What follows belongs to an exercise in optimizing a design on an open flow for small area; a production flow would make more cautious choices. Where RTL was checked, it was by simulation tests only, not by an equivalence proof against the original. Some runs may be left out. An edit can pass the tests and still lose a function that they never use. For runs 2 and 6 to 8, only the layout was checked, not whether the RTL still works.

==> design.v <==
`timescale 1ns / 1ps
module syntropy_core (
    input wire clk,
    input wire rst_n,
    input wire [15:0] voltage_drift,
    input wire [15:0] packet_loss,
    input wire [15:0] temp_variance,
    input wire [15:0] phase_jitter,
    input wire [15:0] threshold,
    input wire enable_learning,
    input wire mesh_broadcast_en,
    output wire stable,
    output reg [15:0] flux_value,
    output reg [15:0] correction_vector,
    output reg [15:0] optimized_params,
    output wire learning_active,
    output wire mesh_broadcast_req,
    input wire [15:0] mesh_flux_in,
    input wire [15:0] mesh_correction_in,
    input wire mesh_valid_in,
    output reg [15:0] mesh_flux_out,
    output reg [15:0] mesh_correction_out,
    output wire mesh_valid_out,
    output wire [7:0] iteration_count,
    output wire [3:0] state,
    output wire error_flag
);
    localparam IDLE = 3'd0, EVAL = 3'd1, LEARN = 3'd2, CORR = 3'd3, BCAST = 3'd4, ERR = 3'd5;
    reg [2:0] cs;         
    reg [2:0] ps;         
    reg [3:0] ic;         
    reg       lflag;      
    reg [15:0] p;         
    reg [15:0] q;         
    reg [15:0] thr;
    reg        len, men;
    assign state = {1'b0, ps};
    assign iteration_count = {4'd0, ic};
    assign stable = (ps == EVAL) && (cs == IDLE);
    assign learning_active = (ps == LEARN) && (cs == LEARN);
    assign mesh_broadcast_req = (ps == BCAST);
    assign mesh_valid_out = (ps == BCAST);
    assign error_flag = (ps == ERR);
    wire in_eval  = (cs == EVAL);
    wire in_learn = (cs == LEARN);
    wire first    = (ps == EVAL);
    wire fin      = in_learn && !first && ic[3] && ic[1];
    wire iter     = in_learn && !fin;
    wire [15:0] flux_calc = 16'h0100 - (voltage_drift + packet_loss + {8'd0, temp_variance[15:8]} + phase_jitter);
    wire [15:0] x = p + {p[14:0], 1'b0} + (fin ? q : {8'd0, q[15:8]});
    wire [15:0] fl = 16'h0100 - x;
    wire [15:0] f = lflag ? fl : flux_value;    
    wire [15:0] m = in_eval ? flux_calc : f;
    wire [16:0] e = {1'b0, thr} - {1'b0, m};    
    wire ezero = (e[15:0] == 16'd0);
    wire stable_c = e[16] | ezero;              
    wire signed [22:0] e25 = $signed(e) * 23'sd25;
    wire [15:0] pu = p + e25[22:7] + {15'd0, |e[6:0]};
    wire signed [10:0] h = $signed({e[16], e[16:7]}) + $signed({10'd0, |e[6:0]});
    wire signed [14:0] h25 = h * 15'sd25;
    wire [15:0] qu = q + {{9{h25[14]}}, h25[14:8]} + {15'd0, |h25[7:0]};
    wire ovf = flux_calc[15] | pu[15] | qu[15];
    always @(posedge clk) begin
        thr <= threshold;
        len <= enable_learning;
        men <= mesh_broadcast_en;
    end
    always @(posedge clk or negedge rst_n) begin
        if (!rst_n) begin
            cs <= IDLE;
            ps <= IDLE;
            ic <= 4'd0;
            lflag <= 1'b0;
            p <= 16'd0;
            q <= 16'd0;
            flux_value <= 16'd0;
            correction_vector <= 16'd0;
            optimized_params <= 16'd0;
            mesh_flux_out <= 16'd0;
            mesh_correction_out <= 16'd0;
        end else begin
            ps <= cs;
            case (cs)
                IDLE: cs <= ovf ? ERR : EVAL;
                EVAL: cs <= stable_c ? IDLE : (len ? LEARN : CORR);
                LEARN: if (fin) cs <= CORR;
                CORR: cs <= BCAST;
                BCAST: cs <= IDLE;
                ERR: cs <= ERR;
                default: cs <= IDLE;
            endcase
            if (in_eval) begin
                flux_value <= flux_calc;
                lflag <= 1'b0;
                correction_vector <= e[16] ? 16'd0 : e[15:0];
            end
            if (iter) begin
                p <= pu;
                q <= qu;
                lflag <= 1'b1;
                ic <= first ? 4'd1 : ic + 4'd1;
            end
            if (fin) optimized_params <= x;
            if (cs == CORR && men && mesh_valid_in) correction_vector <= mesh_correction_in;
            if (cs == BCAST) begin
                mesh_flux_out <= f;
                mesh_correction_out <= correction_vector;
            end
        end
    end
endmodule
==> run.sh <==
#!/bin/bash
# synth_recipe.tcl (not shown) runs the flow's synth.tcl, then flattens the netlist and writes it again
# the make line also repeats each setting of config.mk as NAME=value (left out here)
make -C /OpenROAD-flow-scripts/flow DESIGN_CONFIG=/design/flow/config.mk WORK_HOME=/design/flow/orfs CLKGATE_MAP_FILE= SYNTH_SCRIPT=/design/flow/synth_recipe.tcl finish
==> config.mk <==
export PLATFORM = sky130hd
export DESIGN_NAME = syntropy_core
export DESIGN_NICKNAME = syntropy_core
export VERILOG_FILES = /design/flow/design.v
export SDC_FILE = /design/flow/constraint.sdc
export NUM_CORES = 4
export LEC_CHECK = 0
export CAP_MARGIN = 20
export CORE_MARGIN = 2
export CORE_UTILIZATION = 40
export SLEW_MARGIN = 20
==> constraint.sdc <==
create_clock -name core_clock -period 13.0 [get_ports {clk}]
set_input_delay 2.6000 -clock core_clock [delete_from_list [all_inputs] [get_ports {clk}]]
set_output_delay 2.6000 -clock core_clock [all_outputs]
set_load 0.01 [all_outputs]
==> results.sh, run 1 <==
export IMPL_status="complete, no violations"
export IMPL_postCtsHoldBufs=0
export IMPL_dp_hpwl_um=26920
export IMPL_cp_num_buf_inv=6
export IMPL_final_setup_worst_slack_ps=620.9
export IMPL_required_ps=13330
export IMPL_grt_pass1_wl_um=53740
export IMPL_initial_core_util_pct=40.82
export IMPL_final_hold_viol_count=0
export IMPL_detail_route_antenna_nets=0
export IMPL_final_area_sq_um=16900
export IMPL_yosysMostFrequentCell="nand2_1"
export IMPL_cts_tree="done"
export IMPL_syn_avg_cell_area_sq_um=9.057
export IMPL_synthCells=1426
export IMPL_yosysTopAreaCell="dfrtp_1"
export IMPL_n_antenna_cell=0
export IMPL_grtUsageTotal_pct=20.05
export IMPL_num_vias=10900
export IMPL_drv_cap=0
export IMPL_fp_row_count=65
export IMPL_cts_resized=11
export IMPL_hold_slack_ps=474.8
export IMPL_dieArea_sq_um=33740
export IMPL_die_h_um=183.7
export IMPL_async_reset_ff_share_pct=87.23
export IMPL_cts_root_buf="clkbuf_16"
export IMPL_overflow=0
export IMPL_yosys_warnings=1
export IMPL_stdcell_count=2139
export IMPL_cp_end_kind="flop"
export IMPL_synth_top_flop_cell="dfrtp_1"
export IMPL_crit_type="input pin to flop"
export IMPL_synth_top_cell_area_share_pct=23.83
export IMPL_ys_types=81
export IMPL_synth_area_top_cells="dfrtp_1 (24%), ha_1 (19%), fa_1 (9.6%)"
export IMPL_drc=0
export IMPL_grt_max_degree=70
export IMPL_finalCritPeriodShare_pct=95.22
export IMPL_layout_drive_gt1_share_pct=13.47
export IMPL_tns_ps=0
export IMPL_wire_per_inst_um=15.64
export IMPL_final_nets=2097
export IMPL_final_max_slew_viol_count=0
export IMPL_crit_top_cell="ha_1"
export IMPL_num_io_pins=214
export IMPL_rrSetupSlack_ps=1380
export IMPL_dr_pass1_iters=5
export IMPL_startpoint_type="input pin"
export IMPL_ys_seq_elements=141
export IMPL_fin_util_pct=53.41
export IMPL_dpl_instance_area_sq_um=16030
export IMPL_max_stage_delay_ps=510
export IMPL_grt_pass1_vias=10710
export IMPL_setup_viol=0
export IMPL_finalClockSkew_ps=15.92
export IMPL_fin_crit_ps=12380
export IMPL_gp_congestion=0.8393
export IMPL_rsz0062_at_grt="no"
export IMPL_worst_pin_slew_ps=920.3
export IMPL_synthesis_area_sq_um=12910
export IMPL_min_path_type="flop to flop"
export IMPL_htree_levels=4
export IMPL_preCtsSetupSlack_ps=-758.4
export IMPL_postCtsSetupBuffers=1
export IMPL_dp_cells=2100
export IMPL_path_max_fanout=5
export IMPL_cts_clk_slew_worst_paths_ps=70
export IMPL_antenna_found_initial=1
export IMPL_fmax_mhz=80.78
export IMPL_crit_family="adder cells"
export IMPL_die_w_um=183.7
export IMPL_synth_edf_count=0
export IMPL_wl_um=33460
export IMPL_cp_arrival_ps=12700
export IMPL_crit_path_top_delay_cell="fa_1"
export IMPL_area_growth_pct=30.84
export IMPL_cts_path_max_buffers=2
export IMPL_seq_area_frac_synth_pct=26.62
export IMPL_avgViaCountPerCell=5.097
export IMPL_timing_slew_headroom_pct=38.65
export IMPL_core_area_sq_um=31640
export IMPL_yosys_top_cells_count="nand2_1 (224), ha_1 (194), dfrtp_1 (123)"
export IMPL_drt_iter0_markers=486
export IMPL_io_buffer_count=184
run 1: placed cells by master, fill, tap and decap left out, types with 7 or more instances in the layout:
cell             count
buf_4              131
and2_1              12
xor2_1              39
xnor2_1             57
inv_1              120
dfrtp_1            123
o31ai_1             10
o31a_1               7
a21o_1              26
a22oi_1             16
clkdlybuf4s50_1    183
clkbuf_16           17
nand2_1            224
xnor2_2              8
mux2_2              13
o21a_1              16
ha_1               186
a21oi_1             68
dfxtp_1             18
nor2b_1             15
mux2i_1             11
or3_1               10
nor3_1              22
nand2b_1            17
nor2_1              69
fa_1                59
o21ai_0             93
nand3_1             16
run 1: worst paths after layout:
| kind | from | end | cells after the start |
|---|---|---|---|
| setup reg to reg | cs[1] | q[15] | 51 |
| min in group asynchronous | rst_n | q[3] | 1 |
| hold / removal | mesh_correction_out[0] | mesh_correction_out[0] | 2 |
| setup / recovery | phase_jitter[1] | q[15] | 50 |
| hold reg to reg | mesh_correction_out[0] | mesh_correction_out[0] | 2 |
| max in group asynchronous | rst_n | cs[1] | 2 |
run 1: kinds of logic after synthesis:
logic type                 count (synthesis)  synth area share, %
DFF                                      141                26.62
and+or+nand+nor                          434                15.49
other                                      1              0.02904
xor gates and xnor gates                 110                7.935
muxes                                     24                1.986
adders and majority gates                256                28.41
AOI/OAI and AO/OA                        298                14.60
buffers and inverters                    162                4.931
run 1: cell type report:
| cell class | count | area, sq um |
|---|---|---|
| Fill cell | 2890 | 14740 |
| Inverter | 121 | 456.7 |
| Sequential cell | 141 | 3438 |
| Tap cell | 402 | 503.0 |
| Clock inverter | 13 | 140.1 |
| Multi-Input combinational cell | 1127 | 9079 |
| Clock buffer | 19 | 442.9 |
| Timing Repair Buffer | 316 | 2838 |
run 1: routing by layer:
| layer | part of all wire (%) | up-vias | GRT usage (%) |
|---|---|---|---|
| li1 | - | 5466 | - |
| met1 | 47 | 5179 | 26.95 |
| met5 | 0 | - | 0 |
| met2 | 47 | 230 | 33.00 |
| met4 | 1.4 | 0 | 5.280 |
| met3 | 5.2 | 28 | 3.982 |
Figure 1. The metal 1 layer (run 1).
(3 px per um) Supply wires on this layer in gray.
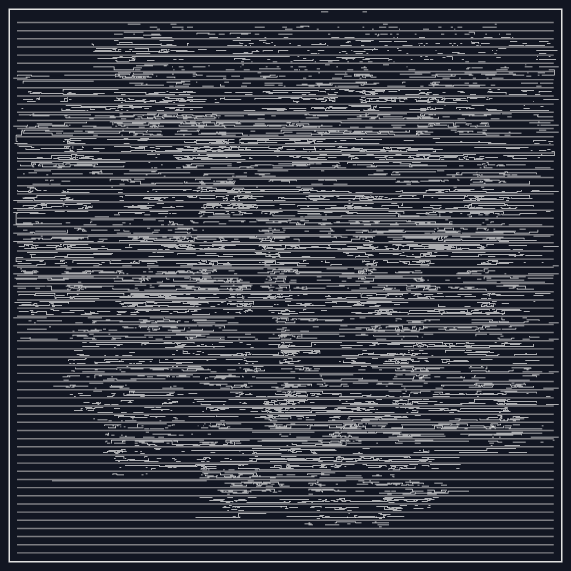
nets with wire on the layer = 1,903
share of all routed wire = 47%
main direction = horizontal
wire length on this layer = 15,600 um

Figure 2. Signal wires on met2 (run 1).
(4 px per um)
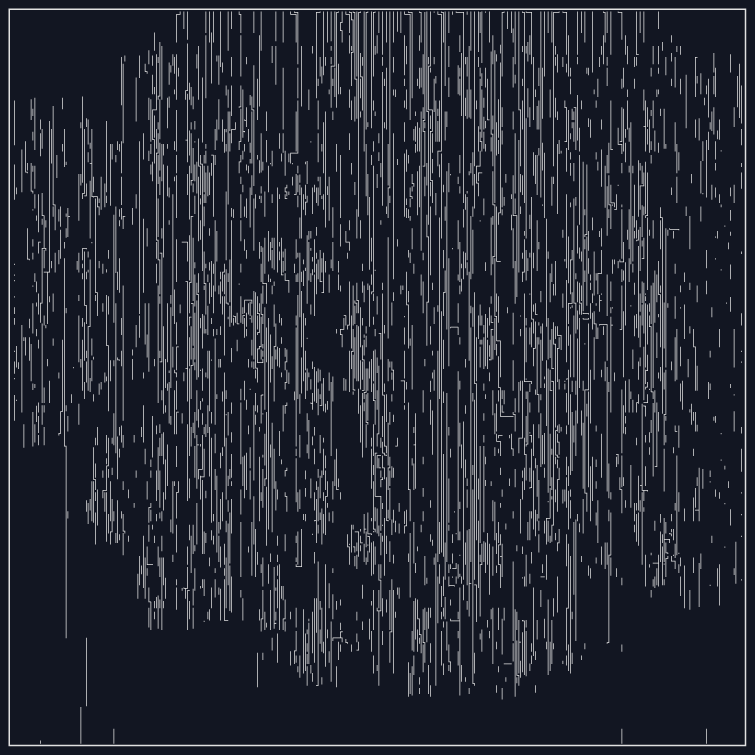
share of all routed wire = 47%
nets with wire on the layer = 1,730
main direction = vertical

Figure 3. The clock network (run 1).
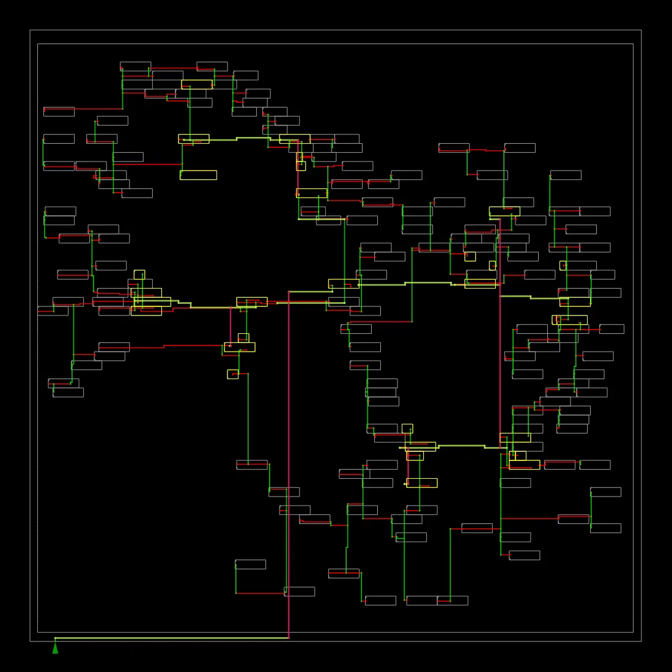
CTS buffer count: 17
# clk buffers: 19
Worst-Skew Late Latency: 440 ps
# clock sinks: 141

Figure 4. Cell placement (run 1).
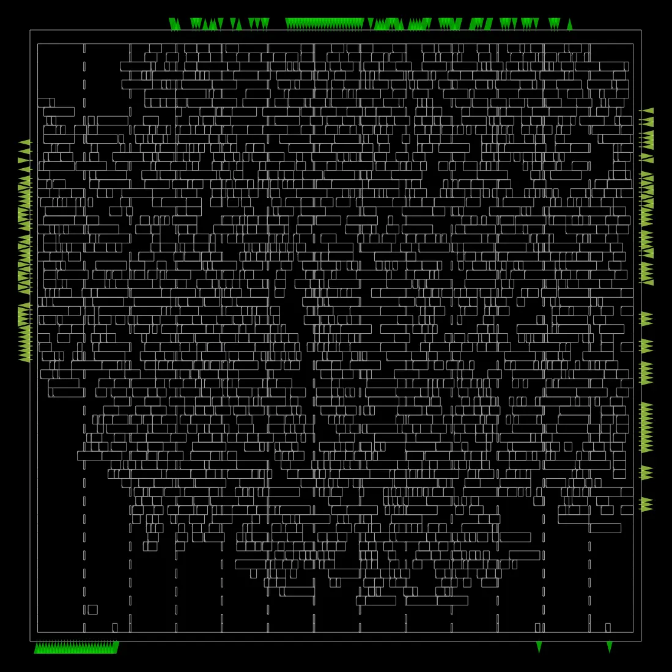

## Run 2: what changed since run 1
--- a/design.v
+++ b/design.v
@@ -46,20 +46,43 @@
     wire first    = (ps == EVAL);
     wire fin      = in_learn && !first && ic[3] && ic[1];
     wire iter     = in_learn && !fin;
-    wire [15:0] flux_calc = 16'h0100 - (voltage_drift + packet_loss + {8'd0, temp_variance[15:8]} + phase_jitter);
-    wire [15:0] x = p + {p[14:0], 1'b0} + (fin ? q : {8'd0, q[15:8]});
-    wire [15:0] fl = 16'h0100 - x;
+    function automatic [23:0] rca(input [23:0] a, input [23:0] b, input ci);
+        integer i;
+        reg c;
+        begin
+            c = ci;
+            for (i = 0; i < 24; i = i + 1) begin
+                rca[i] = a[i] ^ b[i] ^ c;
+                c = (a[i] & b[i]) | (c & (a[i] ^ b[i]));
+            end
+        end
+    endfunction
+    wire [15:0] s_a = rca(voltage_drift, packet_loss, 1'b0);
+    wire [15:0] s_b = rca(s_a, phase_jitter, 1'b0);
+    wire [15:0] s_c = rca(s_b, {8'd0, temp_variance[15:8]}, 1'b0);
+    wire [15:0] flux_calc = rca(~s_c, 16'h0101, 1'b0);
+    wire [15:0] p3 = rca(p, {p[14:0], 1'b0}, 1'b0);
+    wire [15:0] x = rca(p3, fin ? q : {8'd0, q[15:8]}, 1'b0);
+    wire [15:0] fl = rca(~x, 16'h0101, 1'b0);
     wire [15:0] f = lflag ? fl : flux_value;    
     wire [15:0] m = in_eval ? flux_calc : f;
-    wire [16:0] e = {1'b0, thr} - {1'b0, m};    
+    wire [16:0] e = rca({1'b0, thr}, {1'b1, ~m}, 1'b1);    
     wire ezero = (e[15:0] == 16'd0);
     wire stable_c = e[16] | ezero;              
-    wire signed [22:0] e25 = $signed(e) * 23'sd25;
-    wire [15:0] pu = p + e25[22:7] + {15'd0, |e[6:0]};
-    wire signed [10:0] h = $signed({e[16], e[16:7]}) + $signed({10'd0, |e[6:0]});
-    wire signed [14:0] h25 = h * 15'sd25;
-    wire [15:0] qu = q + {{9{h25[14]}}, h25[14:8]} + {15'd0, |h25[7:0]};
-    wire ovf = flux_calc[15] | pu[15] | qu[15];
+    wire [9:0] ea = e[16:7];
+    wire [6:0] eb = e[6:0];
+    wire [15:0] ea16 = {{6{ea[9]}}, ea};
+    wire [11:0] b25 = rca({5'd0, eb}, rca({2'd0, eb, 3'd0}, {1'd0, eb, 4'd0}, 1'b0), 1'b0);
+    wire [4:0] cb = rca(b25[11:7], 5'd0, |b25[6:0]);
+    wire [15:0] a25 = rca(ea16, rca({ea16[12:0], 3'd0}, {ea16[11:0], 4'd0}, 1'b0), 1'b0);
+    wire [15:0] pu = rca(p, a25, 1'b0) ;
+    wire [15:0] pu2 = rca(pu, {11'd0, cb}, 1'b0);
+    wire [10:0] h = rca({ea[9], ea}, 11'd0, |eb);
+    wire [15:0] h16 = {{5{h[10]}}, h};
+    wire [15:0] h25 = rca(h16, rca({h16[12:0], 3'd0}, {h16[11:0], 4'd0}, 1'b0), 1'b0);
+    wire [7:0] g = rca(h25[15:8], 8'd0, |h25[7:0]);
+    wire [15:0] qu = rca(q, {{8{g[7]}}, g}, 1'b0);
+    wire ovf = flux_calc[15] | pu2[15] | qu[15];
     always @(posedge clk) begin
         thr <= threshold;
         len <= enable_learning;
@@ -95,7 +118,7 @@
                 correction_vector <= e[16] ? 16'd0 : e[15:0];
             end
             if (iter) begin
-                p <= pu;
+                p <= pu2;
                 q <= qu;
                 lflag <= 1'b1;
                 ic <= first ? 4'd1 : ic + 4'd1;
Figure 5. Cell placement (run 2).
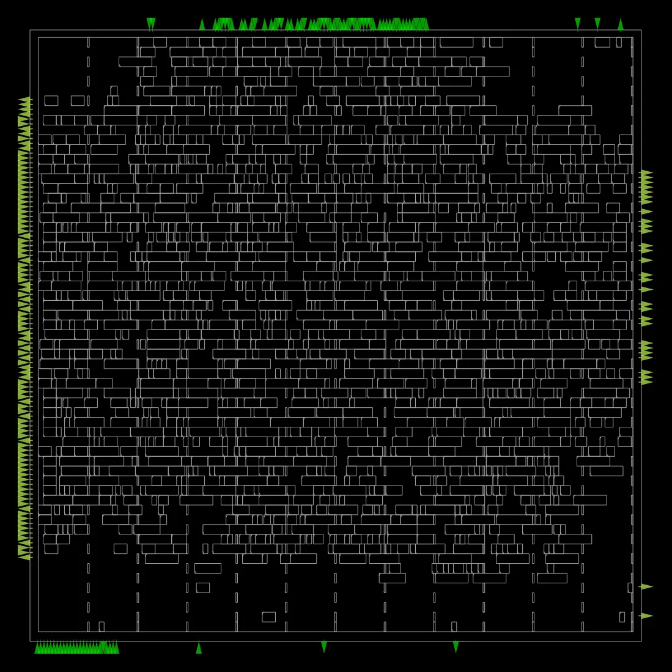
Well Taps: 378
number of core rows: 61
Core Area: 27,550 sq um

Figure 6. Signal wires on met2 (run 2).
(4 px per um)
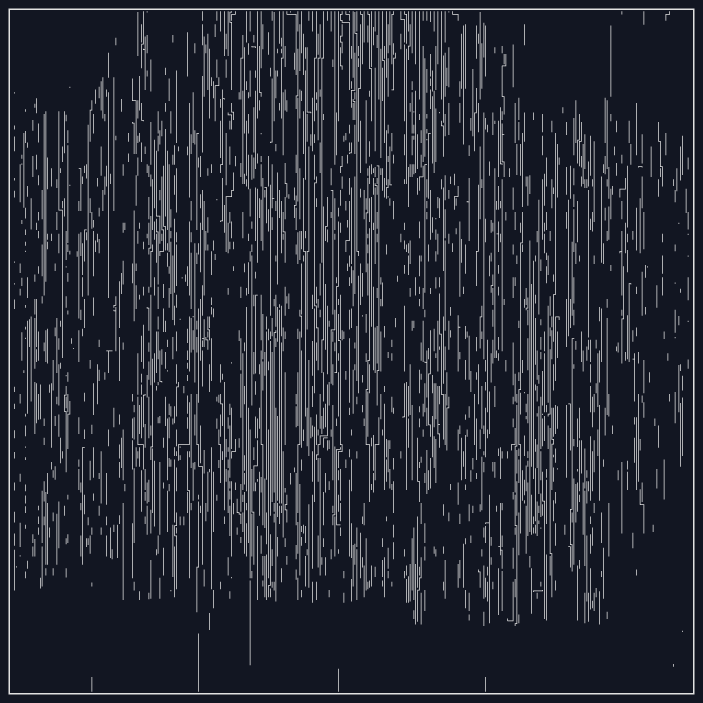
share of all routed wire = 48%
main direction = vertical

==> run 2 against run 1 <==
  * The layout now fails its checks (negative setup slack)
  * Die area fell by 14%
  * Synthesized cell count down 29%
  * Largest cell class unchanged
  * Register-to-register slack worse by 4400 ps
  * Sequential share of layout area up 2.0 points
  * Worst hold slack got worse by 40 ps
==> results.sh, run 2 <==
export IMPL_seq_area_frac_synth_pct=30.92
export IMPL_cts_buffers=17
export IMPL_async_reset_ff_share_pct=87.23
export IMPL_crit_path_top_delay_cell="fa_2"
export IMPL_status="finished with violations"
export IMPL_regArea_sq_um=3438
export IMPL_hold_path_startpoint="len"
export IMPL_clock_sinks=141
export IMPL_wl_um=28180
export IMPL_initial_core_util_pct=40.36
export IMPL_cp_startpoint="voltage_drift[0]"
export IMPL_min_path_type="flop to flop"
export IMPL_setup_viol=17
export IMPL_crit_type="input pin to flop"
export IMPL_layout_commonest_cell="clkdlybuf4s50_1"
export IMPL_timing_slew_headroom_pct=50.15
export IMPL_cts_root_buf="clkbuf_16"
export IMPL_num_vias=7843
export IMPL_syn_avg_cell_area_sq_um=10.99
export IMPL_n_antenna_cell=0
export IMPL_final_cell_mix="clkdlybuf4s50_1 (179), inv_1 (170), buf_4 (142)"
export IMPL_final_setup_worst_slack_ps=-3999
export IMPL_dpl_instance_area_sq_um=14510
export IMPL_overflow=0
export IMPL_grtUsageTotal_pct=20.52
export IMPL_yosysMostFrequentCell="inv_1"
export IMPL_synthesis_area_sq_um=11120
export IMPL_synth_top_flop_cell="dfrtp_1"
export IMPL_synth_edf_count=0
export IMPL_ys_types=51
export IMPL_grt_pass1_wl_um=45120
export IMPL_dp_hpwl_um=22820
export IMPL_fin_util_pct=55.81
export IMPL_grt_pass1_vias=8492
export IMPL_finalCritPeriodShare_pct=130.8
export IMPL_final_max_slew_viol_count=0
export IMPL_insertion_delay_ps=430
export IMPL_final_area_sq_um=15380
export IMPL_required_ps=13300
export IMPL_area_growth_pct=38.29
export IMPL_synth_top_cell_area_share_pct=27.68
export IMPL_timing_rr_start="cs[2]"
export IMPL_layout_drive_gt1_share_pct=28.96
export IMPL_die_h_um=170.7
export IMPL_grt_max_degree=78
export IMPL_antenna_found_initial=1
export IMPL_io_buffer_count=184
export IMPL_cp_end_kind="flop"
export IMPL_multi_input_area_sq_um=7231
export IMPL_yosys_warnings=1
export IMPL_drv_cap=0
export IMPL_synthCells=1012
export IMPL_num_io_pins=214
export IMPL_dieArea_sq_um=29150
export IMPL_yosysTopAreaCell="dfrtp_1"
export IMPL_synth_area_top_cells="dfrtp_1 (28%), fa_1 (27%), ha_1 (11%)"
export IMPL_postCtsHoldBufs=0
export IMPL_ys_seq_elements=141
export IMPL_finalClockSkew_ps=12.58
export IMPL_gp_congestion=0.8396
export IMPL_final_nets=1688
export IMPL_so_faults="negative setup slack"
export IMPL_cts_path_max_buffers=2
## run 2: area by class of cell
| type | instances | share of cell area (%) |
|---|---|---|
| inverters | 192 | 4.687 |
| repair buffers | 327 | 19.06 |
| clock inverters | 14 | 1.009 |
| well taps | 378 | 3.076 |
| clock buffers | 18 | 2.791 |
| flip-flops and latches | 141 | 22.36 |
| multi-input cells | 641 | 47.02 |
## run 2: cell families (layout without fill, tap and decap cells)
family / Yosys count / after routing / share of synthesized area (%)
adders and majority gates: 251 / 251 / 38.44
buffers and inverters: 234 / 551 / 8.901
and+or+nand+nor: 193 / 193 / 8.046
DFF: 141 / 141 / 30.92
AOI/OAI and AO/OA: 112 / 112 / 5.862
muxes: 55 / 55 / 5.334
xor gates and xnor gates: 25 / 25 / 2.464
other: 1 / 5 / 0.03372
## run 2: path summary, 6_finish.rpt
path                       endpoint  slack, ps  cells past startpoint
setup / recovery              cs[2]      -4000                     52
hold reg to reg               cs[0]        430                      1
max in group asynchronous     lflag       9610                      2
min in group asynchronous     ic[3]       2220                      1
setup reg to reg              cs[2]      -2970                     52
hold / removal                cs[0]        430                      1
## run 2: repair_timing
item                       4_1_cts  5_1_grt
pin swaps                       53        7
cloned                           0        0
setup endpoints to repair       19       19
gates resized for setup         58        8
setup buffers                    4        1
## run 2: worst max-delay path: cells and delay by family
family          cells  cell delay (ps)
compound gates      4              510
xor+xnor            2              510
fa+ha+maj          38            13220
buf+inv             8              450
## run 2: layer usage
layer  global-route usage [%]  vias up  share of wire [%]
met1                    26.91     3853                 44
met5                        0        -                  0
li1                         -     3771                  -
met3                    4.464       34                5.6
met4                    6.763        0                2.4
met2                    33.90      185                 48
## run 2: through the flow
stage                     cells  TNS [ps]
final                      1711    -31990
after global routing       1711    -37070
after CTS                  1710    -32850
after detailed placement   1675    -50410
after global placement     1675    -46800
after floorplan            1016    -30590
Figure 7. Wiring heat map (run 2).
(2 px per um) 34 x 34 tiles, from dark blue (low) to red (high), scaled to the fullest tile. Values are wire area over tile area, all layers added.
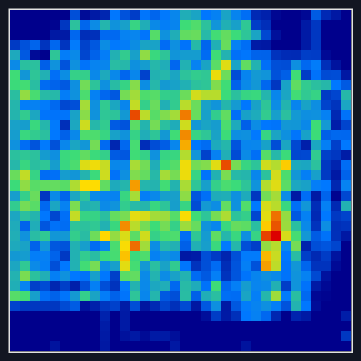

--- run 3 (changed files replaced; the others as in run 2) ---
==> design.v <==
`timescale 1ns / 1ps
module syntropy_core (
    input wire clk,
    input wire rst_n,
    input wire [15:0] voltage_drift,
    input wire [15:0] packet_loss,
    input wire [15:0] temp_variance,
    input wire [15:0] phase_jitter,
    input wire [15:0] threshold,
    input wire enable_learning,
    input wire mesh_broadcast_en,
    output wire stable,
    output reg [15:0] flux_value,
    output reg [15:0] correction_vector,
    output reg [15:0] optimized_params,
    output wire learning_active,
    output wire mesh_broadcast_req,
    input wire [15:0] mesh_flux_in,
    input wire [15:0] mesh_correction_in,
    input wire mesh_valid_in,
    output reg [15:0] mesh_flux_out,
    output reg [15:0] mesh_correction_out,
    output wire mesh_valid_out,
    output wire [7:0] iteration_count,
    output wire [3:0] state,
    output wire error_flag
);
    localparam IDLE = 3'd0, EVAL = 3'd1, LEARN = 3'd2, CORR = 3'd3, BCAST = 3'd4, ERR = 3'd5;
    reg [2:0] cs;         
    reg [2:0] ps;         
    reg [3:0] ic;         
    reg       lflag;      
    reg [15:0] p;         
    reg [15:0] q;         
    reg [15:0] thr;
    reg        len, men;
    assign state = {1'b0, ps};
    assign iteration_count = {4'd0, ic};
    assign stable = (ps == EVAL) && (cs == IDLE);
    assign learning_active = (ps == LEARN) && (cs == LEARN);
    assign mesh_broadcast_req = (ps == BCAST);
    assign mesh_valid_out = (ps == BCAST);
    assign error_flag = (ps == ERR);
    wire in_eval  = (cs == EVAL);
    wire in_learn = (cs == LEARN);
    wire first    = (ps == EVAL);
    wire fin      = in_learn && !first && ic[3] && ic[1];
    wire iter     = in_learn && !fin;
    function automatic [23:0] rca(input [23:0] a, input [23:0] b, input ci);
        integer i;
        reg c;
        begin
            c = ci;
            for (i = 0; i < 24; i = i + 1) begin
                rca[i] = a[i] ^ b[i] ^ c;
                c = (a[i] & b[i]) | (c & (a[i] ^ b[i]));
            end
        end
    endfunction
    function automatic [23:0] csa_s(input [23:0] a, input [23:0] b, input [23:0] c);
        csa_s = a ^ b ^ c;
    endfunction
    function automatic [23:0] csa_c(input [23:0] a, input [23:0] b, input [23:0] c);
        csa_c = ((a & b) | (a & c) | (b & c)) << 1;
    endfunction
    function automatic [4:0] ceil25(input [6:0] b);
        case (b)
            7'd0: ceil25 = 5'd0;
            7'd1: ceil25 = 5'd1;
            7'd2: ceil25 = 5'd1;
            7'd3: ceil25 = 5'd1;
            7'd4: ceil25 = 5'd1;
            7'd5: ceil25 = 5'd1;
            7'd6: ceil25 = 5'd2;
            7'd7: ceil25 = 5'd2;
            7'd8: ceil25 = 5'd2;
            7'd9: ceil25 = 5'd2;
            7'd10: ceil25 = 5'd2;
            7'd11: ceil25 = 5'd3;
            7'd12: ceil25 = 5'd3;
            7'd13: ceil25 = 5'd3;
            7'd14: ceil25 = 5'd3;
            7'd15: ceil25 = 5'd3;
            7'd16: ceil25 = 5'd4;
            7'd17: ceil25 = 5'd4;
            7'd18: ceil25 = 5'd4;
            7'd19: ceil25 = 5'd4;
            7'd20: ceil25 = 5'd4;
            7'd21: ceil25 = 5'd5;
            7'd22: ceil25 = 5'd5;
            7'd23: ceil25 = 5'd5;
            7'd24: ceil25 = 5'd5;
            7'd25: ceil25 = 5'd5;
            7'd26: ceil25 = 5'd6;
            7'd27: ceil25 = 5'd6;
            7'd28: ceil25 = 5'd6;
            7'd29: ceil25 = 5'd6;
            7'd30: ceil25 = 5'd6;
            7'd31: ceil25 = 5'd7;
            7'd32: ceil25 = 5'd7;
            7'd33: ceil25 = 5'd7;
            7'd34: ceil25 = 5'd7;
            7'd35: ceil25 = 5'd7;
            7'd36: ceil25 = 5'd8;
            7'd37: ceil25 = 5'd8;
            7'd38: ceil25 = 5'd8;
            7'd39: ceil25 = 5'd8;
            7'd40: ceil25 = 5'd8;
            7'd41: ceil25 = 5'd9;
            7'd42: ceil25 = 5'd9;
            7'd43: ceil25 = 5'd9;
            7'd44: ceil25 = 5'd9;
            7'd45: ceil25 = 5'd9;
            7'd46: ceil25 = 5'd9;
            7'd47: ceil25 = 5'd10;
            7'd48: ceil25 = 5'd10;
            7'd49: ceil25 = 5'd10;
            7'd50: ceil25 = 5'd10;
            7'd51: ceil25 = 5'd10;
            7'd52: ceil25 = 5'd11;
            7'd53: ceil25 = 5'd11;
            7'd54: ceil25 = 5'd11;
            7'd55: ceil25 = 5'd11;
            7'd56: ceil25 = 5'd11;
            7'd57: ceil25 = 5'd12;
            7'd58: ceil25 = 5'd12;
            7'd59: ceil25 = 5'd12;
            7'd60: ceil25 = 5'd12;
            7'd61: ceil25 = 5'd12;
            7'd62: ceil25 = 5'd13;
            7'd63: ceil25 = 5'd13;
            7'd64: ceil25 = 5'd13;
            7'd65: ceil25 = 5'd13;
            7'd66: ceil25 = 5'd13;
            7'd67: ceil25 = 5'd14;
            7'd68: ceil25 = 5'd14;
            7'd69: ceil25 = 5'd14;
            7'd70: ceil25 = 5'd14;
            7'd71: ceil25 = 5'd14;
            7'd72: ceil25 = 5'd15;
            7'd73: ceil25 = 5'd15;
            7'd74: ceil25 = 5'd15;
            7'd75: ceil25 = 5'd15;
            7'd76: ceil25 = 5'd15;
            7'd77: ceil25 = 5'd16;
            7'd78: ceil25 = 5'd16;
            7'd79: ceil25 = 5'd16;
            7'd80: ceil25 = 5'd16;
            7'd81: ceil25 = 5'd16;
            7'd82: ceil25 = 5'd17;
            7'd83: ceil25 = 5'd17;
            7'd84: ceil25 = 5'd17;
            7'd85: ceil25 = 5'd17;
            7'd86: ceil25 = 5'd17;
            7'd87: ceil25 = 5'd17;
            7'd88: ceil25 = 5'd18;
            7'd89: ceil25 = 5'd18;
            7'd90: ceil25 = 5'd18;
            7'd91: ceil25 = 5'd18;
            7'd92: ceil25 = 5'd18;
            7'd93: ceil25 = 5'd19;
            7'd94: ceil25 = 5'd19;
            7'd95: ceil25 = 5'd19;
            7'd96: ceil25 = 5'd19;
            7'd97: ceil25 = 5'd19;
            7'd98: ceil25 = 5'd20;
            7'd99: ceil25 = 5'd20;
            7'd100: ceil25 = 5'd20;
            7'd101: ceil25 = 5'd20;
            7'd102: ceil25 = 5'd20;
            7'd103: ceil25 = 5'd21;
            7'd104: ceil25 = 5'd21;
            7'd105: ceil25 = 5'd21;
            7'd106: ceil25 = 5'd21;
            7'd107: ceil25 = 5'd21;
            7'd108: ceil25 = 5'd22;
            7'd109: ceil25 = 5'd22;
            7'd110: ceil25 = 5'd22;
            7'd111: ceil25 = 5'd22;
            7'd112: ceil25 = 5'd22;
            7'd113: ceil25 = 5'd23;
            7'd114: ceil25 = 5'd23;
            7'd115: ceil25 = 5'd23;
            7'd116: ceil25 = 5'd23;
            7'd117: ceil25 = 5'd23;
            7'd118: ceil25 = 5'd24;
            7'd119: ceil25 = 5'd24;
            7'd120: ceil25 = 5'd24;
            7'd121: ceil25 = 5'd24;
            7'd122: ceil25 = 5'd24;
            7'd123: ceil25 = 5'd25;
            7'd124: ceil25 = 5'd25;
            7'd125: ceil25 = 5'd25;
            7'd126: ceil25 = 5'd25;
            7'd127: ceil25 = 5'd25;
            default: ceil25 = 5'd0;
        endcase
    endfunction
    wire [15:0] th = {8'd0, temp_variance[15:8]};
    wire [15:0] s1 = csa_s(voltage_drift, packet_loss, phase_jitter);
    wire [15:0] c1 = csa_c(voltage_drift, packet_loss, phase_jitter);
    wire [15:0] s2 = csa_s(s1, c1, th);
    wire [15:0] c2 = csa_c(s1, c1, th);
    wire [15:0] ssum = rca(s2, c2, 1'b0);
    wire [15:0] flux_calc = rca(~ssum, 16'h0100, 1'b1);      
    wire [16:0] ev = rca({1'b0, thr}, {1'b1, ~flux_calc}, 1'b1);
    wire stable_c = ev[16] | (ev[15:0] == 16'd0);            
    wire [15:0] qx = fin ? q : {8'd0, q[15:8]};
    wire [15:0] s3 = csa_s(p, {p[14:0], 1'b0}, qx);
    wire [15:0] c3 = csa_c(p, {p[14:0], 1'b0}, qx);
    wire [15:0] x  = rca(s3, c3, 1'b0);
    wire [15:0] fl = rca(~x, 16'h0100, 1'b1);                
    wire [15:0] f  = lflag ? fl : flux_value;                
    wire [16:0] e = rca({1'b0, thr}, {1'b1, ~f}, 1'b1);
    wire [9:0]  a  = e[16:7];
    wire [6:0]  b  = e[6:0];
    wire        nz = |b;
    wire [14:0] as = {{5{a[9]}}, a};
    wire [14:0] s4 = csa_s(as, {as[11:0], 3'd0}, {as[10:0], 4'd0});
    wire [14:0] c4 = csa_c(as, {as[11:0], 3'd0}, {as[10:0], 4'd0});
    wire [14:0] y  = rca(s4, c4, 1'b0);                      
    wire [4:0]  cb = ceil25(b);
    wire [15:0] ys = {y[14], y};
    wire [15:0] s5 = csa_s(p, ys, {11'd0, cb});
    wire [15:0] c5 = csa_c(p, ys, {11'd0, cb});
    wire [15:0] pu = rca(s5, c5, 1'b0);
    wire ylo_nz = |y[7:0];
    wire ylo_hi = y[7] & y[6] & y[5] & (y[4] | y[3]);        
    wire cadd   = nz ? ylo_hi : ylo_nz;
    wire [7:0] qn  = rca({1'b0, q[6:0]}, 8'd0, nz);            
    wire [7:0] ql  = rca({1'b0, qn[6:0]}, {1'b0, y[14:8]}, cadd);
    wire qinc = (qn[7] ^ ql[7]) ? ~y[14] : (qn[7] & y[14]);
    wire qdec = ~qn[7] & ~ql[7] & y[14];
    wire [8:0] qh = q[15:7];
    reg  [8:0] qh_new;
    integer k;
    always @* begin
        for (k = 0; k < 9; k = k + 1)
            qh_new[k] = qh[k] ^ ((qinc & ((qh & ((9'd1 << k) - 9'd1)) == ((9'd1 << k) - 9'd1))) |
                                 (qdec & ((qh & ((9'd1 << k) - 9'd1)) == 9'd0)));
    end
    wire [15:0] qu = {qh_new, ql[6:0]};
    wire ovf = flux_calc[15] | pu[15] | qu[15];
    always @(posedge clk) begin
        thr <= threshold;
        len <= enable_learning;
        men <= mesh_broadcast_en;
    end
    always @(posedge clk or negedge rst_n) begin
        if (!rst_n) begin
            cs <= IDLE;
            ps <= IDLE;
            ic <= 4'd0;
            lflag <= 1'b0;
            p <= 16'd0;
            q <= 16'd0;
            flux_value <= 16'd0;
            correction_vector <= 16'd0;
            optimized_params <= 16'd0;
            mesh_flux_out <= 16'd0;
            mesh_correction_out <= 16'd0;
        end else begin
            ps <= cs;
            case (cs)
                IDLE: cs <= ovf ? ERR : EVAL;
                EVAL: cs <= stable_c ? IDLE : (len ? LEARN : CORR);
                LEARN: if (fin) cs <= CORR;
                CORR: cs <= BCAST;
                BCAST: cs <= IDLE;
                ERR: cs <= ERR;
                default: cs <= IDLE;
            endcase
            if (in_eval) begin
                flux_value <= flux_calc;
                lflag <= 1'b0;
                correction_vector <= ev[16] ? 16'd0 : ev[15:0];
            end
            if (iter) begin
                p <= pu;
                q <= qu;
                lflag <= 1'b1;
                ic <= first ? 4'd1 : ic + 4'd1;
            end
            if (fin) optimized_params <= x;
            if (cs == CORR && men && mesh_valid_in) correction_vector <= mesh_correction_in;
            if (cs == BCAST) begin
                mesh_flux_out <= f;
                mesh_correction_out <= correction_vector;
            end
        end
    end
endmodule
==> config.mk <==
export PLATFORM = sky130hd
export DESIGN_NAME = syntropy_core
export DESIGN_NICKNAME = syntropy_core
export VERILOG_FILES = /design/flow/design.v
export SDC_FILE = /design/flow/constraint.sdc
export NUM_CORES = 4
export LEC_CHECK = 0
export CAP_MARGIN = 20
export CORE_MARGIN = 2
export CORE_UTILIZATION = 40
export CTS_BUF_LIST = sky130_fd_sc_hd__clkbuf_8
export GPL_TIMING_DRIVEN = 0
export SLEW_MARGIN = 20
Figure 8. Wiring heat map (run 3).
(2 px per um) 33 x 33 tiles, from dark blue (low) to red (high), scaled to the fullest tile. Values are wire area over tile area, all layers added.
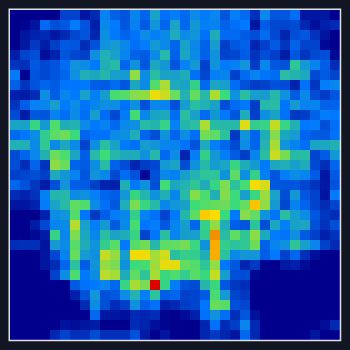
nearly empty tiles = 14%
mean over tiles = 0.15
emptiest ninth of the die = lower right
fullest tile = 0.62

==> run 3 against run 2 <==
  * The layout still fails its checks (negative setup slack)
  * Sequential share of layout area grew 3.3 points
  * Critical path depth shrank 2
  * Largest cell class unchanged
==> results.sh, run 3 <==
export IMPL_status="finished with violations"
export IMPL_so_faults="negative setup slack"
export IMPL_avgViaCountPerCell=4.902
export IMPL_final_nets=1502
export IMPL_insertion_delay_ps=460
export IMPL_synth_edf_count=0
export IMPL_cp_num_cells=50
export IMPL_layout_commonest_cell="clkdlybuf4s50_1"
export IMPL_crit_type="flop to flop"
export IMPL_cts_path_max_buffers=2
export IMPL_synth_area_top_cells="dfrtp_1 (30%), fa_1 (25%), ha_1 (7.9%)"
export IMPL_dp_hpwl_um=21510
export IMPL_num_vias=7530
export IMPL_timing_rr_start="cs[0]"
export IMPL_cp_startpoint="cs[0]"
export IMPL_htree_levels=4
export IMPL_startpoint_type="flop"
export IMPL_fp_row_count=58
export IMPL_yosys_top_cells_count="inv_1 (164), fa_1 (127), dfrtp_1 (123)"
export IMPL_final_setup_worst_slack_ps=-53.51
export IMPL_crit_family="adder cells"
export IMPL_required_ps=13350
export IMPL_final_hold_viol_count=0
export IMPL_max_stage_delay_ps=570
export IMPL_grt_pass1_wl_um=42280
export IMPL_grt_max_degree=63
export IMPL_yosys_warnings=1
export IMPL_crit_path_top_delay_cell="fa_2"
export IMPL_dieArea_sq_um=27200
export IMPL_cts_tree="done"
export IMPL_cts_buffers=17
export IMPL_yosysMostFrequentCell="inv_1"
export IMPL_path_max_fanout=5
export IMPL_final_max_slew_viol_count=0
export IMPL_area_growth_pct=29.63
export IMPL_cp_num_buf_inv=9
export IMPL_finalClockSkew_ps=12.58
export IMPL_wl_um=26670
export IMPL_ys_types=62
export IMPL_hold_slack_ps=477.1
export IMPL_cp_endpoint="q[14]"
export IMPL_crit_top_cell="fa_2"
export IMPL_rsz0062_at_grt="yes"
export IMPL_detail_route_antenna_nets=0
export IMPL_fin_crit_ps=13050
export IMPL_min_path_type="flop to flop"
export IMPL_core_area_sq_um=25330
export IMPL_yosysTopAreaCell="dfrtp_1"
export IMPL_async_reset_ff_share_pct=87.23
export IMPL_drc=0
export IMPL_final_cell_mix="clkdlybuf4s50_1 (183), inv_1 (154), dfrtp_1 (121)"
export IMPL_cts_clk_slew_worst_paths_ps=90
export IMPL_initial_core_util_pct=40.91
export IMPL_worst_pin_slew_ps=896.7
export IMPL_synthCells=966
export IMPL_wire_per_inst_um=17.37
export IMPL_fin_util_pct=53.02
export IMPL_finalCritPeriodShare_pct=100.4
export IMPL_die_h_um=164.9
export IMPL_io_buffer_count=184
export IMPL_timing_rr_end="q[14]"
export IMPL_die_w_um=164.9
export IMPL_cp_end_kind="flop"
export IMPL_drv_cap=0
export IMPL_cp_arrival_ps=13400
export IMPL_drt_iter0_markers=350
export IMPL_timing_slew_headroom_pct=39.79
export IMPL_rr_worst_depth=50
export IMPL_fmax_mhz=76.61
export IMPL_setup_viol=3
export IMPL_synth_top_cell_area_share_pct=29.71
export IMPL_overflow=0
export IMPL_ys_seq_elements=141
export IMPL_cts_root_buf="clkbuf_8"
export IMPL_antenna_found_initial=0
export IMPL_synth_top_flop_cell="dfrtp_1"
export IMPL_n_antenna_cell=0
export IMPL_grtUsageTotal_pct=20.48
export IMPL_synthesis_area_sq_um=10360
export IMPL_grt_pass1_vias=7832
export IMPL_dr_pass1_iters=4
export IMPL_gp_congestion=0.8719
export IMPL_rrSetupSlack_ps=-50
export IMPL_layout_drive_gt1_share_pct=16.33
export IMPL_num_io_pins=214
export IMPL_clock_sinks=141
export IMPL_syn_avg_cell_area_sq_um=10.72
Figure 9. The metal 1 layer (run 3).
(3 px per um) Supply wires on this layer in gray.
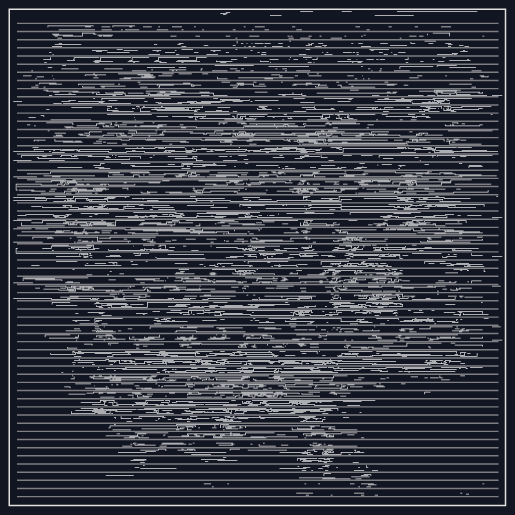
nets with wire on the layer = 1,359
longest straight run = 54.7 um
share of all routed wire = 46%
main direction = horizontal

==> run 3: worst min-delay path by stage <==
stage | from | to | slack (ps) | cells after the start
3_5_place_dp | cs[2] | ps[2] | 360 | 0
2_1_floorplan | cs[2] | ps[2] | 350 | 0
5_1_grt | cs[0] | ps[0] | 470 | 0
4_1_cts | cs[2] | ps[2] | 410 | 0
6_report | cs[0] | ps[0] | 480 | 0
3_3_place_gp | cs[2] | ps[2] | 360 | 0
==> run 3: through the flow <==
stage / setup TNS (ps) / setup WS (ps) / std cells / cell area, sq um
floorplan: 0 / 19.96 / 970 / 10460
global placement: -6192 / -954.4 / 1484 / 12710
detailed placement: -6935 / -987.4 / 1485 / 12740
CTS: -1111 / -343.9 / 1529 / 13340
global route: -1813 / -367.2 / 1536 / 13430
finish: -108.8 / -53.51 / 1536 / 13430
==> run 3: metal layers <==
metal	GRT usage (%)	wire length [um]
met5	0	0
met2	33.17	13000
met3	3.214	1200
met1	29.04	12180
met4	4.822	290
==> run 3: timing repair <==
item                       in CTS  in global routing
resized for setup              38                 11
setup endpoints to repair      12                 12
hold buffers                    0                  0
buffers inserted               13                  9
pin swaps                      24                 19
==> run 3: worst reg2reg max path: cells and delay by family, from the launching register on <==
family | cells | cell delay [ps]
xor gates and xnor gates | 3 | 520
adders and majority gates | 27 | 9280
muxes | 1 | 130
DFF | 1 | 460
and+or+nand+nor | 8 | 1470
buffers and inverters | 9 | 610
AOI/OAI and AO/OA | 2 | 500
==> run 3: cells by family after synthesis <==
kind of cell             synth area share (%)
XOR/XNOR                                3.213
other                                 0.03620
multiplexers                            6.063
buffers and inverters                   7.874
AND/OR/NAND/NOR                         9.275
flip-flops                              33.19
adder cells (fa/ha/maj)                 32.68
AO/OA/AOI/OAI                           7.669
==> run 3: layout make-up <==
cell class / instances / area, sq um
clock inverters: 14 / 125.1
clock buffers: 18 / 247.7
inverters: 164 / 619.3
plain buffers: 38 / 185.2
multi-input cells: 624 / 6359
fillers: 2287 / 11900
well taps: 330 / 412.9
flip-flops and latches: 141 / 3441
repair buffers: 207 / 2039
Figure 10. Signal wires on met2 (run 3).
(4 px per um)
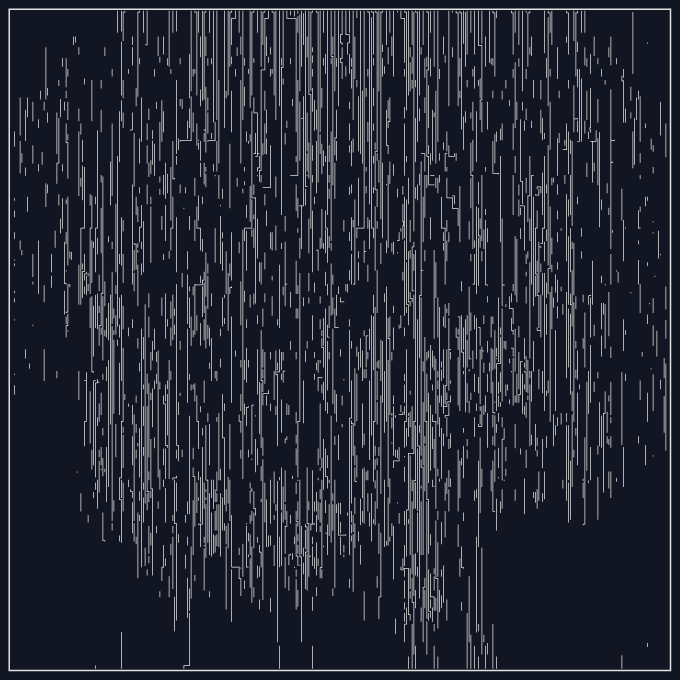

## Run 4: what changed since run 3
--- a/config.mk
+++ b/config.mk
@@ -8,6 +8,4 @@
 export CAP_MARGIN = 20
 export CORE_MARGIN = 2
 export CORE_UTILIZATION = 40
-export CTS_BUF_LIST = sky130_fd_sc_hd__clkbuf_8
-export GPL_TIMING_DRIVEN = 0
 export SLEW_MARGIN = 20
Figure 11. Signal wires on met2 (run 4).
(4 px per um)
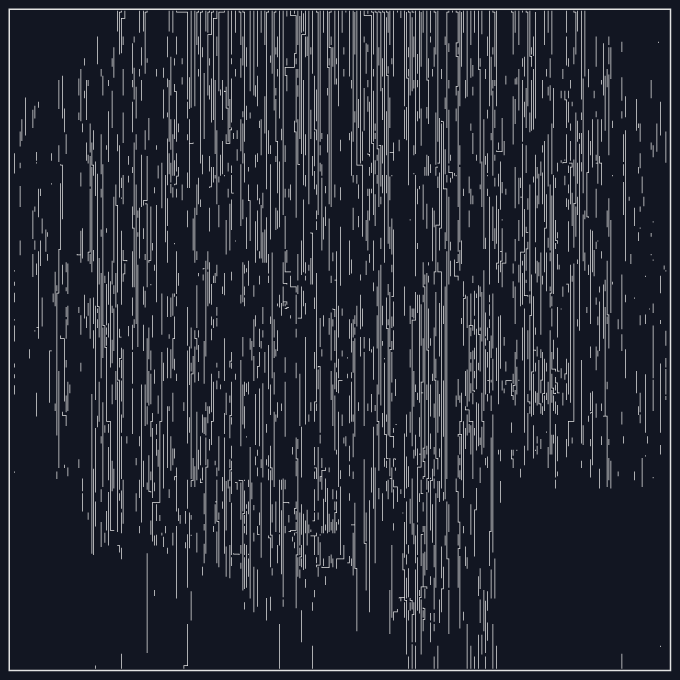
WL final: 25,530 um
met2 global-route usage: 33.05%
via count: 7,431

==> run 4 against run 3 <==
  * The run now finishes clean
  * Final cell count grew 0.52%
  * Sequential cell count did not move
  * Maximum frequency up 2.3%
  * Sequential share of layout area decreased by 0.67 points
  * Non-clock buffer count increased by 8
  * Routed wire length is 4.3% lower
  * Register-to-register slack improved by 290 ps
  * Via count down 1.3%
  * Global-route usage is 0.59 points lower
==> results.sh, run 4 <==
export IMPL_status="complete, no violations"
export IMPL_fmax_mhz=78.34
export IMPL_die_h_um=164.9
export IMPL_required_ps=13300
export IMPL_fin_crit_ps=12760
export IMPL_grtUsageTotal_pct=19.89
export IMPL_initial_core_util_pct=40.91
export IMPL_layout_drive_gt1_share_pct=18.62
export IMPL_layout_commonest_cell="clkdlybuf4s50_1"
export IMPL_cp_end_kind="flop"
export IMPL_startpoint_type="flop"
export IMPL_rr_worst_depth=46
export IMPL_crit_top_cell="fa_2"
export IMPL_insertion_delay_ps=430
export IMPL_dp_hpwl_um=20250
export IMPL_detail_route_antenna_nets=0
export IMPL_clock_sinks=141
export IMPL_cts_tree="done"
export IMPL_synth_edf_count=0
export IMPL_cp_endpoint="cs[2]"
export IMPL_final_hold_viol_count=0
export IMPL_synth_top_cell_area_share_pct=29.71
export IMPL_path_max_fanout=4
export IMPL_yosys_warnings=1
export IMPL_wire_per_inst_um=16.53
export IMPL_postCtsHoldBufs=0
export IMPL_synthCells=966
export IMPL_grt_pass1_vias=7818
export IMPL_drv_cap=0
export IMPL_cts_path_max_buffers=2
export IMPL_timing_slew_headroom_pct=37.50
export IMPL_core_area_sq_um=25330
export IMPL_fillers=2234
export IMPL_grt_pass1_wl_um=41350
export IMPL_finalClockSkew_ps=12.85
export IMPL_synth_top_flop_cell="dfrtp_1"
export IMPL_ys_types=62
export IMPL_cts_root_buf="clkbuf_16"
export IMPL_crit_type="flop to flop"
export IMPL_htree_levels=4
export IMPL_cp_arrival_ps=13070
export IMPL_setup_viol=0
export IMPL_drt_iter0_markers=461
export IMPL_max_stage_delay_ps=570
export IMPL_cts_buffers=17
export IMPL_seq_area_frac_synth_pct=33.19
export IMPL_rrSetupSlack_ps=240
export IMPL_multi_input_area_sq_um=6370
export IMPL_dpl_instance_area_sq_um=12970
export IMPL_crit_family="adder cells"
export IMPL_postCtsSetupBuffers=5
export IMPL_crit_path_top_delay_cell="fa_2"
export IMPL_worst_pin_slew_ps=937.5
export IMPL_rsz0062_at_grt="yes"
export IMPL_final_cell_mix="clkdlybuf4s50_1 (183), inv_1 (155), dfrtp_1 (123)"
export IMPL_async_reset_ff_share_pct=87.23
export IMPL_avgViaCountPerCell=4.813
export IMPL_antenna_found_initial=0
export IMPL_yosys_top_cells_count="inv_1 (164), fa_1 (127), dfrtp_1 (123)"
export IMPL_min_path_type="flop to flop"
export IMPL_num_io_pins=214
export IMPL_synth_area_top_cells="dfrtp_1 (30%), fa_1 (25%), ha_1 (7.9%)"
export IMPL_dieArea_sq_um=27200
export IMPL_overflow=0
export IMPL_cp_num_buf_inv=6
export IMPL_yosysMostFrequentCell="inv_1"
export IMPL_cts_clk_slew_worst_paths_ps=70
export IMPL_final_nets=1510
export IMPL_synthesis_area_sq_um=10360
export IMPL_grt_max_degree=70
export IMPL_ys_seq_elements=141
export IMPL_cts_resized=11
export IMPL_n_antenna_cell=0
export IMPL_drc=0
export IMPL_area_growth_pct=33.02
export IMPL_yosysTopAreaCell="dfrtp_1"
export IMPL_final_max_slew_viol_count=0
export IMPL_final_area_sq_um=13780
export IMPL_cp_num_cells=46
export IMPL_cp_startpoint="cs[0]"
export IMPL_syn_avg_cell_area_sq_um=10.72
Figure 12. Cell placement (run 4).
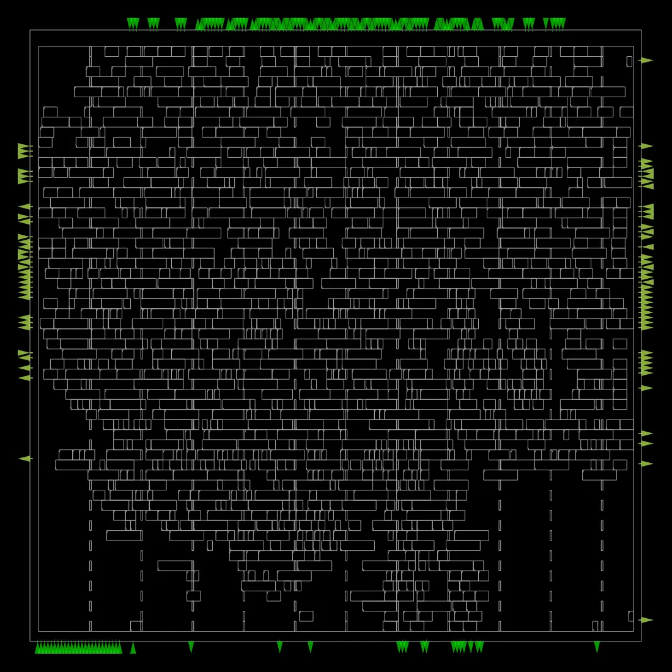
Seq/total area: 24.95%
final core occ: 54.41%
number of core rows: 58

==> run 4: changes by cell type in the layout (fill, tap and decap cells not counted), moves of 2 or more <==
cell / change
dfrtp_1: +2
dfrtp_2: -2
buf_2: -7
fa_1: -2
clkinvlp_4: -2
fa_2: +2
buf_4: +41
clkbuf_1: -22
a21oi_1: +2
clkbuf_16: +17
clkbuf_8: -17
==> run 4: cell type report <==
cell class / instances / area share (%)
Sequential cell: 141 / 24.95
Inverter: 164 / 4.467
Timing Repair Buffer: 253 / 17.11
Tap cell: 330 / 2.996
Clock inverter: 14 / 1.071
Multi-Input combinational cell: 624 / 46.22
Clock buffer: 18 / 3.187
==> run 4: how the worst min path moves through the flow <==
stage | from | to | slack [ps] | cells after the start
2_1_floorplan | cs[2] | ps[2] | 350 | 0
3_3_place_gp | optimized_params[15] | optimized_params[15] | 460 | 2
3_5_place_dp | optimized_params[15] | optimized_params[15] | 470 | 2
4_1_cts | optimized_params[15] | optimized_params[15] | 480 | 2
5_1_grt | optimized_params[15] | optimized_params[15] | 500 | 2
6_report | optimized_params[15] | optimized_params[15] | 480 | 2
==> run 4: metal layers <==
| layer | part of all wire (%) | GRT usage (%) |
|---|---|---|
| met1 | 45 | 27.16 |
| met2 | 50 | 33.05 |
| met3 | 3.6 | 3.466 |
| met4 | 1.4 | 4.980 |
| met5 | 0 | 0 |
==> run 4: worst reg2reg max path, delay by kind of cell (launching register included) <==
kind | cells | cell delay [ps]
adders and majority gates | 27 | 9240
buffers and inverters | 6 | 370
muxes | 1 | 270
DFF | 1 | 380
xor gates and xnor gates | 3 | 460
AOI/OAI and AO/OA | 3 | 710
and+or+nand+nor | 6 | 1190
==> run 4: per-stage QoR <==
step,utilization [%],TNS (ps),std cells,hold slack (ps),worst slack (ps)
floorplan,-,0,970,354.8,19.96
global placement,51.17,-236.7,1503,456.1,-150.4
CTS,53.80,0,1541,484.4,6.804
detailed placement,51.20,-371.6,1504,468.3,-186.2
global route,54.41,-276.2,1544,498.8,-111.6
finish,54.41,0,1544,478.2,235.2
==> run 4: cell families after synthesis <==
family | after synthesis | share of synthesized area (%)
AND/OR/NAND/NOR | 205 | 9.275
buffers and inverters | 205 | 7.874
adder cells (fa/ha/maj) | 195 | 32.68
flip-flops | 141 | 33.19
AO/OA/AOI/OAI | 124 | 7.669
multiplexers | 57 | 6.063
XOR/XNOR | 38 | 3.213
other | 1 | 0.03620
Figure 13. The clock network (run 4).
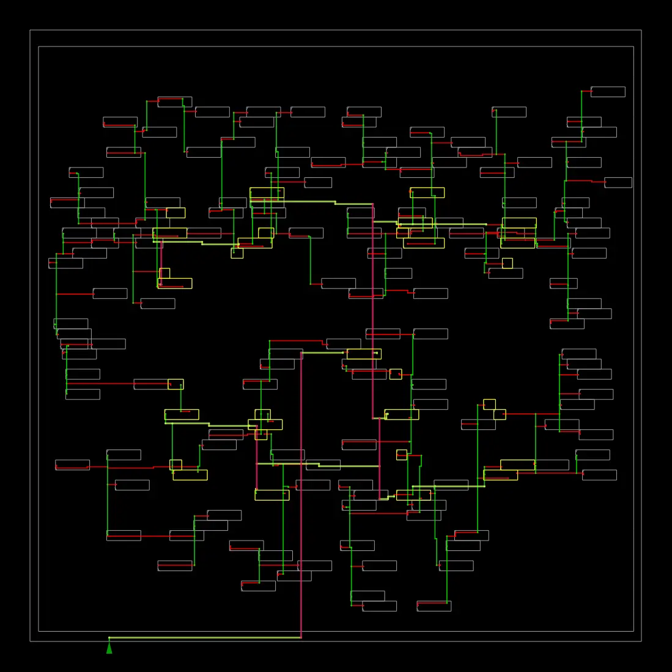

## Run 5: what changed since run 4
==> flow/run.sh (new file) <==
#!/bin/bash
set -euo pipefail
bash standard.sh synth > synth.log 2>&1
bash standard.sh 'BUFFER_PORTS_ARGS=-buffer_cell sky130_fd_sc_hd__buf_1' finish > layout.log 2>&1
==> standard.sh (new file) <==
#!/bin/bash
# synth_recipe.tcl (not shown) runs the flow's synth.tcl, then flattens the netlist and writes it again
# the make line also repeats each setting of config.mk as NAME=value (left out here)
make -C /OpenROAD-flow-scripts/flow DESIGN_CONFIG=/design/flow/config.mk WORK_HOME=/design/flow/orfs CLKGATE_MAP_FILE= SYNTH_SCRIPT=/design/flow/synth_recipe.tcl "${@:-finish}"
removed: run.sh
Figure 14. The clock network (run 5).
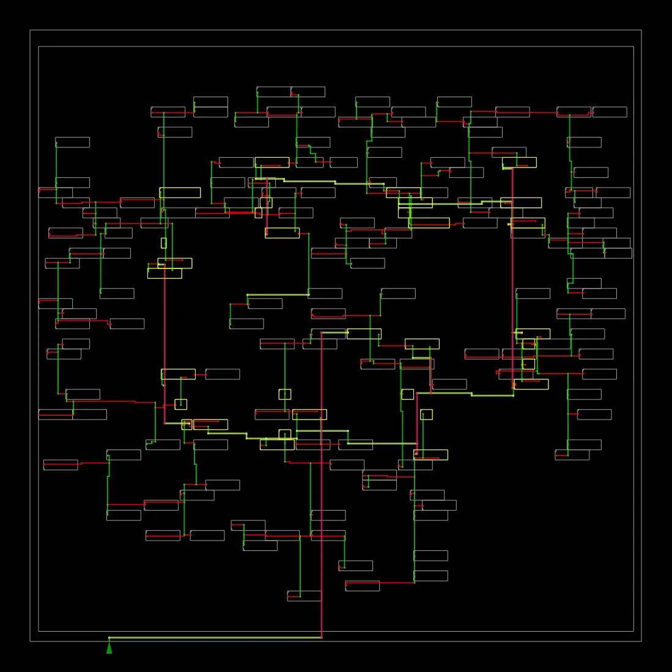
clk_skew: 12.54 ps
# clk buffers: 18
Seq Cell Count: 141

Figure 15. The metal 1 layer (run 5).
(3 px per um) Supply wires on this layer in gray.
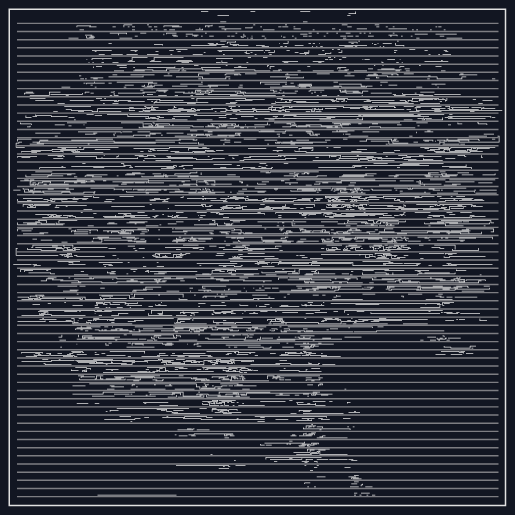
via count: 7,512
met1 Resource Use GR: 26.25%
WL final: 24,970 um

==> run 5 against run 4 <==
  * Still clean on timing, DRC and antenna
  * Clock skew about the same
  * Critical endpoint unchanged
  * Register-to-register slack worse by 80 ps
  * Sequential share of layout area up 2.3 points
  * Critical path depth unchanged
  * Setup slack worse by 83 ps
  * Global-route usage down 0.52 points
  * Synthesized cell count unchanged
  * Final cell count down 0.13%
  * Non-clock buffer count down 2
  * Largest cell class unchanged
  * Critical path type unchanged
  * Maximum frequency down 0.65%
==> results.sh, run 5 <==
export IMPL_final_hold_viol_count=0
export IMPL_final_setup_worst_slack_ps=152.1
export IMPL_antenna_found_initial=0
export IMPL_grtUsageMet2_pct=32.35
export IMPL_die_w_um=164.9
export IMPL_clock_sinks=141
export IMPL_synth_top_cell_area_share_pct=29.71
export IMPL_drc=0
export IMPL_stdcell_count=1542
export IMPL_grt_pass1_vias=7584
export IMPL_detail_route_antenna_nets=0
export IMPL_synth_top_flop_cell="dfrtp_1"
export IMPL_yosysTopAreaCell="dfrtp_1"
export IMPL_synthCells=966
export IMPL_final_area_sq_um=12630
export IMPL_final_nets=1508
export IMPL_startpoint_type="flop"
export IMPL_grt_busiest_layer="met2"
export IMPL_fillers=2310
export IMPL_dr_pass1_iters=5
export IMPL_use_met3_pct=3.114
export IMPL_die_h_um=164.9
export IMPL_cp_end_kind="flop"
export IMPL_regArea_sq_um=3438
export IMPL_crit_type="flop to flop"
export IMPL_grt_max_degree=75
export IMPL_syn_avg_cell_area_sq_um=10.72
export IMPL_cts_tree="done"
export IMPL_wire_per_inst_um=16.20
export IMPL_final_max_slew_viol_count=0
export IMPL_crit_path_top_delay_cell="fa_2"
export IMPL_hold_path_startpoint="optimized_params[15]"
export IMPL_synth_edf_count=0
export IMPL_max_stage_delay_ps=570
export IMPL_path_max_fanout=4
export IMPL_timing_rr_start="cs[0]"
export IMPL_insertion_delay_ps=440
export IMPL_cp_arrival_ps=13160
export IMPL_htree_levels=4
export IMPL_fin_util_pct=49.88
export IMPL_async_reset_ff_share_pct=87.23
export IMPL_grt_pass1_wl_um=40230
export IMPL_crit_top_cell="fa_2"
export IMPL_cts_buffers=17
export IMPL_min_path_type="flop to flop"
export IMPL_synth_area_top_cells="dfrtp_1 (30%), fa_1 (25%), ha_1 (7.9%)"
export IMPL_initial_core_util_pct=40.91
export IMPL_area_growth_pct=21.93
export IMPL_multi_input_area_sq_um=6357
export IMPL_hold_slack_ps=468.3
export IMPL_ys_types=62
export IMPL_fin_crit_ps=12850
export IMPL_num_io_pins=214
export IMPL_setup_viol=0
export IMPL_yosys_warnings=1
export IMPL_ys_seq_elements=141
export IMPL_crit_family="adder cells"
export IMPL_layout_drive_gt1_share_pct=18.32
export IMPL_tns_ps=0
export IMPL_cts_root_buf="clkbuf_16"
export IMPL_dp_cells=1502
export IMPL_timing_slew_headroom_pct=35.56
export IMPL_cp_startpoint="cs[0]"
export IMPL_cp_num_buf_inv=6
export IMPL_dieArea_sq_um=27200
export IMPL_preCtsSetupSlack_ps=-206.7
export IMPL_drv_cap=0
export IMPL_cts_path_max_buffers=2
export IMPL_fmax_mhz=77.83
export IMPL_seq_area_frac_synth_pct=33.19
export IMPL_core_area_sq_um=25330
export IMPL_gp_congestion=0.8559
export IMPL_fp_row_count=58
export IMPL_dp_hpwl_um=19740
export IMPL_rsz0062_at_grt="yes"
export IMPL_yosysMostFrequentCell="inv_1"
export IMPL_synthesis_area_sq_um=10360
export IMPL_finalCritPeriodShare_pct=98.83
export IMPL_io_buffer_count=184
export IMPL_worst_pin_slew_ps=966.6
export IMPL_yosys_top_cells_count="inv_1 (164), fa_1 (127), dfrtp_1 (123)"
export IMPL_dpl_instance_area_sq_um=11810
export IMPL_grtUsageTotal_pct=19.38
export IMPL_n_antenna_cell=0
export IMPL_overflow=0
export IMPL_required_ps=13310
export IMPL_final_cell_mix="buf_1 (183), inv_1 (156), dfrtp_1 (123)"
export IMPL_layout_commonest_cell="buf_1"
export IMPL_cts_clk_slew_worst_paths_ps=60
export IMPL_status="complete, no violations"
export IMPL_avgViaCountPerCell=4.872
export IMPL_drt_iter0_markers=403
==> run 5: cell types whose count changed in the layout (fill, tap and decap cells not counted), sizes merged <==
cell           previous run  this run
clkdlybuf4s50           183         0
inv                     173       169
clkinv                    1         5
clkinvlp                  3         1
clkbuf                   18        19
bufinv                    1         3
buf                      70       250
==> run 5: logic make-up (layout without fill, tap and decap cells) <==
| kind of cell | count (synthesis) | after routing | share of synthesized area, % |
|---|---|---|---|
| adder cells (fa/ha/maj) | 195 | 195 | 32.68 |
| XOR/XNOR | 38 | 38 | 3.213 |
| buffers and inverters | 205 | 447 | 7.874 |
| AND/OR/NAND/NOR | 205 | 205 | 9.275 |
| multiplexers | 57 | 57 | 6.063 |
| other | 1 | 5 | 0.03620 |
| flip-flops | 141 | 141 | 33.19 |
| AO/OA/AOI/OAI | 124 | 124 | 7.669 |
==> run 5: worst reg2reg max path: cells and delay by family (launching register included) <==
kind,cells,cell delay [ps]
flip-flops,1,380
buffers and inverters,6,380
AND/OR/NAND/NOR,6,1210
XOR/XNOR,3,510
AO/OA/AOI/OAI,3,730
multiplexers,1,270
adder cells (fa/ha/maj),27,9290
==> run 5: layer usage <==
metal	routed length [um]	part of all wire (%)
met1	10880	44
met3	1150	4.6
met4	425	1.7
met5	0	0
met2	12520	50
==> run 5: repair_timing <==
item,in CTS,in global routing
buffers inserted,3,5
gates resized for setup,15,25
pin swaps,12,16
hold buffers,0,0
endpoints found under the setup margin,4,11
==> run 5: area by class of cell <==
| cell class | count | area share (%) |
|---|---|---|
| clock buffer | 18 | 3.397 |
| clock inverter | 14 | 1.436 |
| inverter | 164 | 4.873 |
| multi-input combinational | 624 | 50.33 |
| sequential | 141 | 27.22 |
| tap | 330 | 3.269 |
| timing repair buffer | 251 | 9.479 |
==> run 5: path summary, 6_finish.rpt <==
path | to | slack, ps | cells past startpoint
setup / recovery | cs[2] | 150 | 46
hold / removal | optimized_params[15] | 470 | 2
setup reg to reg | cs[2] | 150 | 46
hold reg to reg | optimized_params[15] | 470 | 2
max in group asynchronous | flux_value[6] | 9250 | 2
min in group asynchronous | optimized_params[9] | 2240 | 1
Figure 16. Wiring heat map (run 5).
(2 px per um) 33 x 33 tiles, from dark blue (low) to red (high), scaled to the fullest tile. Values are wire area over tile area, all layers added.
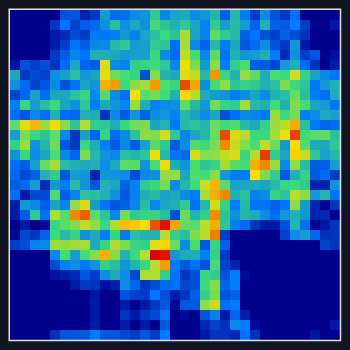

==> run 6: a larger rewrite; changed files in full <==
removed: flow/run.sh
removed: standard.sh
==> design.v <==
`timescale 1ns / 1ps
module syntropy_core #(
    parameter DATA_WIDTH = 16,
    parameter ADDR_WIDTH = 8,
    parameter THRESHOLD_DEFAULT = 16'hE666,   
    parameter LEARNING_RATE = 16'h0019,      
    parameter MAX_ITERATIONS = 8'd10
)(
    input wire clk,
    input wire rst_n,
    input wire [DATA_WIDTH-1:0] voltage_drift,     
    input wire [DATA_WIDTH-1:0] packet_loss,       
    input wire [DATA_WIDTH-1:0] temp_variance,     
    input wire [DATA_WIDTH-1:0] phase_jitter,      
    input wire [DATA_WIDTH-1:0] threshold,         
    input wire enable_learning,                    
    input wire mesh_broadcast_en,                  
    output reg stable,                             
    output reg [DATA_WIDTH-1:0] flux_value,        
    output reg [DATA_WIDTH-1:0] correction_vector,  
    output reg [DATA_WIDTH-1:0] optimized_params,  
    output reg learning_active,                    
    output reg mesh_broadcast_req,                 
    input wire [DATA_WIDTH-1:0] mesh_flux_in,      
    input wire [DATA_WIDTH-1:0] mesh_correction_in,  
    input wire mesh_valid_in,                      
    output reg [DATA_WIDTH-1:0] mesh_flux_out,     
    output reg [DATA_WIDTH-1:0] mesh_correction_out,  
    output reg mesh_valid_out,                     
    output reg [7:0] iteration_count,              
    output reg [3:0] state,                        
    output reg error_flag                          
);
    localparam IDLE = 4'd0;
    localparam EVALUATE = 4'd1;
    localparam LEARN = 4'd2;
    localparam CORRECT = 4'd3;
    localparam BROADCAST = 4'd4;
    localparam ERROR = 4'd5;
    reg [DATA_WIDTH-1:0] flux_reg;
    reg [DATA_WIDTH-1:0] threshold_reg;
    reg [DATA_WIDTH-1:0] metrics [0:3];   
    reg [DATA_WIDTH-1:0] gradients [0:3];  
    reg [DATA_WIDTH-1:0] params [0:3];    
    reg [7:0] iter_count;
    reg [3:0] current_state;
    reg learning_en;
    reg mesh_en;
    wire [DATA_WIDTH-1:0] flux_calc;
    wire signed [22:0] gradient_calc [0:3];
    wire signed [31:0] scaled_step [0:3];
    wire [DATA_WIDTH-1:0] param_update [0:3];
    wire signed [17:0] flux_error;
    localparam signed [31:0] LEARNING_RATE_S = LEARNING_RATE;
    wire overflow_flag;
    assign flux_calc = 16'h0100 - (voltage_drift + packet_loss + 
                                   (temp_variance >> 8) + phase_jitter);
    assign flux_error = $signed({2'b00, threshold_reg}) - $signed({2'b00, flux_reg});
    assign gradient_calc[0] = -2 * flux_error;  
    assign gradient_calc[1] = -2 * flux_error;  
    assign gradient_calc[2] = (-2 * flux_error) >>> 8;  
    assign gradient_calc[3] = -2 * flux_error;  
    assign scaled_step[0] = (LEARNING_RATE_S * gradient_calc[0]) >>> 8;
    assign scaled_step[1] = (LEARNING_RATE_S * gradient_calc[1]) >>> 8;
    assign scaled_step[2] = (LEARNING_RATE_S * gradient_calc[2]) >>> 8;
    assign scaled_step[3] = (LEARNING_RATE_S * gradient_calc[3]) >>> 8;
    assign param_update[0] = params[0] - scaled_step[0][DATA_WIDTH-1:0];
    assign param_update[1] = params[1] - scaled_step[1][DATA_WIDTH-1:0];
    assign param_update[2] = params[2] - scaled_step[2][DATA_WIDTH-1:0];
    assign param_update[3] = params[3] - scaled_step[3][DATA_WIDTH-1:0];
    assign overflow_flag = (flux_calc[15] == 1'b1) || 
                          (param_update[0][15] == 1'b1) ||
                          (param_update[1][15] == 1'b1) ||
                          (param_update[2][15] == 1'b1) ||
                          (param_update[3][15] == 1'b1);
    always @(posedge clk or negedge rst_n) begin
        if (!rst_n) begin
            stable <= 1'b0;
            flux_value <= 16'h0000;
            correction_vector <= 16'h0000;
            optimized_params <= 16'h0000;
            learning_active <= 1'b0;
            mesh_broadcast_req <= 1'b0;
            mesh_flux_out <= 16'h0000;
            mesh_correction_out <= 16'h0000;
            mesh_valid_out <= 1'b0;
            iteration_count <= 8'd0;
            state <= IDLE;
            error_flag <= 1'b0;
            params[0] <= 16'h0000;  
            params[1] <= 16'h0000;  
            params[2] <= 16'h0000;  
            params[3] <= 16'h0000;  
            threshold_reg <= THRESHOLD_DEFAULT;
            flux_reg <= 16'h0000;
            current_state <= IDLE;
            learning_en <= 1'b0;
            mesh_en <= 1'b0;
            iter_count <= 8'd0;
        end else begin
            threshold_reg <= threshold;
            learning_en <= enable_learning;
            mesh_en <= mesh_broadcast_en;
            metrics[0] <= voltage_drift;
            metrics[1] <= packet_loss;
            metrics[2] <= temp_variance;
            metrics[3] <= phase_jitter;
            case (current_state)
                IDLE: begin
                    stable <= 1'b0;
                    learning_active <= 1'b0;
                    mesh_broadcast_req <= 1'b0;
                    mesh_valid_out <= 1'b0;
                    error_flag <= 1'b0;
                    iter_count <= 8'd0;
                    if (overflow_flag) begin
                        current_state <= ERROR;
                    end else begin
                        current_state <= EVALUATE;
                    end
                end
                EVALUATE: begin
                    flux_reg <= flux_calc;
                    flux_value <= flux_calc;
                    if (flux_calc >= threshold_reg) begin
                        stable <= 1'b1;
                        correction_vector <= 16'h0000;
                        current_state <= IDLE;
                    end else begin
                        stable <= 1'b0;
                        correction_vector <= threshold_reg - flux_calc;
                        if (learning_en) begin
                            current_state <= LEARN;
                        end else begin
                            current_state <= CORRECT;
                        end
                    end
                end
                LEARN: begin
                    learning_active <= 1'b1;
                    if (iter_count < MAX_ITERATIONS) begin
                        gradients[0] <= gradient_calc[0];
                        gradients[1] <= gradient_calc[1];
                        gradients[2] <= gradient_calc[2];
                        gradients[3] <= gradient_calc[3];
                        params[0] <= param_update[0];
                        params[1] <= param_update[1];
                        params[2] <= param_update[2];
                        params[3] <= param_update[3];
                        iter_count <= iter_count + 1;
                        iteration_count <= iter_count + 1;
                        flux_reg <= 16'h0100 - (param_update[0] + param_update[1] + 
                                               (param_update[2] >> 8) + param_update[3]);
                    end else begin
                        learning_active <= 1'b0;
                        optimized_params <= params[0] + params[1] + params[2] + params[3];
                        current_state <= CORRECT;
                    end
                end
                CORRECT: begin
                    if (mesh_en && mesh_valid_in) begin
                        correction_vector <= mesh_correction_in;
                    end
                    current_state <= BROADCAST;
                end
                BROADCAST: begin
                    mesh_flux_out <= flux_reg;
                    mesh_correction_out <= correction_vector;
                    mesh_valid_out <= 1'b1;
                    mesh_broadcast_req <= 1'b1;
                    current_state <= IDLE;
                end
                ERROR: begin
                    error_flag <= 1'b1;
                    stable <= 1'b0;
                    learning_active <= 1'b0;
                    mesh_broadcast_req <= 1'b0;
                    mesh_valid_out <= 1'b0;
                end
                default: begin
                    current_state <= IDLE;
                end
            endcase
            state <= current_state;
        end
    end
    always @(posedge clk) begin
        if (mesh_valid_in && mesh_en) begin
        end
    end
endmodule
==> run.sh <==
#!/bin/bash
# synth_recipe.tcl (not shown) runs the flow's synth.tcl, then flattens the netlist and writes it again
# the make line also repeats each setting of config.mk as NAME=value (left out here)
make -C /OpenROAD-flow-scripts/flow DESIGN_CONFIG=/design/flow/config.mk WORK_HOME=/design/flow/orfs CLKGATE_MAP_FILE= SYNTH_SCRIPT=/design/flow/synth_recipe.tcl finish
Figure 17. Wiring heat map (run 6).
(1.5 px per um) 22 x 22 tiles, from dark blue (low) to red (high), scaled to the fullest tile. Values are wire area over tile area, all layers added.
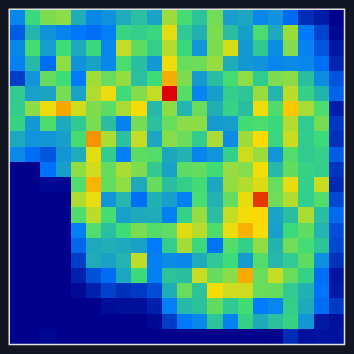
emptiest ninth of the die = lower left
fullest tile = 0.43
tiles over half the peak = 34%
nearly empty tiles = 14%

Figure 18. The clock network (run 6).
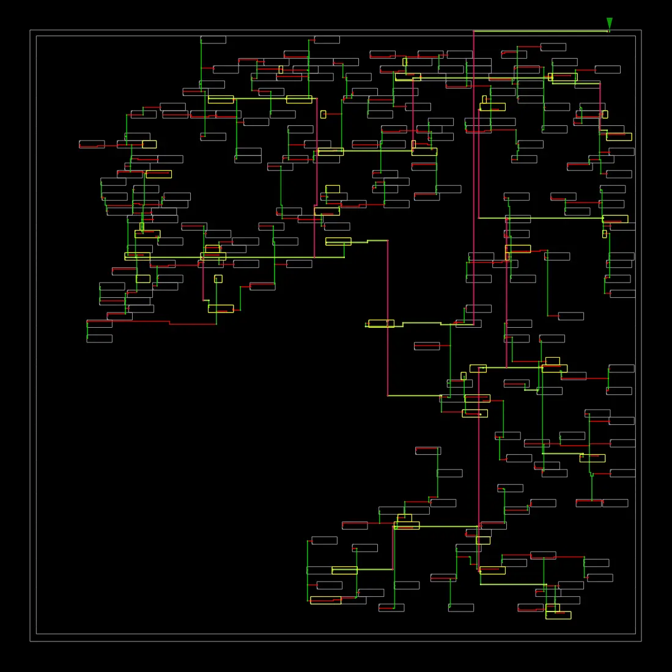
clk_skew: 9.682 ps
CTS buffer count: 26

==> run 6 against run 5 <==
  * Final area rose by 79%
  * Die area up 82%
  * Global-route usage is 1.3 points higher
  * Worst hold slack improved by 4.5 ps
  * Setup slack better by 710 ps
  * Synthesized cell count grew 110%
  * Sequential share of layout area is 4.5 points lower
  * Final cell count rose by 87%
  * Still clean on timing, DRC and antenna
  * Routed wire length increased by 100%
  * Critical path depth increased by 2
==> results.sh, run 6 <==
export IMPL_status="complete, no violations"
export IMPL_finalCritPeriodShare_pct=93.39
export IMPL_holdPathStages=2
export IMPL_yosysMostFrequentCell="ha_1"
export IMPL_layout_drive_gt1_share_pct=6.555
export IMPL_fin_crit_ps=12140
export IMPL_async_reset_ff_share_pct=100.0
export IMPL_required_ps=13460
export IMPL_syn_avg_cell_area_sq_um=9.220
export IMPL_timing_rr_end="flux_reg[14]"
export IMPL_synthesis_area_sq_um=19090
export IMPL_cp_arrival_ps=12600
export IMPL_final_cell_mix="ha_1 (262), inv_1 (237), nand2_1 (222)"
export IMPL_yosys_top_cells_count="ha_1 (262), inv_1 (237), nand2_1 (223)"
export IMPL_rrSetupSlack_ps=860
export IMPL_cp_endpoint="flux_reg[14]"
export IMPL_ys_types=89
export IMPL_timing_slew_headroom_pct=29.32
export IMPL_postCtsSetupBuffers=0
export IMPL_drv_cap=0
export IMPL_crit_type="flop to flop"
export IMPL_top_register="params"
export IMPL_stdcell_count=2889
export IMPL_synthCells=2071
export IMPL_grt_pass1_vias=15390
export IMPL_grt_max_degree=98
export IMPL_dp_cells=2840
export IMPL_final_hold_viol_count=0
export IMPL_dieArea_sq_um=49500
export IMPL_synth_edf_count=0
export IMPL_grt_pass1_wl_um=82030
export IMPL_worst_pin_slew_ps=1056
export IMPL_insertion_delay_ps=550
export IMPL_drc=0
export IMPL_final_nets=2733
export IMPL_cp_end_kind="flop"
export IMPL_max_stage_delay_ps=570
export IMPL_cts_tree="done"
export IMPL_rr_worst_depth=48
export IMPL_fmax_mhz=82.36
export IMPL_startpoint_type="flop"
export IMPL_final_max_slew_viol_count=0
export IMPL_cts_path_max_buffers=3
export IMPL_largest_register_ffs=64
export IMPL_yosysTopAreaCell="dfrtp_1"
export IMPL_crit_top_cell="ha_1"
export IMPL_rsz0062_at_grt="no"
export IMPL_setup_viol=0
export IMPL_dr_pass1_iters=5
export IMPL_fillers=4567
export IMPL_area_growth_pct=18.14
export IMPL_crit_path_top_delay_cell="dfstp_2"
export IMPL_overflow=0
export IMPL_seq_area_frac_synth_pct=26.79
export IMPL_layout_commonest_cell="ha_1"
export IMPL_path_max_fanout=6
export IMPL_fp_row_count=80
export IMPL_htree_levels=1
export IMPL_die_h_um=222.5
export IMPL_avgViaCountPerCell=5.141
export IMPL_wire_per_inst_um=17.47
export IMPL_grtUsageTotal_pct=20.67
export IMPL_synth_top_cell_area_share_pct=25.56
export IMPL_die_w_um=222.5
export IMPL_final_area_sq_um=22560
export IMPL_wl_um=50470
export IMPL_antenna_found_initial=2
export IMPL_drt_iter0_markers=735
export IMPL_synth_area_top_cells="dfrtp_1 (26%), ha_1 (17%), fa_1 (11%)"
export IMPL_core_area_sq_um=47450
export IMPL_synth_top_flop_cell="dfrtp_1"
export IMPL_ys_seq_elements=204
export IMPL_yosys_warnings=4
export IMPL_io_buffer_count=188
export IMPL_timing_rr_start="threshold_reg[1]"
export IMPL_min_path_type="flop to flop"
export IMPL_num_vias=14850
export IMPL_num_io_pins=214
export IMPL_cts_clk_slew_worst_paths_ps=60
export IMPL_hold_path_startpoint="optimized_params[0]"
export IMPL_cp_startpoint="threshold_reg[1]"
export IMPL_cts_root_buf="clkbuf_16"
export IMPL_tns_ps=0
export IMPL_clock_sinks=204
export IMPL_gp_congestion=0.8324
export IMPL_hold_path_end="optimized_params[0]"
export IMPL_dp_hpwl_um=41530
export IMPL_detail_route_antenna_nets=0
export IMPL_dpl_instance_area_sq_um=21670
export IMPL_initial_core_util_pct=40.25
[run 6: changes by cell type after synthesis, moves of 33 or more]
cell	previous run	this run
ha_1	65	262
nand2_1	93	223
o21ai_0	42	152
xnor2_1	27	105
inv_1	164	237
a21oi_1	37	109
dfrtp_1	123	195
nor2_1	45	96
xor2_1	11	56
a21o_1	3	41
nor3_1	7	40
[run 6: cell families (layout without fill, tap and decap cells)]
group	count (synthesis)	count (layout)	share of synthesized area, %
other cells	1	2	0.01964
flops	204	204	26.79
buf+inv	288	490	5.825
simple gates	538	538	13.56
fa+ha+maj	363	363	27.76
xor+xnor	165	165	7.876
mux	41	41	2.398
compound gates	471	471	15.77
[run 6: metal layers]
metal / wire length (um) / GRT usage, %
met5: 0 / 0
met1: 22550 / 26.31
met4: 1453 / 6.040
met2: 24620 / 36.21
met3: 1849 / 3.147
[run 6: critical path, delay by kind of cell, from the launching register on]
family,cells,cell delay [ps]
DFF,1,570
muxes,1,290
xor gates and xnor gates,2,630
AOI/OAI and AO/OA,21,4230
and+or+nand+nor,11,2130
buffers and inverters,2,190
adders and majority gates,11,4010
[run 6: metrics by stage]
| stage | worst slack (ps) | hold slack, ps | util, % |
|---|---|---|---|
| after floorplan | 2069 | 351.9 | - |
| after global placement | 550.3 | 460.4 | 45.67 |
| after detailed placement | 512.4 | 462.9 | 45.67 |
| after CTS | 443.3 | 476.4 | 47.48 |
| after global routing | 45.48 | 493.4 | 47.55 |
| final | 858.9 | 472.8 | 47.55 |
[run 6: what timing repair did]
action / CTS / global route
resized for setup: 0 / 8
hold buffers: 0 / 0
setup endpoints to repair: 0 / 4
[run 6: layout make-up]
cell class	instances	area (sq um)	area share, %
multi-input combinational	1579	12900	57.20
sequential	204	5116	22.68
timing repair buffer	204	2006	8.891
inverter	238	900.9	3.993
clock buffer	42	790.8	3.505
tap	615	769.5	3.411
clock inverter	6	68.82	0.3050
antenna	1	2.502	0.01109
Figure 19. Signal wires on met2 (run 6).
(3 px per um)
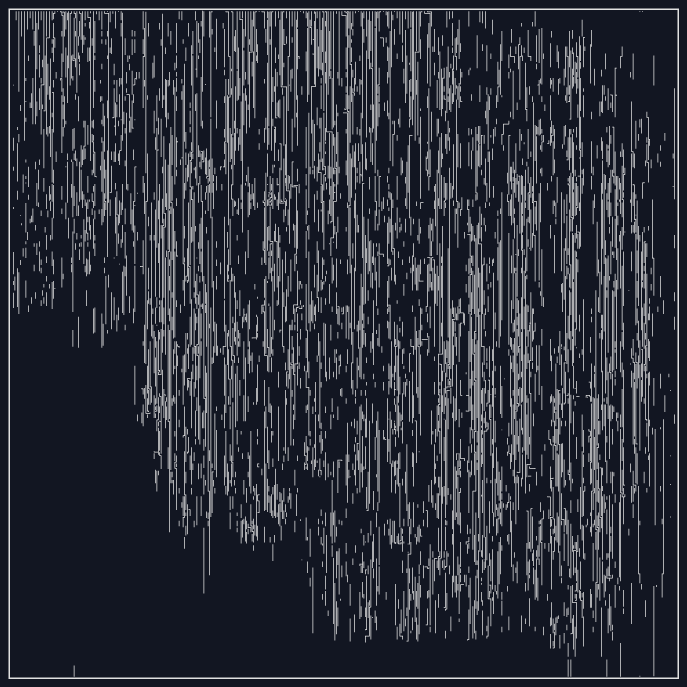

--- run 7: outline of the changes from run 6 ---
design.v: 191 -> 677 lines; modules unchanged: 0
  fa: new, 10 lines
  ha: new, 9 lines
  syntropy_core: edited, 190 -> 657 lines
==> module ha as of run 7 <==
module ha (
    input wire a,
    input wire b,
    output wire s,
    output wire co
);
    assign s = a ^ b;
    assign co = a & b;
endmodule
==> module fa as of run 7 <==
module fa (
    input wire a,
    input wire b,
    input wire c,
    output wire s,
    output wire co
);
    assign s = a ^ b ^ c;
    assign co = (a & b) | (c & (a ^ b));
endmodule
==> flow/run.sh (new file) <==
#!/bin/bash
set -euo pipefail
bash standard.sh synth > synth.log 2>&1
bash standard.sh 'BUFFER_PORTS_ARGS=-buffer_cell sky130_fd_sc_hd__buf_1' finish > layout.log 2>&1
==> standard.sh (new file) <==
#!/bin/bash
# synth_recipe.tcl (not shown) runs the flow's synth.tcl, then flattens the netlist and writes it again
# the make line also repeats each setting of config.mk as NAME=value (left out here)
make -C /OpenROAD-flow-scripts/flow DESIGN_CONFIG=/design/flow/config.mk WORK_HOME=/design/flow/orfs CLKGATE_MAP_FILE= SYNTH_SCRIPT=/design/flow/synth_recipe.tcl "${@:-finish}"
--- a/config.mk
+++ b/config.mk
@@ -9,3 +9,6 @@
 export CORE_MARGIN = 2
 export CORE_UTILIZATION = 40
+export CTS_BUF_LIST = sky130_fd_sc_hd__clkbuf_8
+export GPL_TIMING_DRIVEN = 0
 export SLEW_MARGIN = 20
+export SYNTH_HIERARCHICAL = 1
removed: run.sh
Figure 20. Signal wires on met2 (run 7).
(4 px per um)
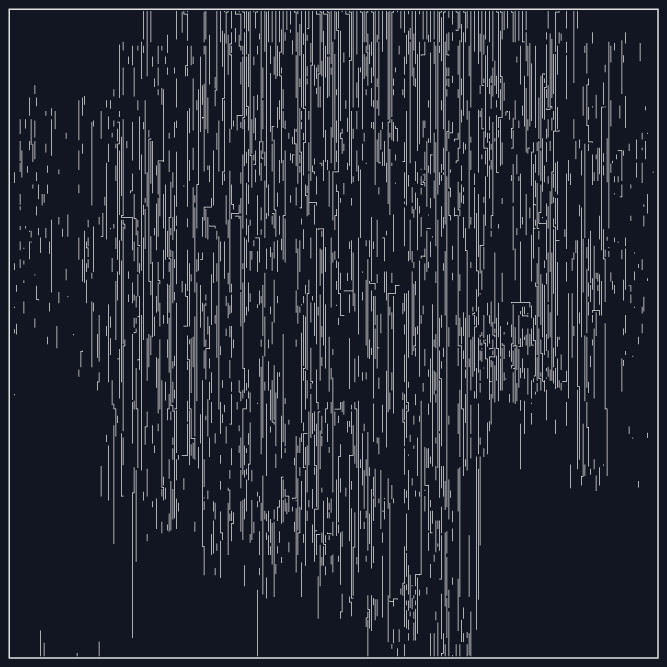
share of all routed wire = 49%
wire length on this layer = 12,300 um
nets with wire on the layer = 1,204

Figure 21. The metal 1 layer (run 7).
(4 px per um) Supply wires on this layer in gray.
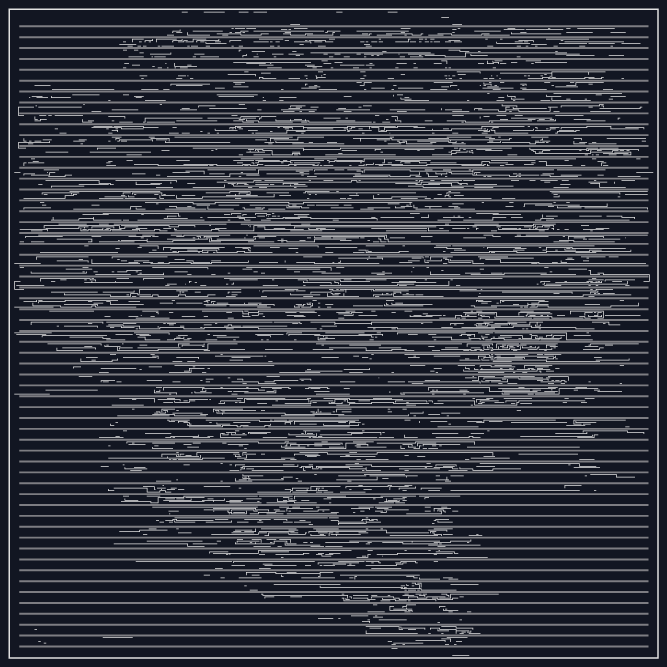
wire length on this layer = 11,600 um
nets with wire on the layer = 1,265

==> run 7 against run 6 <==
  * Critical endpoint is now q[13]
  * The layout now fails its checks (negative setup slack)
  * Via count fell by 51%
  * Die area fell by 47%
  * Highest routed layer unchanged
  * Largest cell class unchanged
==> results.sh, run 7 <==
export IMPL_status="finished with violations"
export IMPL_so_faults="negative setup slack"
export IMPL_met1_usage_pct=28.60
export IMPL_ys_seq_elements=142
export IMPL_async_reset_ff_share_pct=87.32
export IMPL_grtUsageTotal_pct=20.24
export IMPL_synthCells=905
export IMPL_tns_ps=-2672
export IMPL_cts_root_buf="clkbuf_8"
export IMPL_synth_area_top_cells="dfrtp_1 (31%), fa_1 (28%), ha_1 (6.2%)"
export IMPL_syn_avg_cell_area_sq_um=11.01
export IMPL_avgViaCountPerCell=4.931
export IMPL_layout_commonest_cell="buf_1"
export IMPL_final_nets=1441
export IMPL_dpl_instance_area_sq_um=11380
export IMPL_yosysMostFrequentCell="fa_1"
export IMPL_area_growth_pct=20.79
export IMPL_detail_route_antenna_nets=0
export IMPL_min_path_type="flop to flop"
export IMPL_cp_end_kind="flop"
export IMPL_worst_pin_slew_ps=968.1
export IMPL_path_max_fanout=6
export IMPL_final_cell_mix="buf_1 (186), nand2_1 (129), dfrtp_1 (123)"
export IMPL_die_w_um=161.8
export IMPL_use_met3_pct=4.341
export IMPL_final_area_sq_um=12040
export IMPL_num_io_pins=214
export IMPL_dr_pass1_iters=8
export IMPL_final_setup_worst_slack_ps=-505.7
export IMPL_cts_path_max_buffers=2
export IMPL_n_antenna_cell=0
export IMPL_cts_buffers=17
export IMPL_fmax_mhz=74.04
export IMPL_num_vias=7254
export IMPL_startpoint_type="flop"
export IMPL_regArea_sq_um=3465
export IMPL_grt_max_degree=32
export IMPL_grt_pass1_wl_um=40570
export IMPL_die_h_um=161.8
export IMPL_clock_sinks=142
export IMPL_grt_busiest_layer="met2"
export IMPL_dieArea_sq_um=26190
export IMPL_synth_edf_count=0
export IMPL_setup_viol=9
export IMPL_timing_slew_headroom_pct=35.46
export IMPL_yosysTopAreaCell="dfrtp_1"
export IMPL_preCtsSetupSlack_ps=-1038
export IMPL_grtUsageMet2_pct=32.34
export IMPL_wl_um=25420
export IMPL_dp_cells=1421
export IMPL_grt_pass1_vias=7501
export IMPL_crit_top_cell="fa_2"
export IMPL_fp_row_count=57
export IMPL_cp_arrival_ps=13900
export IMPL_rsz0062_at_grt="yes"
export IMPL_htree_levels=4
export IMPL_ys_types=60
export IMPL_layout_drive_gt1_share_pct=17.44
export IMPL_crit_type="flop to flop"
export IMPL_overflow=0
export IMPL_crit_path_top_delay_cell="fa_2"
export IMPL_wire_per_inst_um=17.28
export IMPL_postCtsHoldBufs=0
export IMPL_antenna_found_initial=0
export IMPL_synth_top_flop_cell="dfrtp_1"
export IMPL_core_area_sq_um=24390
export IMPL_required_ps=13390
export IMPL_drv_cap=0
export IMPL_fillers=2271
export IMPL_initial_core_util_pct=40.85
export IMPL_fin_crit_ps=13510
export IMPL_dp_hpwl_um=20760
export IMPL_insertion_delay_ps=480
export IMPL_finalClockSkew_ps=25.64
export IMPL_io_buffer_count=184
export IMPL_cts_tree="done"
export IMPL_seq_area_frac_synth_pct=34.76
export IMPL_cts_clk_slew_worst_paths_ps=90
export IMPL_fin_util_pct=49.35
export IMPL_gp_congestion=0.8350
export IMPL_synth_top_cell_area_share_pct=31.14
export IMPL_stdcell_count=1471
export IMPL_max_stage_delay_ps=590
export IMPL_final_max_slew_viol_count=0
export IMPL_finalCritPeriodShare_pct=103.9
export IMPL_yosys_warnings=7
export IMPL_multi_input_area_sq_um=6305
export IMPL_yosys_top_cells_count="fa_1 (141), nand2_1 (129), dfrtp_1 (124)"
export IMPL_final_hold_viol_count=0
export IMPL_hold_slack_ps=388.6
export IMPL_drt_iter0_markers=389
export IMPL_synthesis_area_sq_um=9965
export IMPL_drc=0
[run 7: cell types whose count changed in the layout (fill, tap and decap cells not counted), moves of 76 or more]
cell             change
buf_1              +186
clkdlybuf4s50_1    -187
inv_1              -148
ha_1               -223
a21oi_1             -76
o21ai_0            -138
xnor2_1             -95
nand2_1             -93
[run 7: path summary, 6_finish.rpt]
check,depth (start not counted),slack [ps],from,endpoint
setup / recovery,44,-510,q[8],q[13]
hold / removal,0,390,cs[1],ps[1]
setup reg to reg,44,-510,q[8],q[13]
hold reg to reg,0,390,cs[1],ps[1]
max in group asynchronous,3,10080,rst_n,flux_value[7]
min in group asynchronous,1,2130,rst_n,q[7]
[run 7: modules after synthesis (local to each module, per instance)]
module	flip-flops and latches	cell area, sq um
fa	0	20.02
ha	0	12.51
syntropy_core	142	6842
[run 7: area by class of cell]
class                           instances  share of cell area, %
Inverter                               96                  2.994
Tap cell                              324                  3.368
Clock inverter                         15                  1.081
Clock buffer                           17                  1.944
Sequential cell                       142                  28.78
Multi-Input combinational cell        623                  52.38
Timing Repair Buffer                  207                  7.661
Buffer                                 47                  1.788
[run 7: logic make-up after synthesis]
group | synth area share [%]
muxes | 5.738
buffers and inverters | 5.814
adders and majority gates | 34.48
xor gates and xnor gates | 1.055
DFF | 34.76
AOI/OAI and AO/OA | 6.969
other | 0.03763
and+or+nand+nor | 11.15
[run 7: critical path, delay by kind of cell, from the launching register on]
kind | cells | cell delay [ps]
adder cells (fa/ha/maj) | 34 | 11100
AO/OA/AOI/OAI | 3 | 790
AND/OR/NAND/NOR | 2 | 710
flip-flops | 1 | 400
buffers and inverters | 3 | 220
XOR/XNOR | 1 | 120
multiplexers | 1 | 80
[run 7: repair_timing]
| item | CTS | global route |
|---|---|---|
| pin swaps | 24 | 14 |
| endpoints found under the setup margin | 12 | 12 |
| gates resized for setup | 26 | 19 |
| setup buffers | 13 | 6 |
[run 7: layer usage]
| metal | vias up | wire length (um) |
|---|---|---|
| li1 | 3401 | - |
| met1 | 3673 | 11570 |
| met2 | 162 | 12330 |
| met3 | 18 | 1193 |
| met4 | 0 | 323 |
| met5 | - | 0 |
Figure 22. Cell placement (run 7).
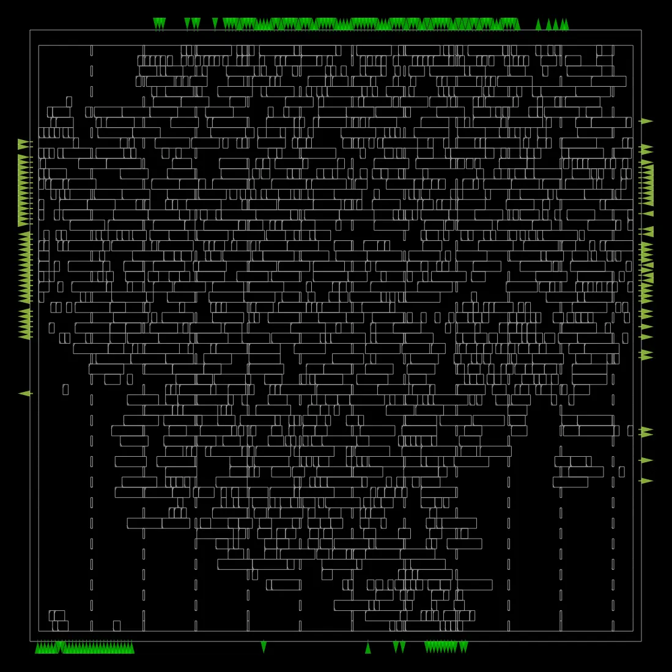

## Run 8: what changed since run 7
--- a/config.mk
+++ b/config.mk
@@ -8,7 +8,5 @@
 export CAP_MARGIN = 20
 export CORE_MARGIN = 2
 export CORE_UTILIZATION = 40
-export CTS_BUF_LIST = sky130_fd_sc_hd__clkbuf_8
-export GPL_TIMING_DRIVEN = 0
 export SLEW_MARGIN = 20
 export SYNTH_HIERARCHICAL = 1
Figure 23. Cell placement (run 8).
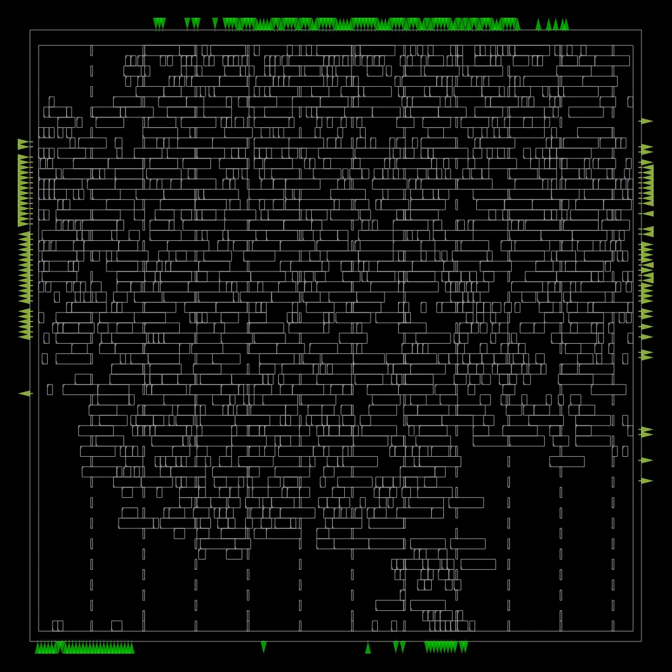
number of core rows: 57
Seq/total area: 27.82%

Figure 24. Wiring heat map (run 8).
(2 px per um) 32 x 32 tiles, from dark blue (low) to red (high), scaled to the fullest tile. Values are wire area over tile area, all layers added.
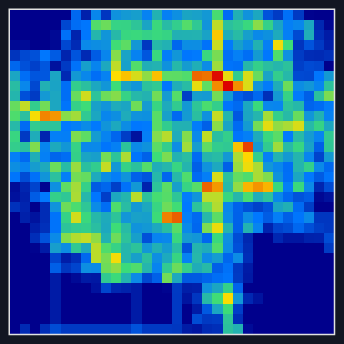
WL final: 24,290 um
GRT Util Overall: 19.32%
via count: 7,178
wire per inst: 16.41 um

==> run 8 against run 7 <==
  * The layout still fails its checks (negative setup slack)
  * Final area grew 3.4%
  * Clock skew shrank 12 ps
  * Synthesized area is the same
  * Non-clock buffer count grew 9
  * First-iteration DRC count grew 21%
  * Register-to-register slack gained 30 ps
  * Critical path depth is the same
  * Final cell count grew 0.61%
  * Utilization grew 1.7 points
  * Highest routed layer unchanged
==> results.sh, run 8 <==
export IMPL_status="finished with violations"
export IMPL_so_faults="negative setup slack"
export IMPL_yosys_warnings=7
export IMPL_drc=0
export IMPL_overflow=0
export IMPL_ys_types=60
export IMPL_regArea_sq_um=3463
export IMPL_timing_slew_headroom_pct=34.08
export IMPL_cts_buffers=17
export IMPL_gp_congestion=0.8138
export IMPL_finalCritPeriodShare_pct=103.6
export IMPL_cp_end_kind="flop"
export IMPL_final_max_slew_viol_count=0
export IMPL_fillers=2252
export IMPL_min_path_type="flop to flop"
export IMPL_stdcell_count=1480
export IMPL_ys_seq_elements=142
export IMPL_crit_type="flop to flop"
export IMPL_clock_sinks=142
export IMPL_die_w_um=161.8
export IMPL_cts_tree="done"
export IMPL_drv_cap=0
export IMPL_crit_top_cell="fa_2"
export IMPL_required_ps=13360
export IMPL_area_growth_pct=24.94
export IMPL_core_area_sq_um=24390
export IMPL_layout_commonest_cell="buf_1"
export IMPL_initial_core_util_pct=40.85
export IMPL_fin_crit_ps=13470
export IMPL_setup_viol=10
export IMPL_yosysTopAreaCell="dfrtp_1"
export IMPL_dp_hpwl_um=18880
export IMPL_final_hold_viol_count=0
export IMPL_io_buffer_count=184
export IMPL_crit_path_top_delay_cell="fa_2"
export IMPL_worst_pin_slew_ps=988.8
export IMPL_path_max_fanout=4
export IMPL_async_reset_ff_share_pct=87.32
export IMPL_dr_pass1_iters=5
export IMPL_antenna_found_initial=0
export IMPL_cts_clk_slew_worst_paths_ps=70
export IMPL_syn_avg_cell_area_sq_um=11.01
export IMPL_cts_root_buf="clkbuf_16"
export IMPL_seq_area_frac_synth_pct=34.76
export IMPL_final_nets=1450
export IMPL_drt_iter0_markers=472
export IMPL_finalClockSkew_ps=13.31
export IMPL_yosys_top_cells_count="fa_1 (141), nand2_1 (129), dfrtp_1 (124)"
export IMPL_dieArea_sq_um=26190
export IMPL_detail_route_antenna_nets=0
export IMPL_preCtsSetupSlack_ps=-698.1
export IMPL_htree_levels=4
export IMPL_synthesis_area_sq_um=9965
export IMPL_final_cell_mix="buf_1 (183), nand2_1 (129), dfrtp_1 (124)"
export IMPL_synth_top_cell_area_share_pct=31.14
export IMPL_rsz0062_at_grt="yes"
export IMPL_tns_ps=-2483
export IMPL_cp_arrival_ps=13830
export IMPL_fmax_mhz=74.22
export IMPL_multi_input_area_sq_um=6265
export IMPL_n_antenna_cell=0
export IMPL_grt_pass1_vias=7292
export IMPL_synth_top_flop_cell="dfrtp_1"
export IMPL_final_setup_worst_slack_ps=-474.4
export IMPL_startpoint_type="flop"
export IMPL_num_io_pins=214
export IMPL_layout_drive_gt1_share_pct=20.33
export IMPL_grt_pass1_wl_um=39010
export IMPL_die_h_um=161.8
export IMPL_synth_area_top_cells="dfrtp_1 (31%), fa_1 (28%), ha_1 (6.2%)"
export IMPL_grt_max_degree=66
export IMPL_fin_util_pct=51.04
export IMPL_dp_cells=1438
export IMPL_max_stage_delay_ps=570
export IMPL_yosysMostFrequentCell="fa_1"
export IMPL_synthCells=905
export IMPL_insertion_delay_ps=440
export IMPL_avgViaCountPerCell=4.850
export IMPL_cts_path_max_buffers=2
export IMPL_synth_edf_count=0
run 8: cell counts after synthesis:
Identical to the previous run, type by type.
run 8: modules after synthesis, one instance, submodules excluded:
module	cell area, sq um	copies in the design	flip-flops and latches
ha	12.51	24	0
fa	20.02	141	0
syntropy_core	6842	1	142
run 8: cells by family after synthesis:
| group | Yosys count | synth area share, % |
|---|---|---|
| other cells | 1 | 0.03763 |
| mux | 53 | 5.738 |
| buf+inv | 144 | 5.814 |
| fa+ha+maj | 190 | 34.48 |
| flops | 142 | 34.76 |
| compound gates | 116 | 6.969 |
| xor+xnor | 12 | 1.055 |
| simple gates | 247 | 11.15 |
run 8: cell type report:
class	count	area share, %
multi-input combinational	623	50.32
sequential	142	27.82
clock buffer	17	3.417
inverter	96	2.894
clock inverter	15	1.799
timing repair buffer	263	10.49
tap	324	3.256
run 8: stage by stage:
stage,area (sq um),hold slack (ps)
2_1_floorplan,10200,348.7
3_3_place_gp,11600,480.8
3_5_place_dp,11600,487.4
4_1_cts,12350,504.4
5_1_grt,12450,511.7
6_report,12450,499.4
run 8: critical path, delay by kind of cell, from the launching register on:
kind / cells / cell delay [ps]
adders and majority gates: 34 / 11090
buffers and inverters: 3 / 220
xor gates and xnor gates: 1 / 130
muxes: 1 / 80
and+or+nand+nor: 2 / 710
AOI/OAI and AO/OA: 3 / 780
DFF: 1 / 360
run 8: path summary, 6_finish.rpt:
kind                       start                    to  slack (ps)  cells after the start
max                         q[9]                 q[13]        -470                     44
min                        q[15]                 q[15]         500                      1
max reg2reg                 q[9]                 q[13]        -470                     44
min reg2reg                q[15]                 q[15]         500                      1
max in group asynchronous  rst_n        flux_value[15]        9260                      2
min in group asynchronous  rst_n  optimized_params[15]        2310                      1
run 8: repair_timing:
item                       CTS  global route
resized for setup           16            19
buffers inserted             5             5
setup endpoints to repair   11            12
cloned                       0             0
pin swaps                   16            13
hold buffers                 0             0
run 8: per-layer routing:
layer	vias up	share of wire (%)	global-route usage, %
met5	-	0	0
met4	0	1.4	5.149
met3	20	3.9	3.422
met2	169	49	31.59
met1	3563	45	26.79
li1	3426	-	-
Figure 25. The clock network (run 8).
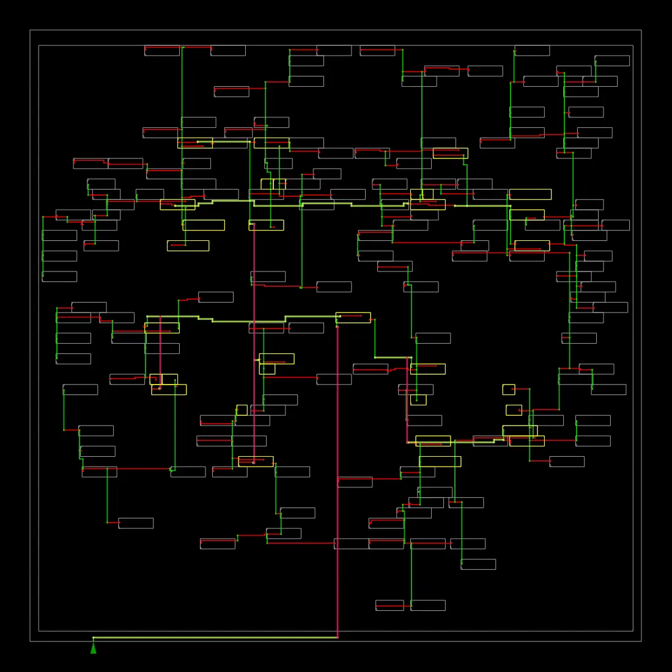

## Run 9: what changed since run 8
--- a/design.v
+++ b/design.v
@@ -357,7 +357,7 @@
         end
     endgenerate
     wire qhz = qhb[8];                                      
-    wire [15:0] qx = fin ? q : {7'h7f, ~qhz, qhz ? 8'hff : qhm1};
+    wire [15:0] qx = fin ? q : {7'h7f, ~qhz, qhm1};
     wire nx_w1, nx_w2;
     ha nx_ha2 (.a(p[1]), .b(p[0]), .s(nx_w1), .co(nx_w2));
     wire nx_w3, nx_w4;
--- a/config.mk
+++ b/config.mk
@@ -8,5 +8,7 @@
 export CAP_MARGIN = 20
 export CORE_MARGIN = 2
 export CORE_UTILIZATION = 40
+export CTS_BUF_LIST = sky130_fd_sc_hd__clkbuf_8
+export GPL_TIMING_DRIVEN = 0
 export SLEW_MARGIN = 20
 export SYNTH_HIERARCHICAL = 1
Figure 26. The clock network (run 9).
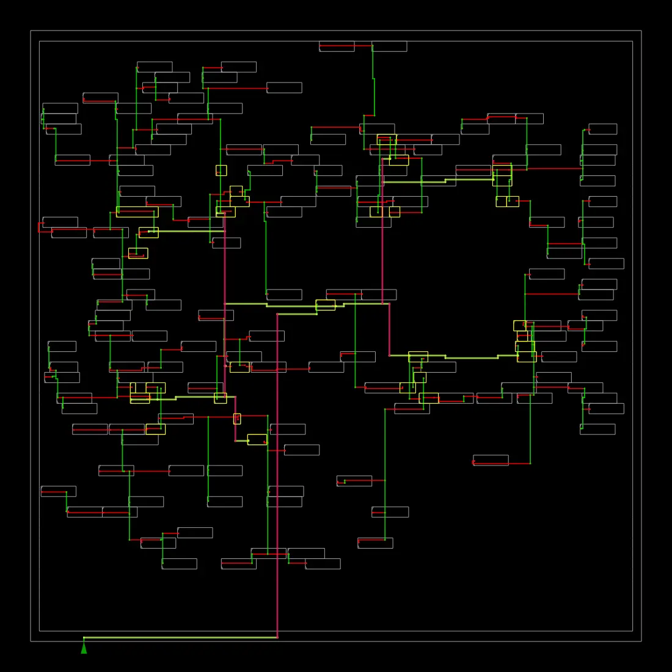
clk_skew: 13.60 ps
# clock sinks: 142

Figure 27. Signal wires on met2 (run 9).
(4 px per um)
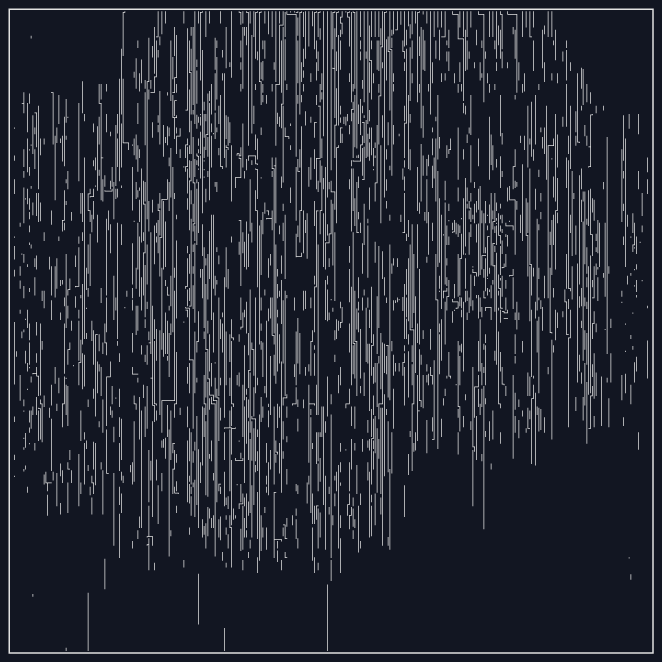
wire length on this layer = 11,700 um
longest straight run = 54.1 um

==> run 9 against run 8 <==
  * The run now finishes clean
  * Worst hold slack lost 120 ps
  * First-iteration DRC count shrank 11%
  * Synthesized cell count shrank 4.5%
  * Critical path depth shrank 6
  * Non-clock buffer count shrank 20
  * Maximum frequency grew 5.0%
==> results.sh, run 9 <==
export IMPL_status="complete, no violations"
export IMPL_synth_edf_count=0
export IMPL_yosys_top_cells_count="fa_1 (141), dfrtp_1 (124), inv_1 (108)"
export IMPL_num_io_pins=214
export IMPL_synth_top_cell_area_share_pct=31.66
export IMPL_synth_area_top_cells="dfrtp_1 (32%), fa_1 (29%), ha_1 (6.3%)"
export IMPL_final_max_slew_viol_count=0
export IMPL_multi_input_area_sq_um=6055
export IMPL_ys_types=59
export IMPL_cts_clk_slew_worst_paths_ps=90
export IMPL_postCtsHoldBufs=0
export IMPL_cp_arrival_ps=13170
export IMPL_dr_pass1_iters=6
export IMPL_overflow=0
export IMPL_core_area_sq_um=24180
export IMPL_setup_viol=0
export IMPL_io_buffer_count=184
export IMPL_rsz0062_at_grt="yes"
export IMPL_cts_tree="done"
export IMPL_seq_area_frac_synth_pct=35.33
export IMPL_yosysMostFrequentCell="fa_1"
export IMPL_insertion_delay_ps=450
export IMPL_yosys_warnings=7
export IMPL_synthesis_area_sq_um=9802
export IMPL_final_hold_viol_count=0
export IMPL_avgViaCountPerCell=4.961
export IMPL_crit_path_top_delay_cell="fa_2"
export IMPL_die_w_um=160.5
export IMPL_required_ps=13340
export IMPL_htree_levels=4
export IMPL_antenna_found_initial=0
export IMPL_async_reset_ff_share_pct=87.32
export IMPL_drt_iter0_markers=422
export IMPL_grtUsageTotal_pct=20.35
export IMPL_fmax_mhz=77.95
export IMPL_n_antenna_cell=0
export IMPL_wl_um=24870
export IMPL_worst_pin_slew_ps=1120
export IMPL_cts_path_max_buffers=2
export IMPL_final_cell_mix="buf_1 (184), dfrtp_1 (121), nand2_1 (104)"
export IMPL_min_path_type="flop to flop"
export IMPL_cts_root_buf="clkbuf_8"
export IMPL_cp_num_buf_inv=3
export IMPL_fin_crit_ps=12830
export IMPL_max_stage_delay_ps=590
export IMPL_timing_slew_headroom_pct=25.31
export IMPL_regArea_sq_um=3467
export IMPL_cp_end_kind="flop"
export IMPL_wire_per_inst_um=17.43
export IMPL_syn_avg_cell_area_sq_um=11.34
export IMPL_dieArea_sq_um=25770
export IMPL_crit_family="adder cells"
export IMPL_hold_slack_ps=381.9
export IMPL_tns_ps=0
export IMPL_synth_top_flop_cell="dfrtp_1"
export IMPL_drc=0
export IMPL_gp_congestion=0.9059
export IMPL_drv_cap=0
export IMPL_cts_buffers=17
export IMPL_initial_core_util_pct=40.54
export IMPL_die_h_um=160.5
export IMPL_grt_max_degree=32
export IMPL_grt_pass1_wl_um=40270
export IMPL_num_vias=7080
export IMPL_synthCells=864
export IMPL_layout_commonest_cell="buf_1"
export IMPL_detail_route_antenna_nets=0
export IMPL_layout_drive_gt1_share_pct=16.14
export IMPL_grt_pass1_vias=7418
export IMPL_path_max_fanout=4
export IMPL_fp_row_count=57
export IMPL_fillers=2272
export IMPL_crit_top_cell="fa_2"
export IMPL_finalCritPeriodShare_pct=98.68
export IMPL_startpoint_type="flop"
export IMPL_ys_seq_elements=142
export IMPL_area_growth_pct=20.50
export IMPL_final_nets=1397
export IMPL_dp_hpwl_um=20340
export IMPL_yosysTopAreaCell="dfrtp_1"
export IMPL_crit_type="flop to flop"
## run 9: cell types whose count changed in the layout (fill, tap and decap cells not counted), moves of 9 or more
cell,previous run,this run
buf_4,74,20
clkbuf_1,0,29
nand2_1,129,104
clkbuf_8,0,18
clkbuf_16,17,1
nand3_1,23,7
a222oi_1,0,15
a31oi_1,15,2
a21oi_1,35,47
inv_1,90,102
mux2i_1,15,6
## run 9: cells by family (layout without fill, tap and decap cells)
family          Yosys count  after routing  synth area share [%]
simple gates            202            202                 9.191
fa+ha+maj               190            190                 35.05
buf+inv                 150            385                 5.999
flops                   142            142                 35.33
compound gates          115            115                 7.583
mux                      52             52                 5.731
xor+xnor                 12             12                 1.072
other cells               1              5               0.03826
## run 9: metrics by stage
step	area, sq um	setup WS, ps	utilization, %	std cells
global route	11810	-149.2	48.85	1427
global placement	10960	-853.4	45.35	1376
floorplan	9868	15.84	-	868
CTS	11680	18.14	48.31	1422
detailed placement	11050	-1060	45.69	1380
finish	11810	171.8	48.85	1427
## run 9: path summary, 6_finish.rpt
check / from / to / slack, ps / cells after the start
setup / recovery: q[8] / q[15] / 170 / 38
hold / removal: cs[1] / ps[1] / 380 / 0
setup reg to reg: q[8] / q[15] / 170 / 38
hold reg to reg: cs[1] / ps[1] / 380 / 0
max in group asynchronous: rst_n / flux_value[4] / 10160 / 3
min in group asynchronous: rst_n / q[12] / 2090 / 1
## run 9: per-layer routing
| layer | GRT usage, % | share of wire, % | vias up |
|---|---|---|---|
| met2 | 31.50 | 47 | 229 |
| met1 | 29.03 | 45 | 3565 |
| li1 | - | - | 3266 |
| met4 | 5.364 | 1.2 | 0 |
| met5 | 0 | 0 | - |
| met3 | 4.804 | 6.8 | 20 |
## run 9: per-module statistics from Yosys, one instance, submodules excluded
module | cells | area, sq um
ha | 1 | 12.51
fa | 1 | 20.02
syntropy_core | 699 | 6679
## run 9: layout make-up
type	count	area share (%)
Sequential cell	142	29.35
Inverter	110	3.517
Multi-Input combinational cell	576	51.26
Buffer	40	1.695
Clock buffer	18	2.097
Timing Repair Buffer	203	7.521
Clock inverter	14	1.123
Tap cell	324	3.432
## run 9: repair_timing
item | in CTS | in global routing
buffers inserted | 10 | 5
resized for setup | 53 | 27
setup endpoints to repair | 12 | 6
endpoints found under the hold margin | 0 | 0
pin swaps | 29 | 12

==> gallery <==
Logic cells by family.
image #1
(3 px per um)
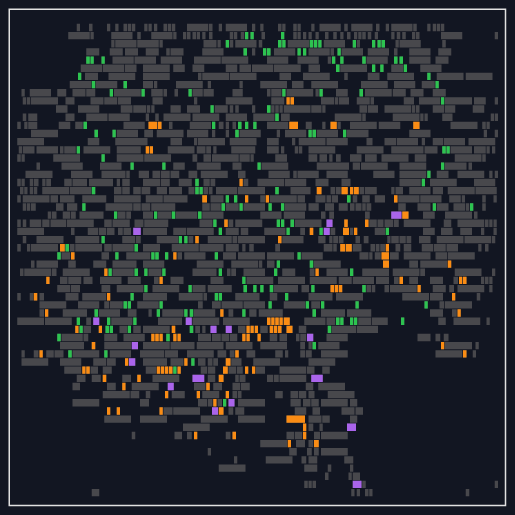
image #2
(3 px per um)
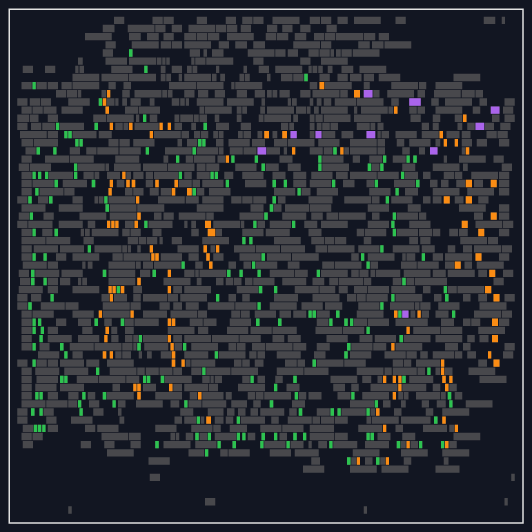
image #3
(2 px per um)
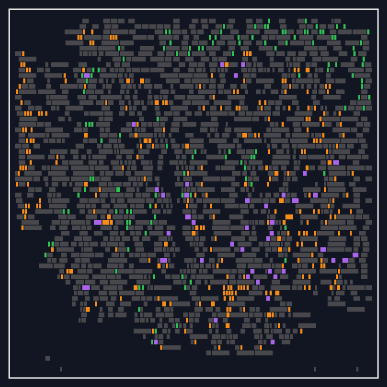
image #3: run 1
image #1: run 5
image #2: run 2
Of these, most cells: image #3
Of these, largest die: image #3

==> static timing again, ports no longer ideal <==
In the flow no input, the clock included, has a driving cell. The finished layouts below were timed again as built, in two steps.
Step 1 assumes that a clkbuf_16 drives the clock port and a buf_2 every other input.
Step 2, shift: input delay + t, output delay - t, t = (earliest + latest rising clock arrival at the registers) / 2. This alone moves slack from input paths to output paths.
a / b / c = ideal / step 1 / step 2; a / b = the first two.
run | shift t [ns] | slack for setup (ns) | worst setup path after step 2 | slew at the worst register clock pin (ns) | cell pins on the clock port's net
run 1 | 0.484 | 0.621 / 0.643 / 0.159 | input to register | 0.07 / 0.07 | 1
run 2 | 0.473 | -3.999 / -3.982 / -4.454 | input to register | 0.07 / 0.07 | 1
run 3 | 0.493 | -0.054 / -0.054 / -0.054 | register to register | 0.10 / 0.10 | 1
run 4 | 0.471 | 0.235 / 0.235 / 0.235 | register to register | 0.07 / 0.07 | 1
run 5 | 0.476 | 0.152 / 0.152 / 0.152 | register to register | 0.07 / 0.07 | 1
run 6 | 0.599 | 0.859 / 0.859 / 0.859 | register to register | 0.06 / 0.06 | 1
run 7 | 0.515 | -0.506 / -0.506 / -0.506 | register to register | 0.11 / 0.11 | 1
run 8 | 0.475 | -0.474 / -0.474 / -0.474 | register to register | 0.07 / 0.07 | 1
run 9 | 0.488 | 0.172 / 0.172 / 0.172 | register to register | 0.09 / 0.09 | 1
For run 1, which loses most, drivers alone change the setup slack by +0.022 ns; drivers and shift together by -0.462 ns.
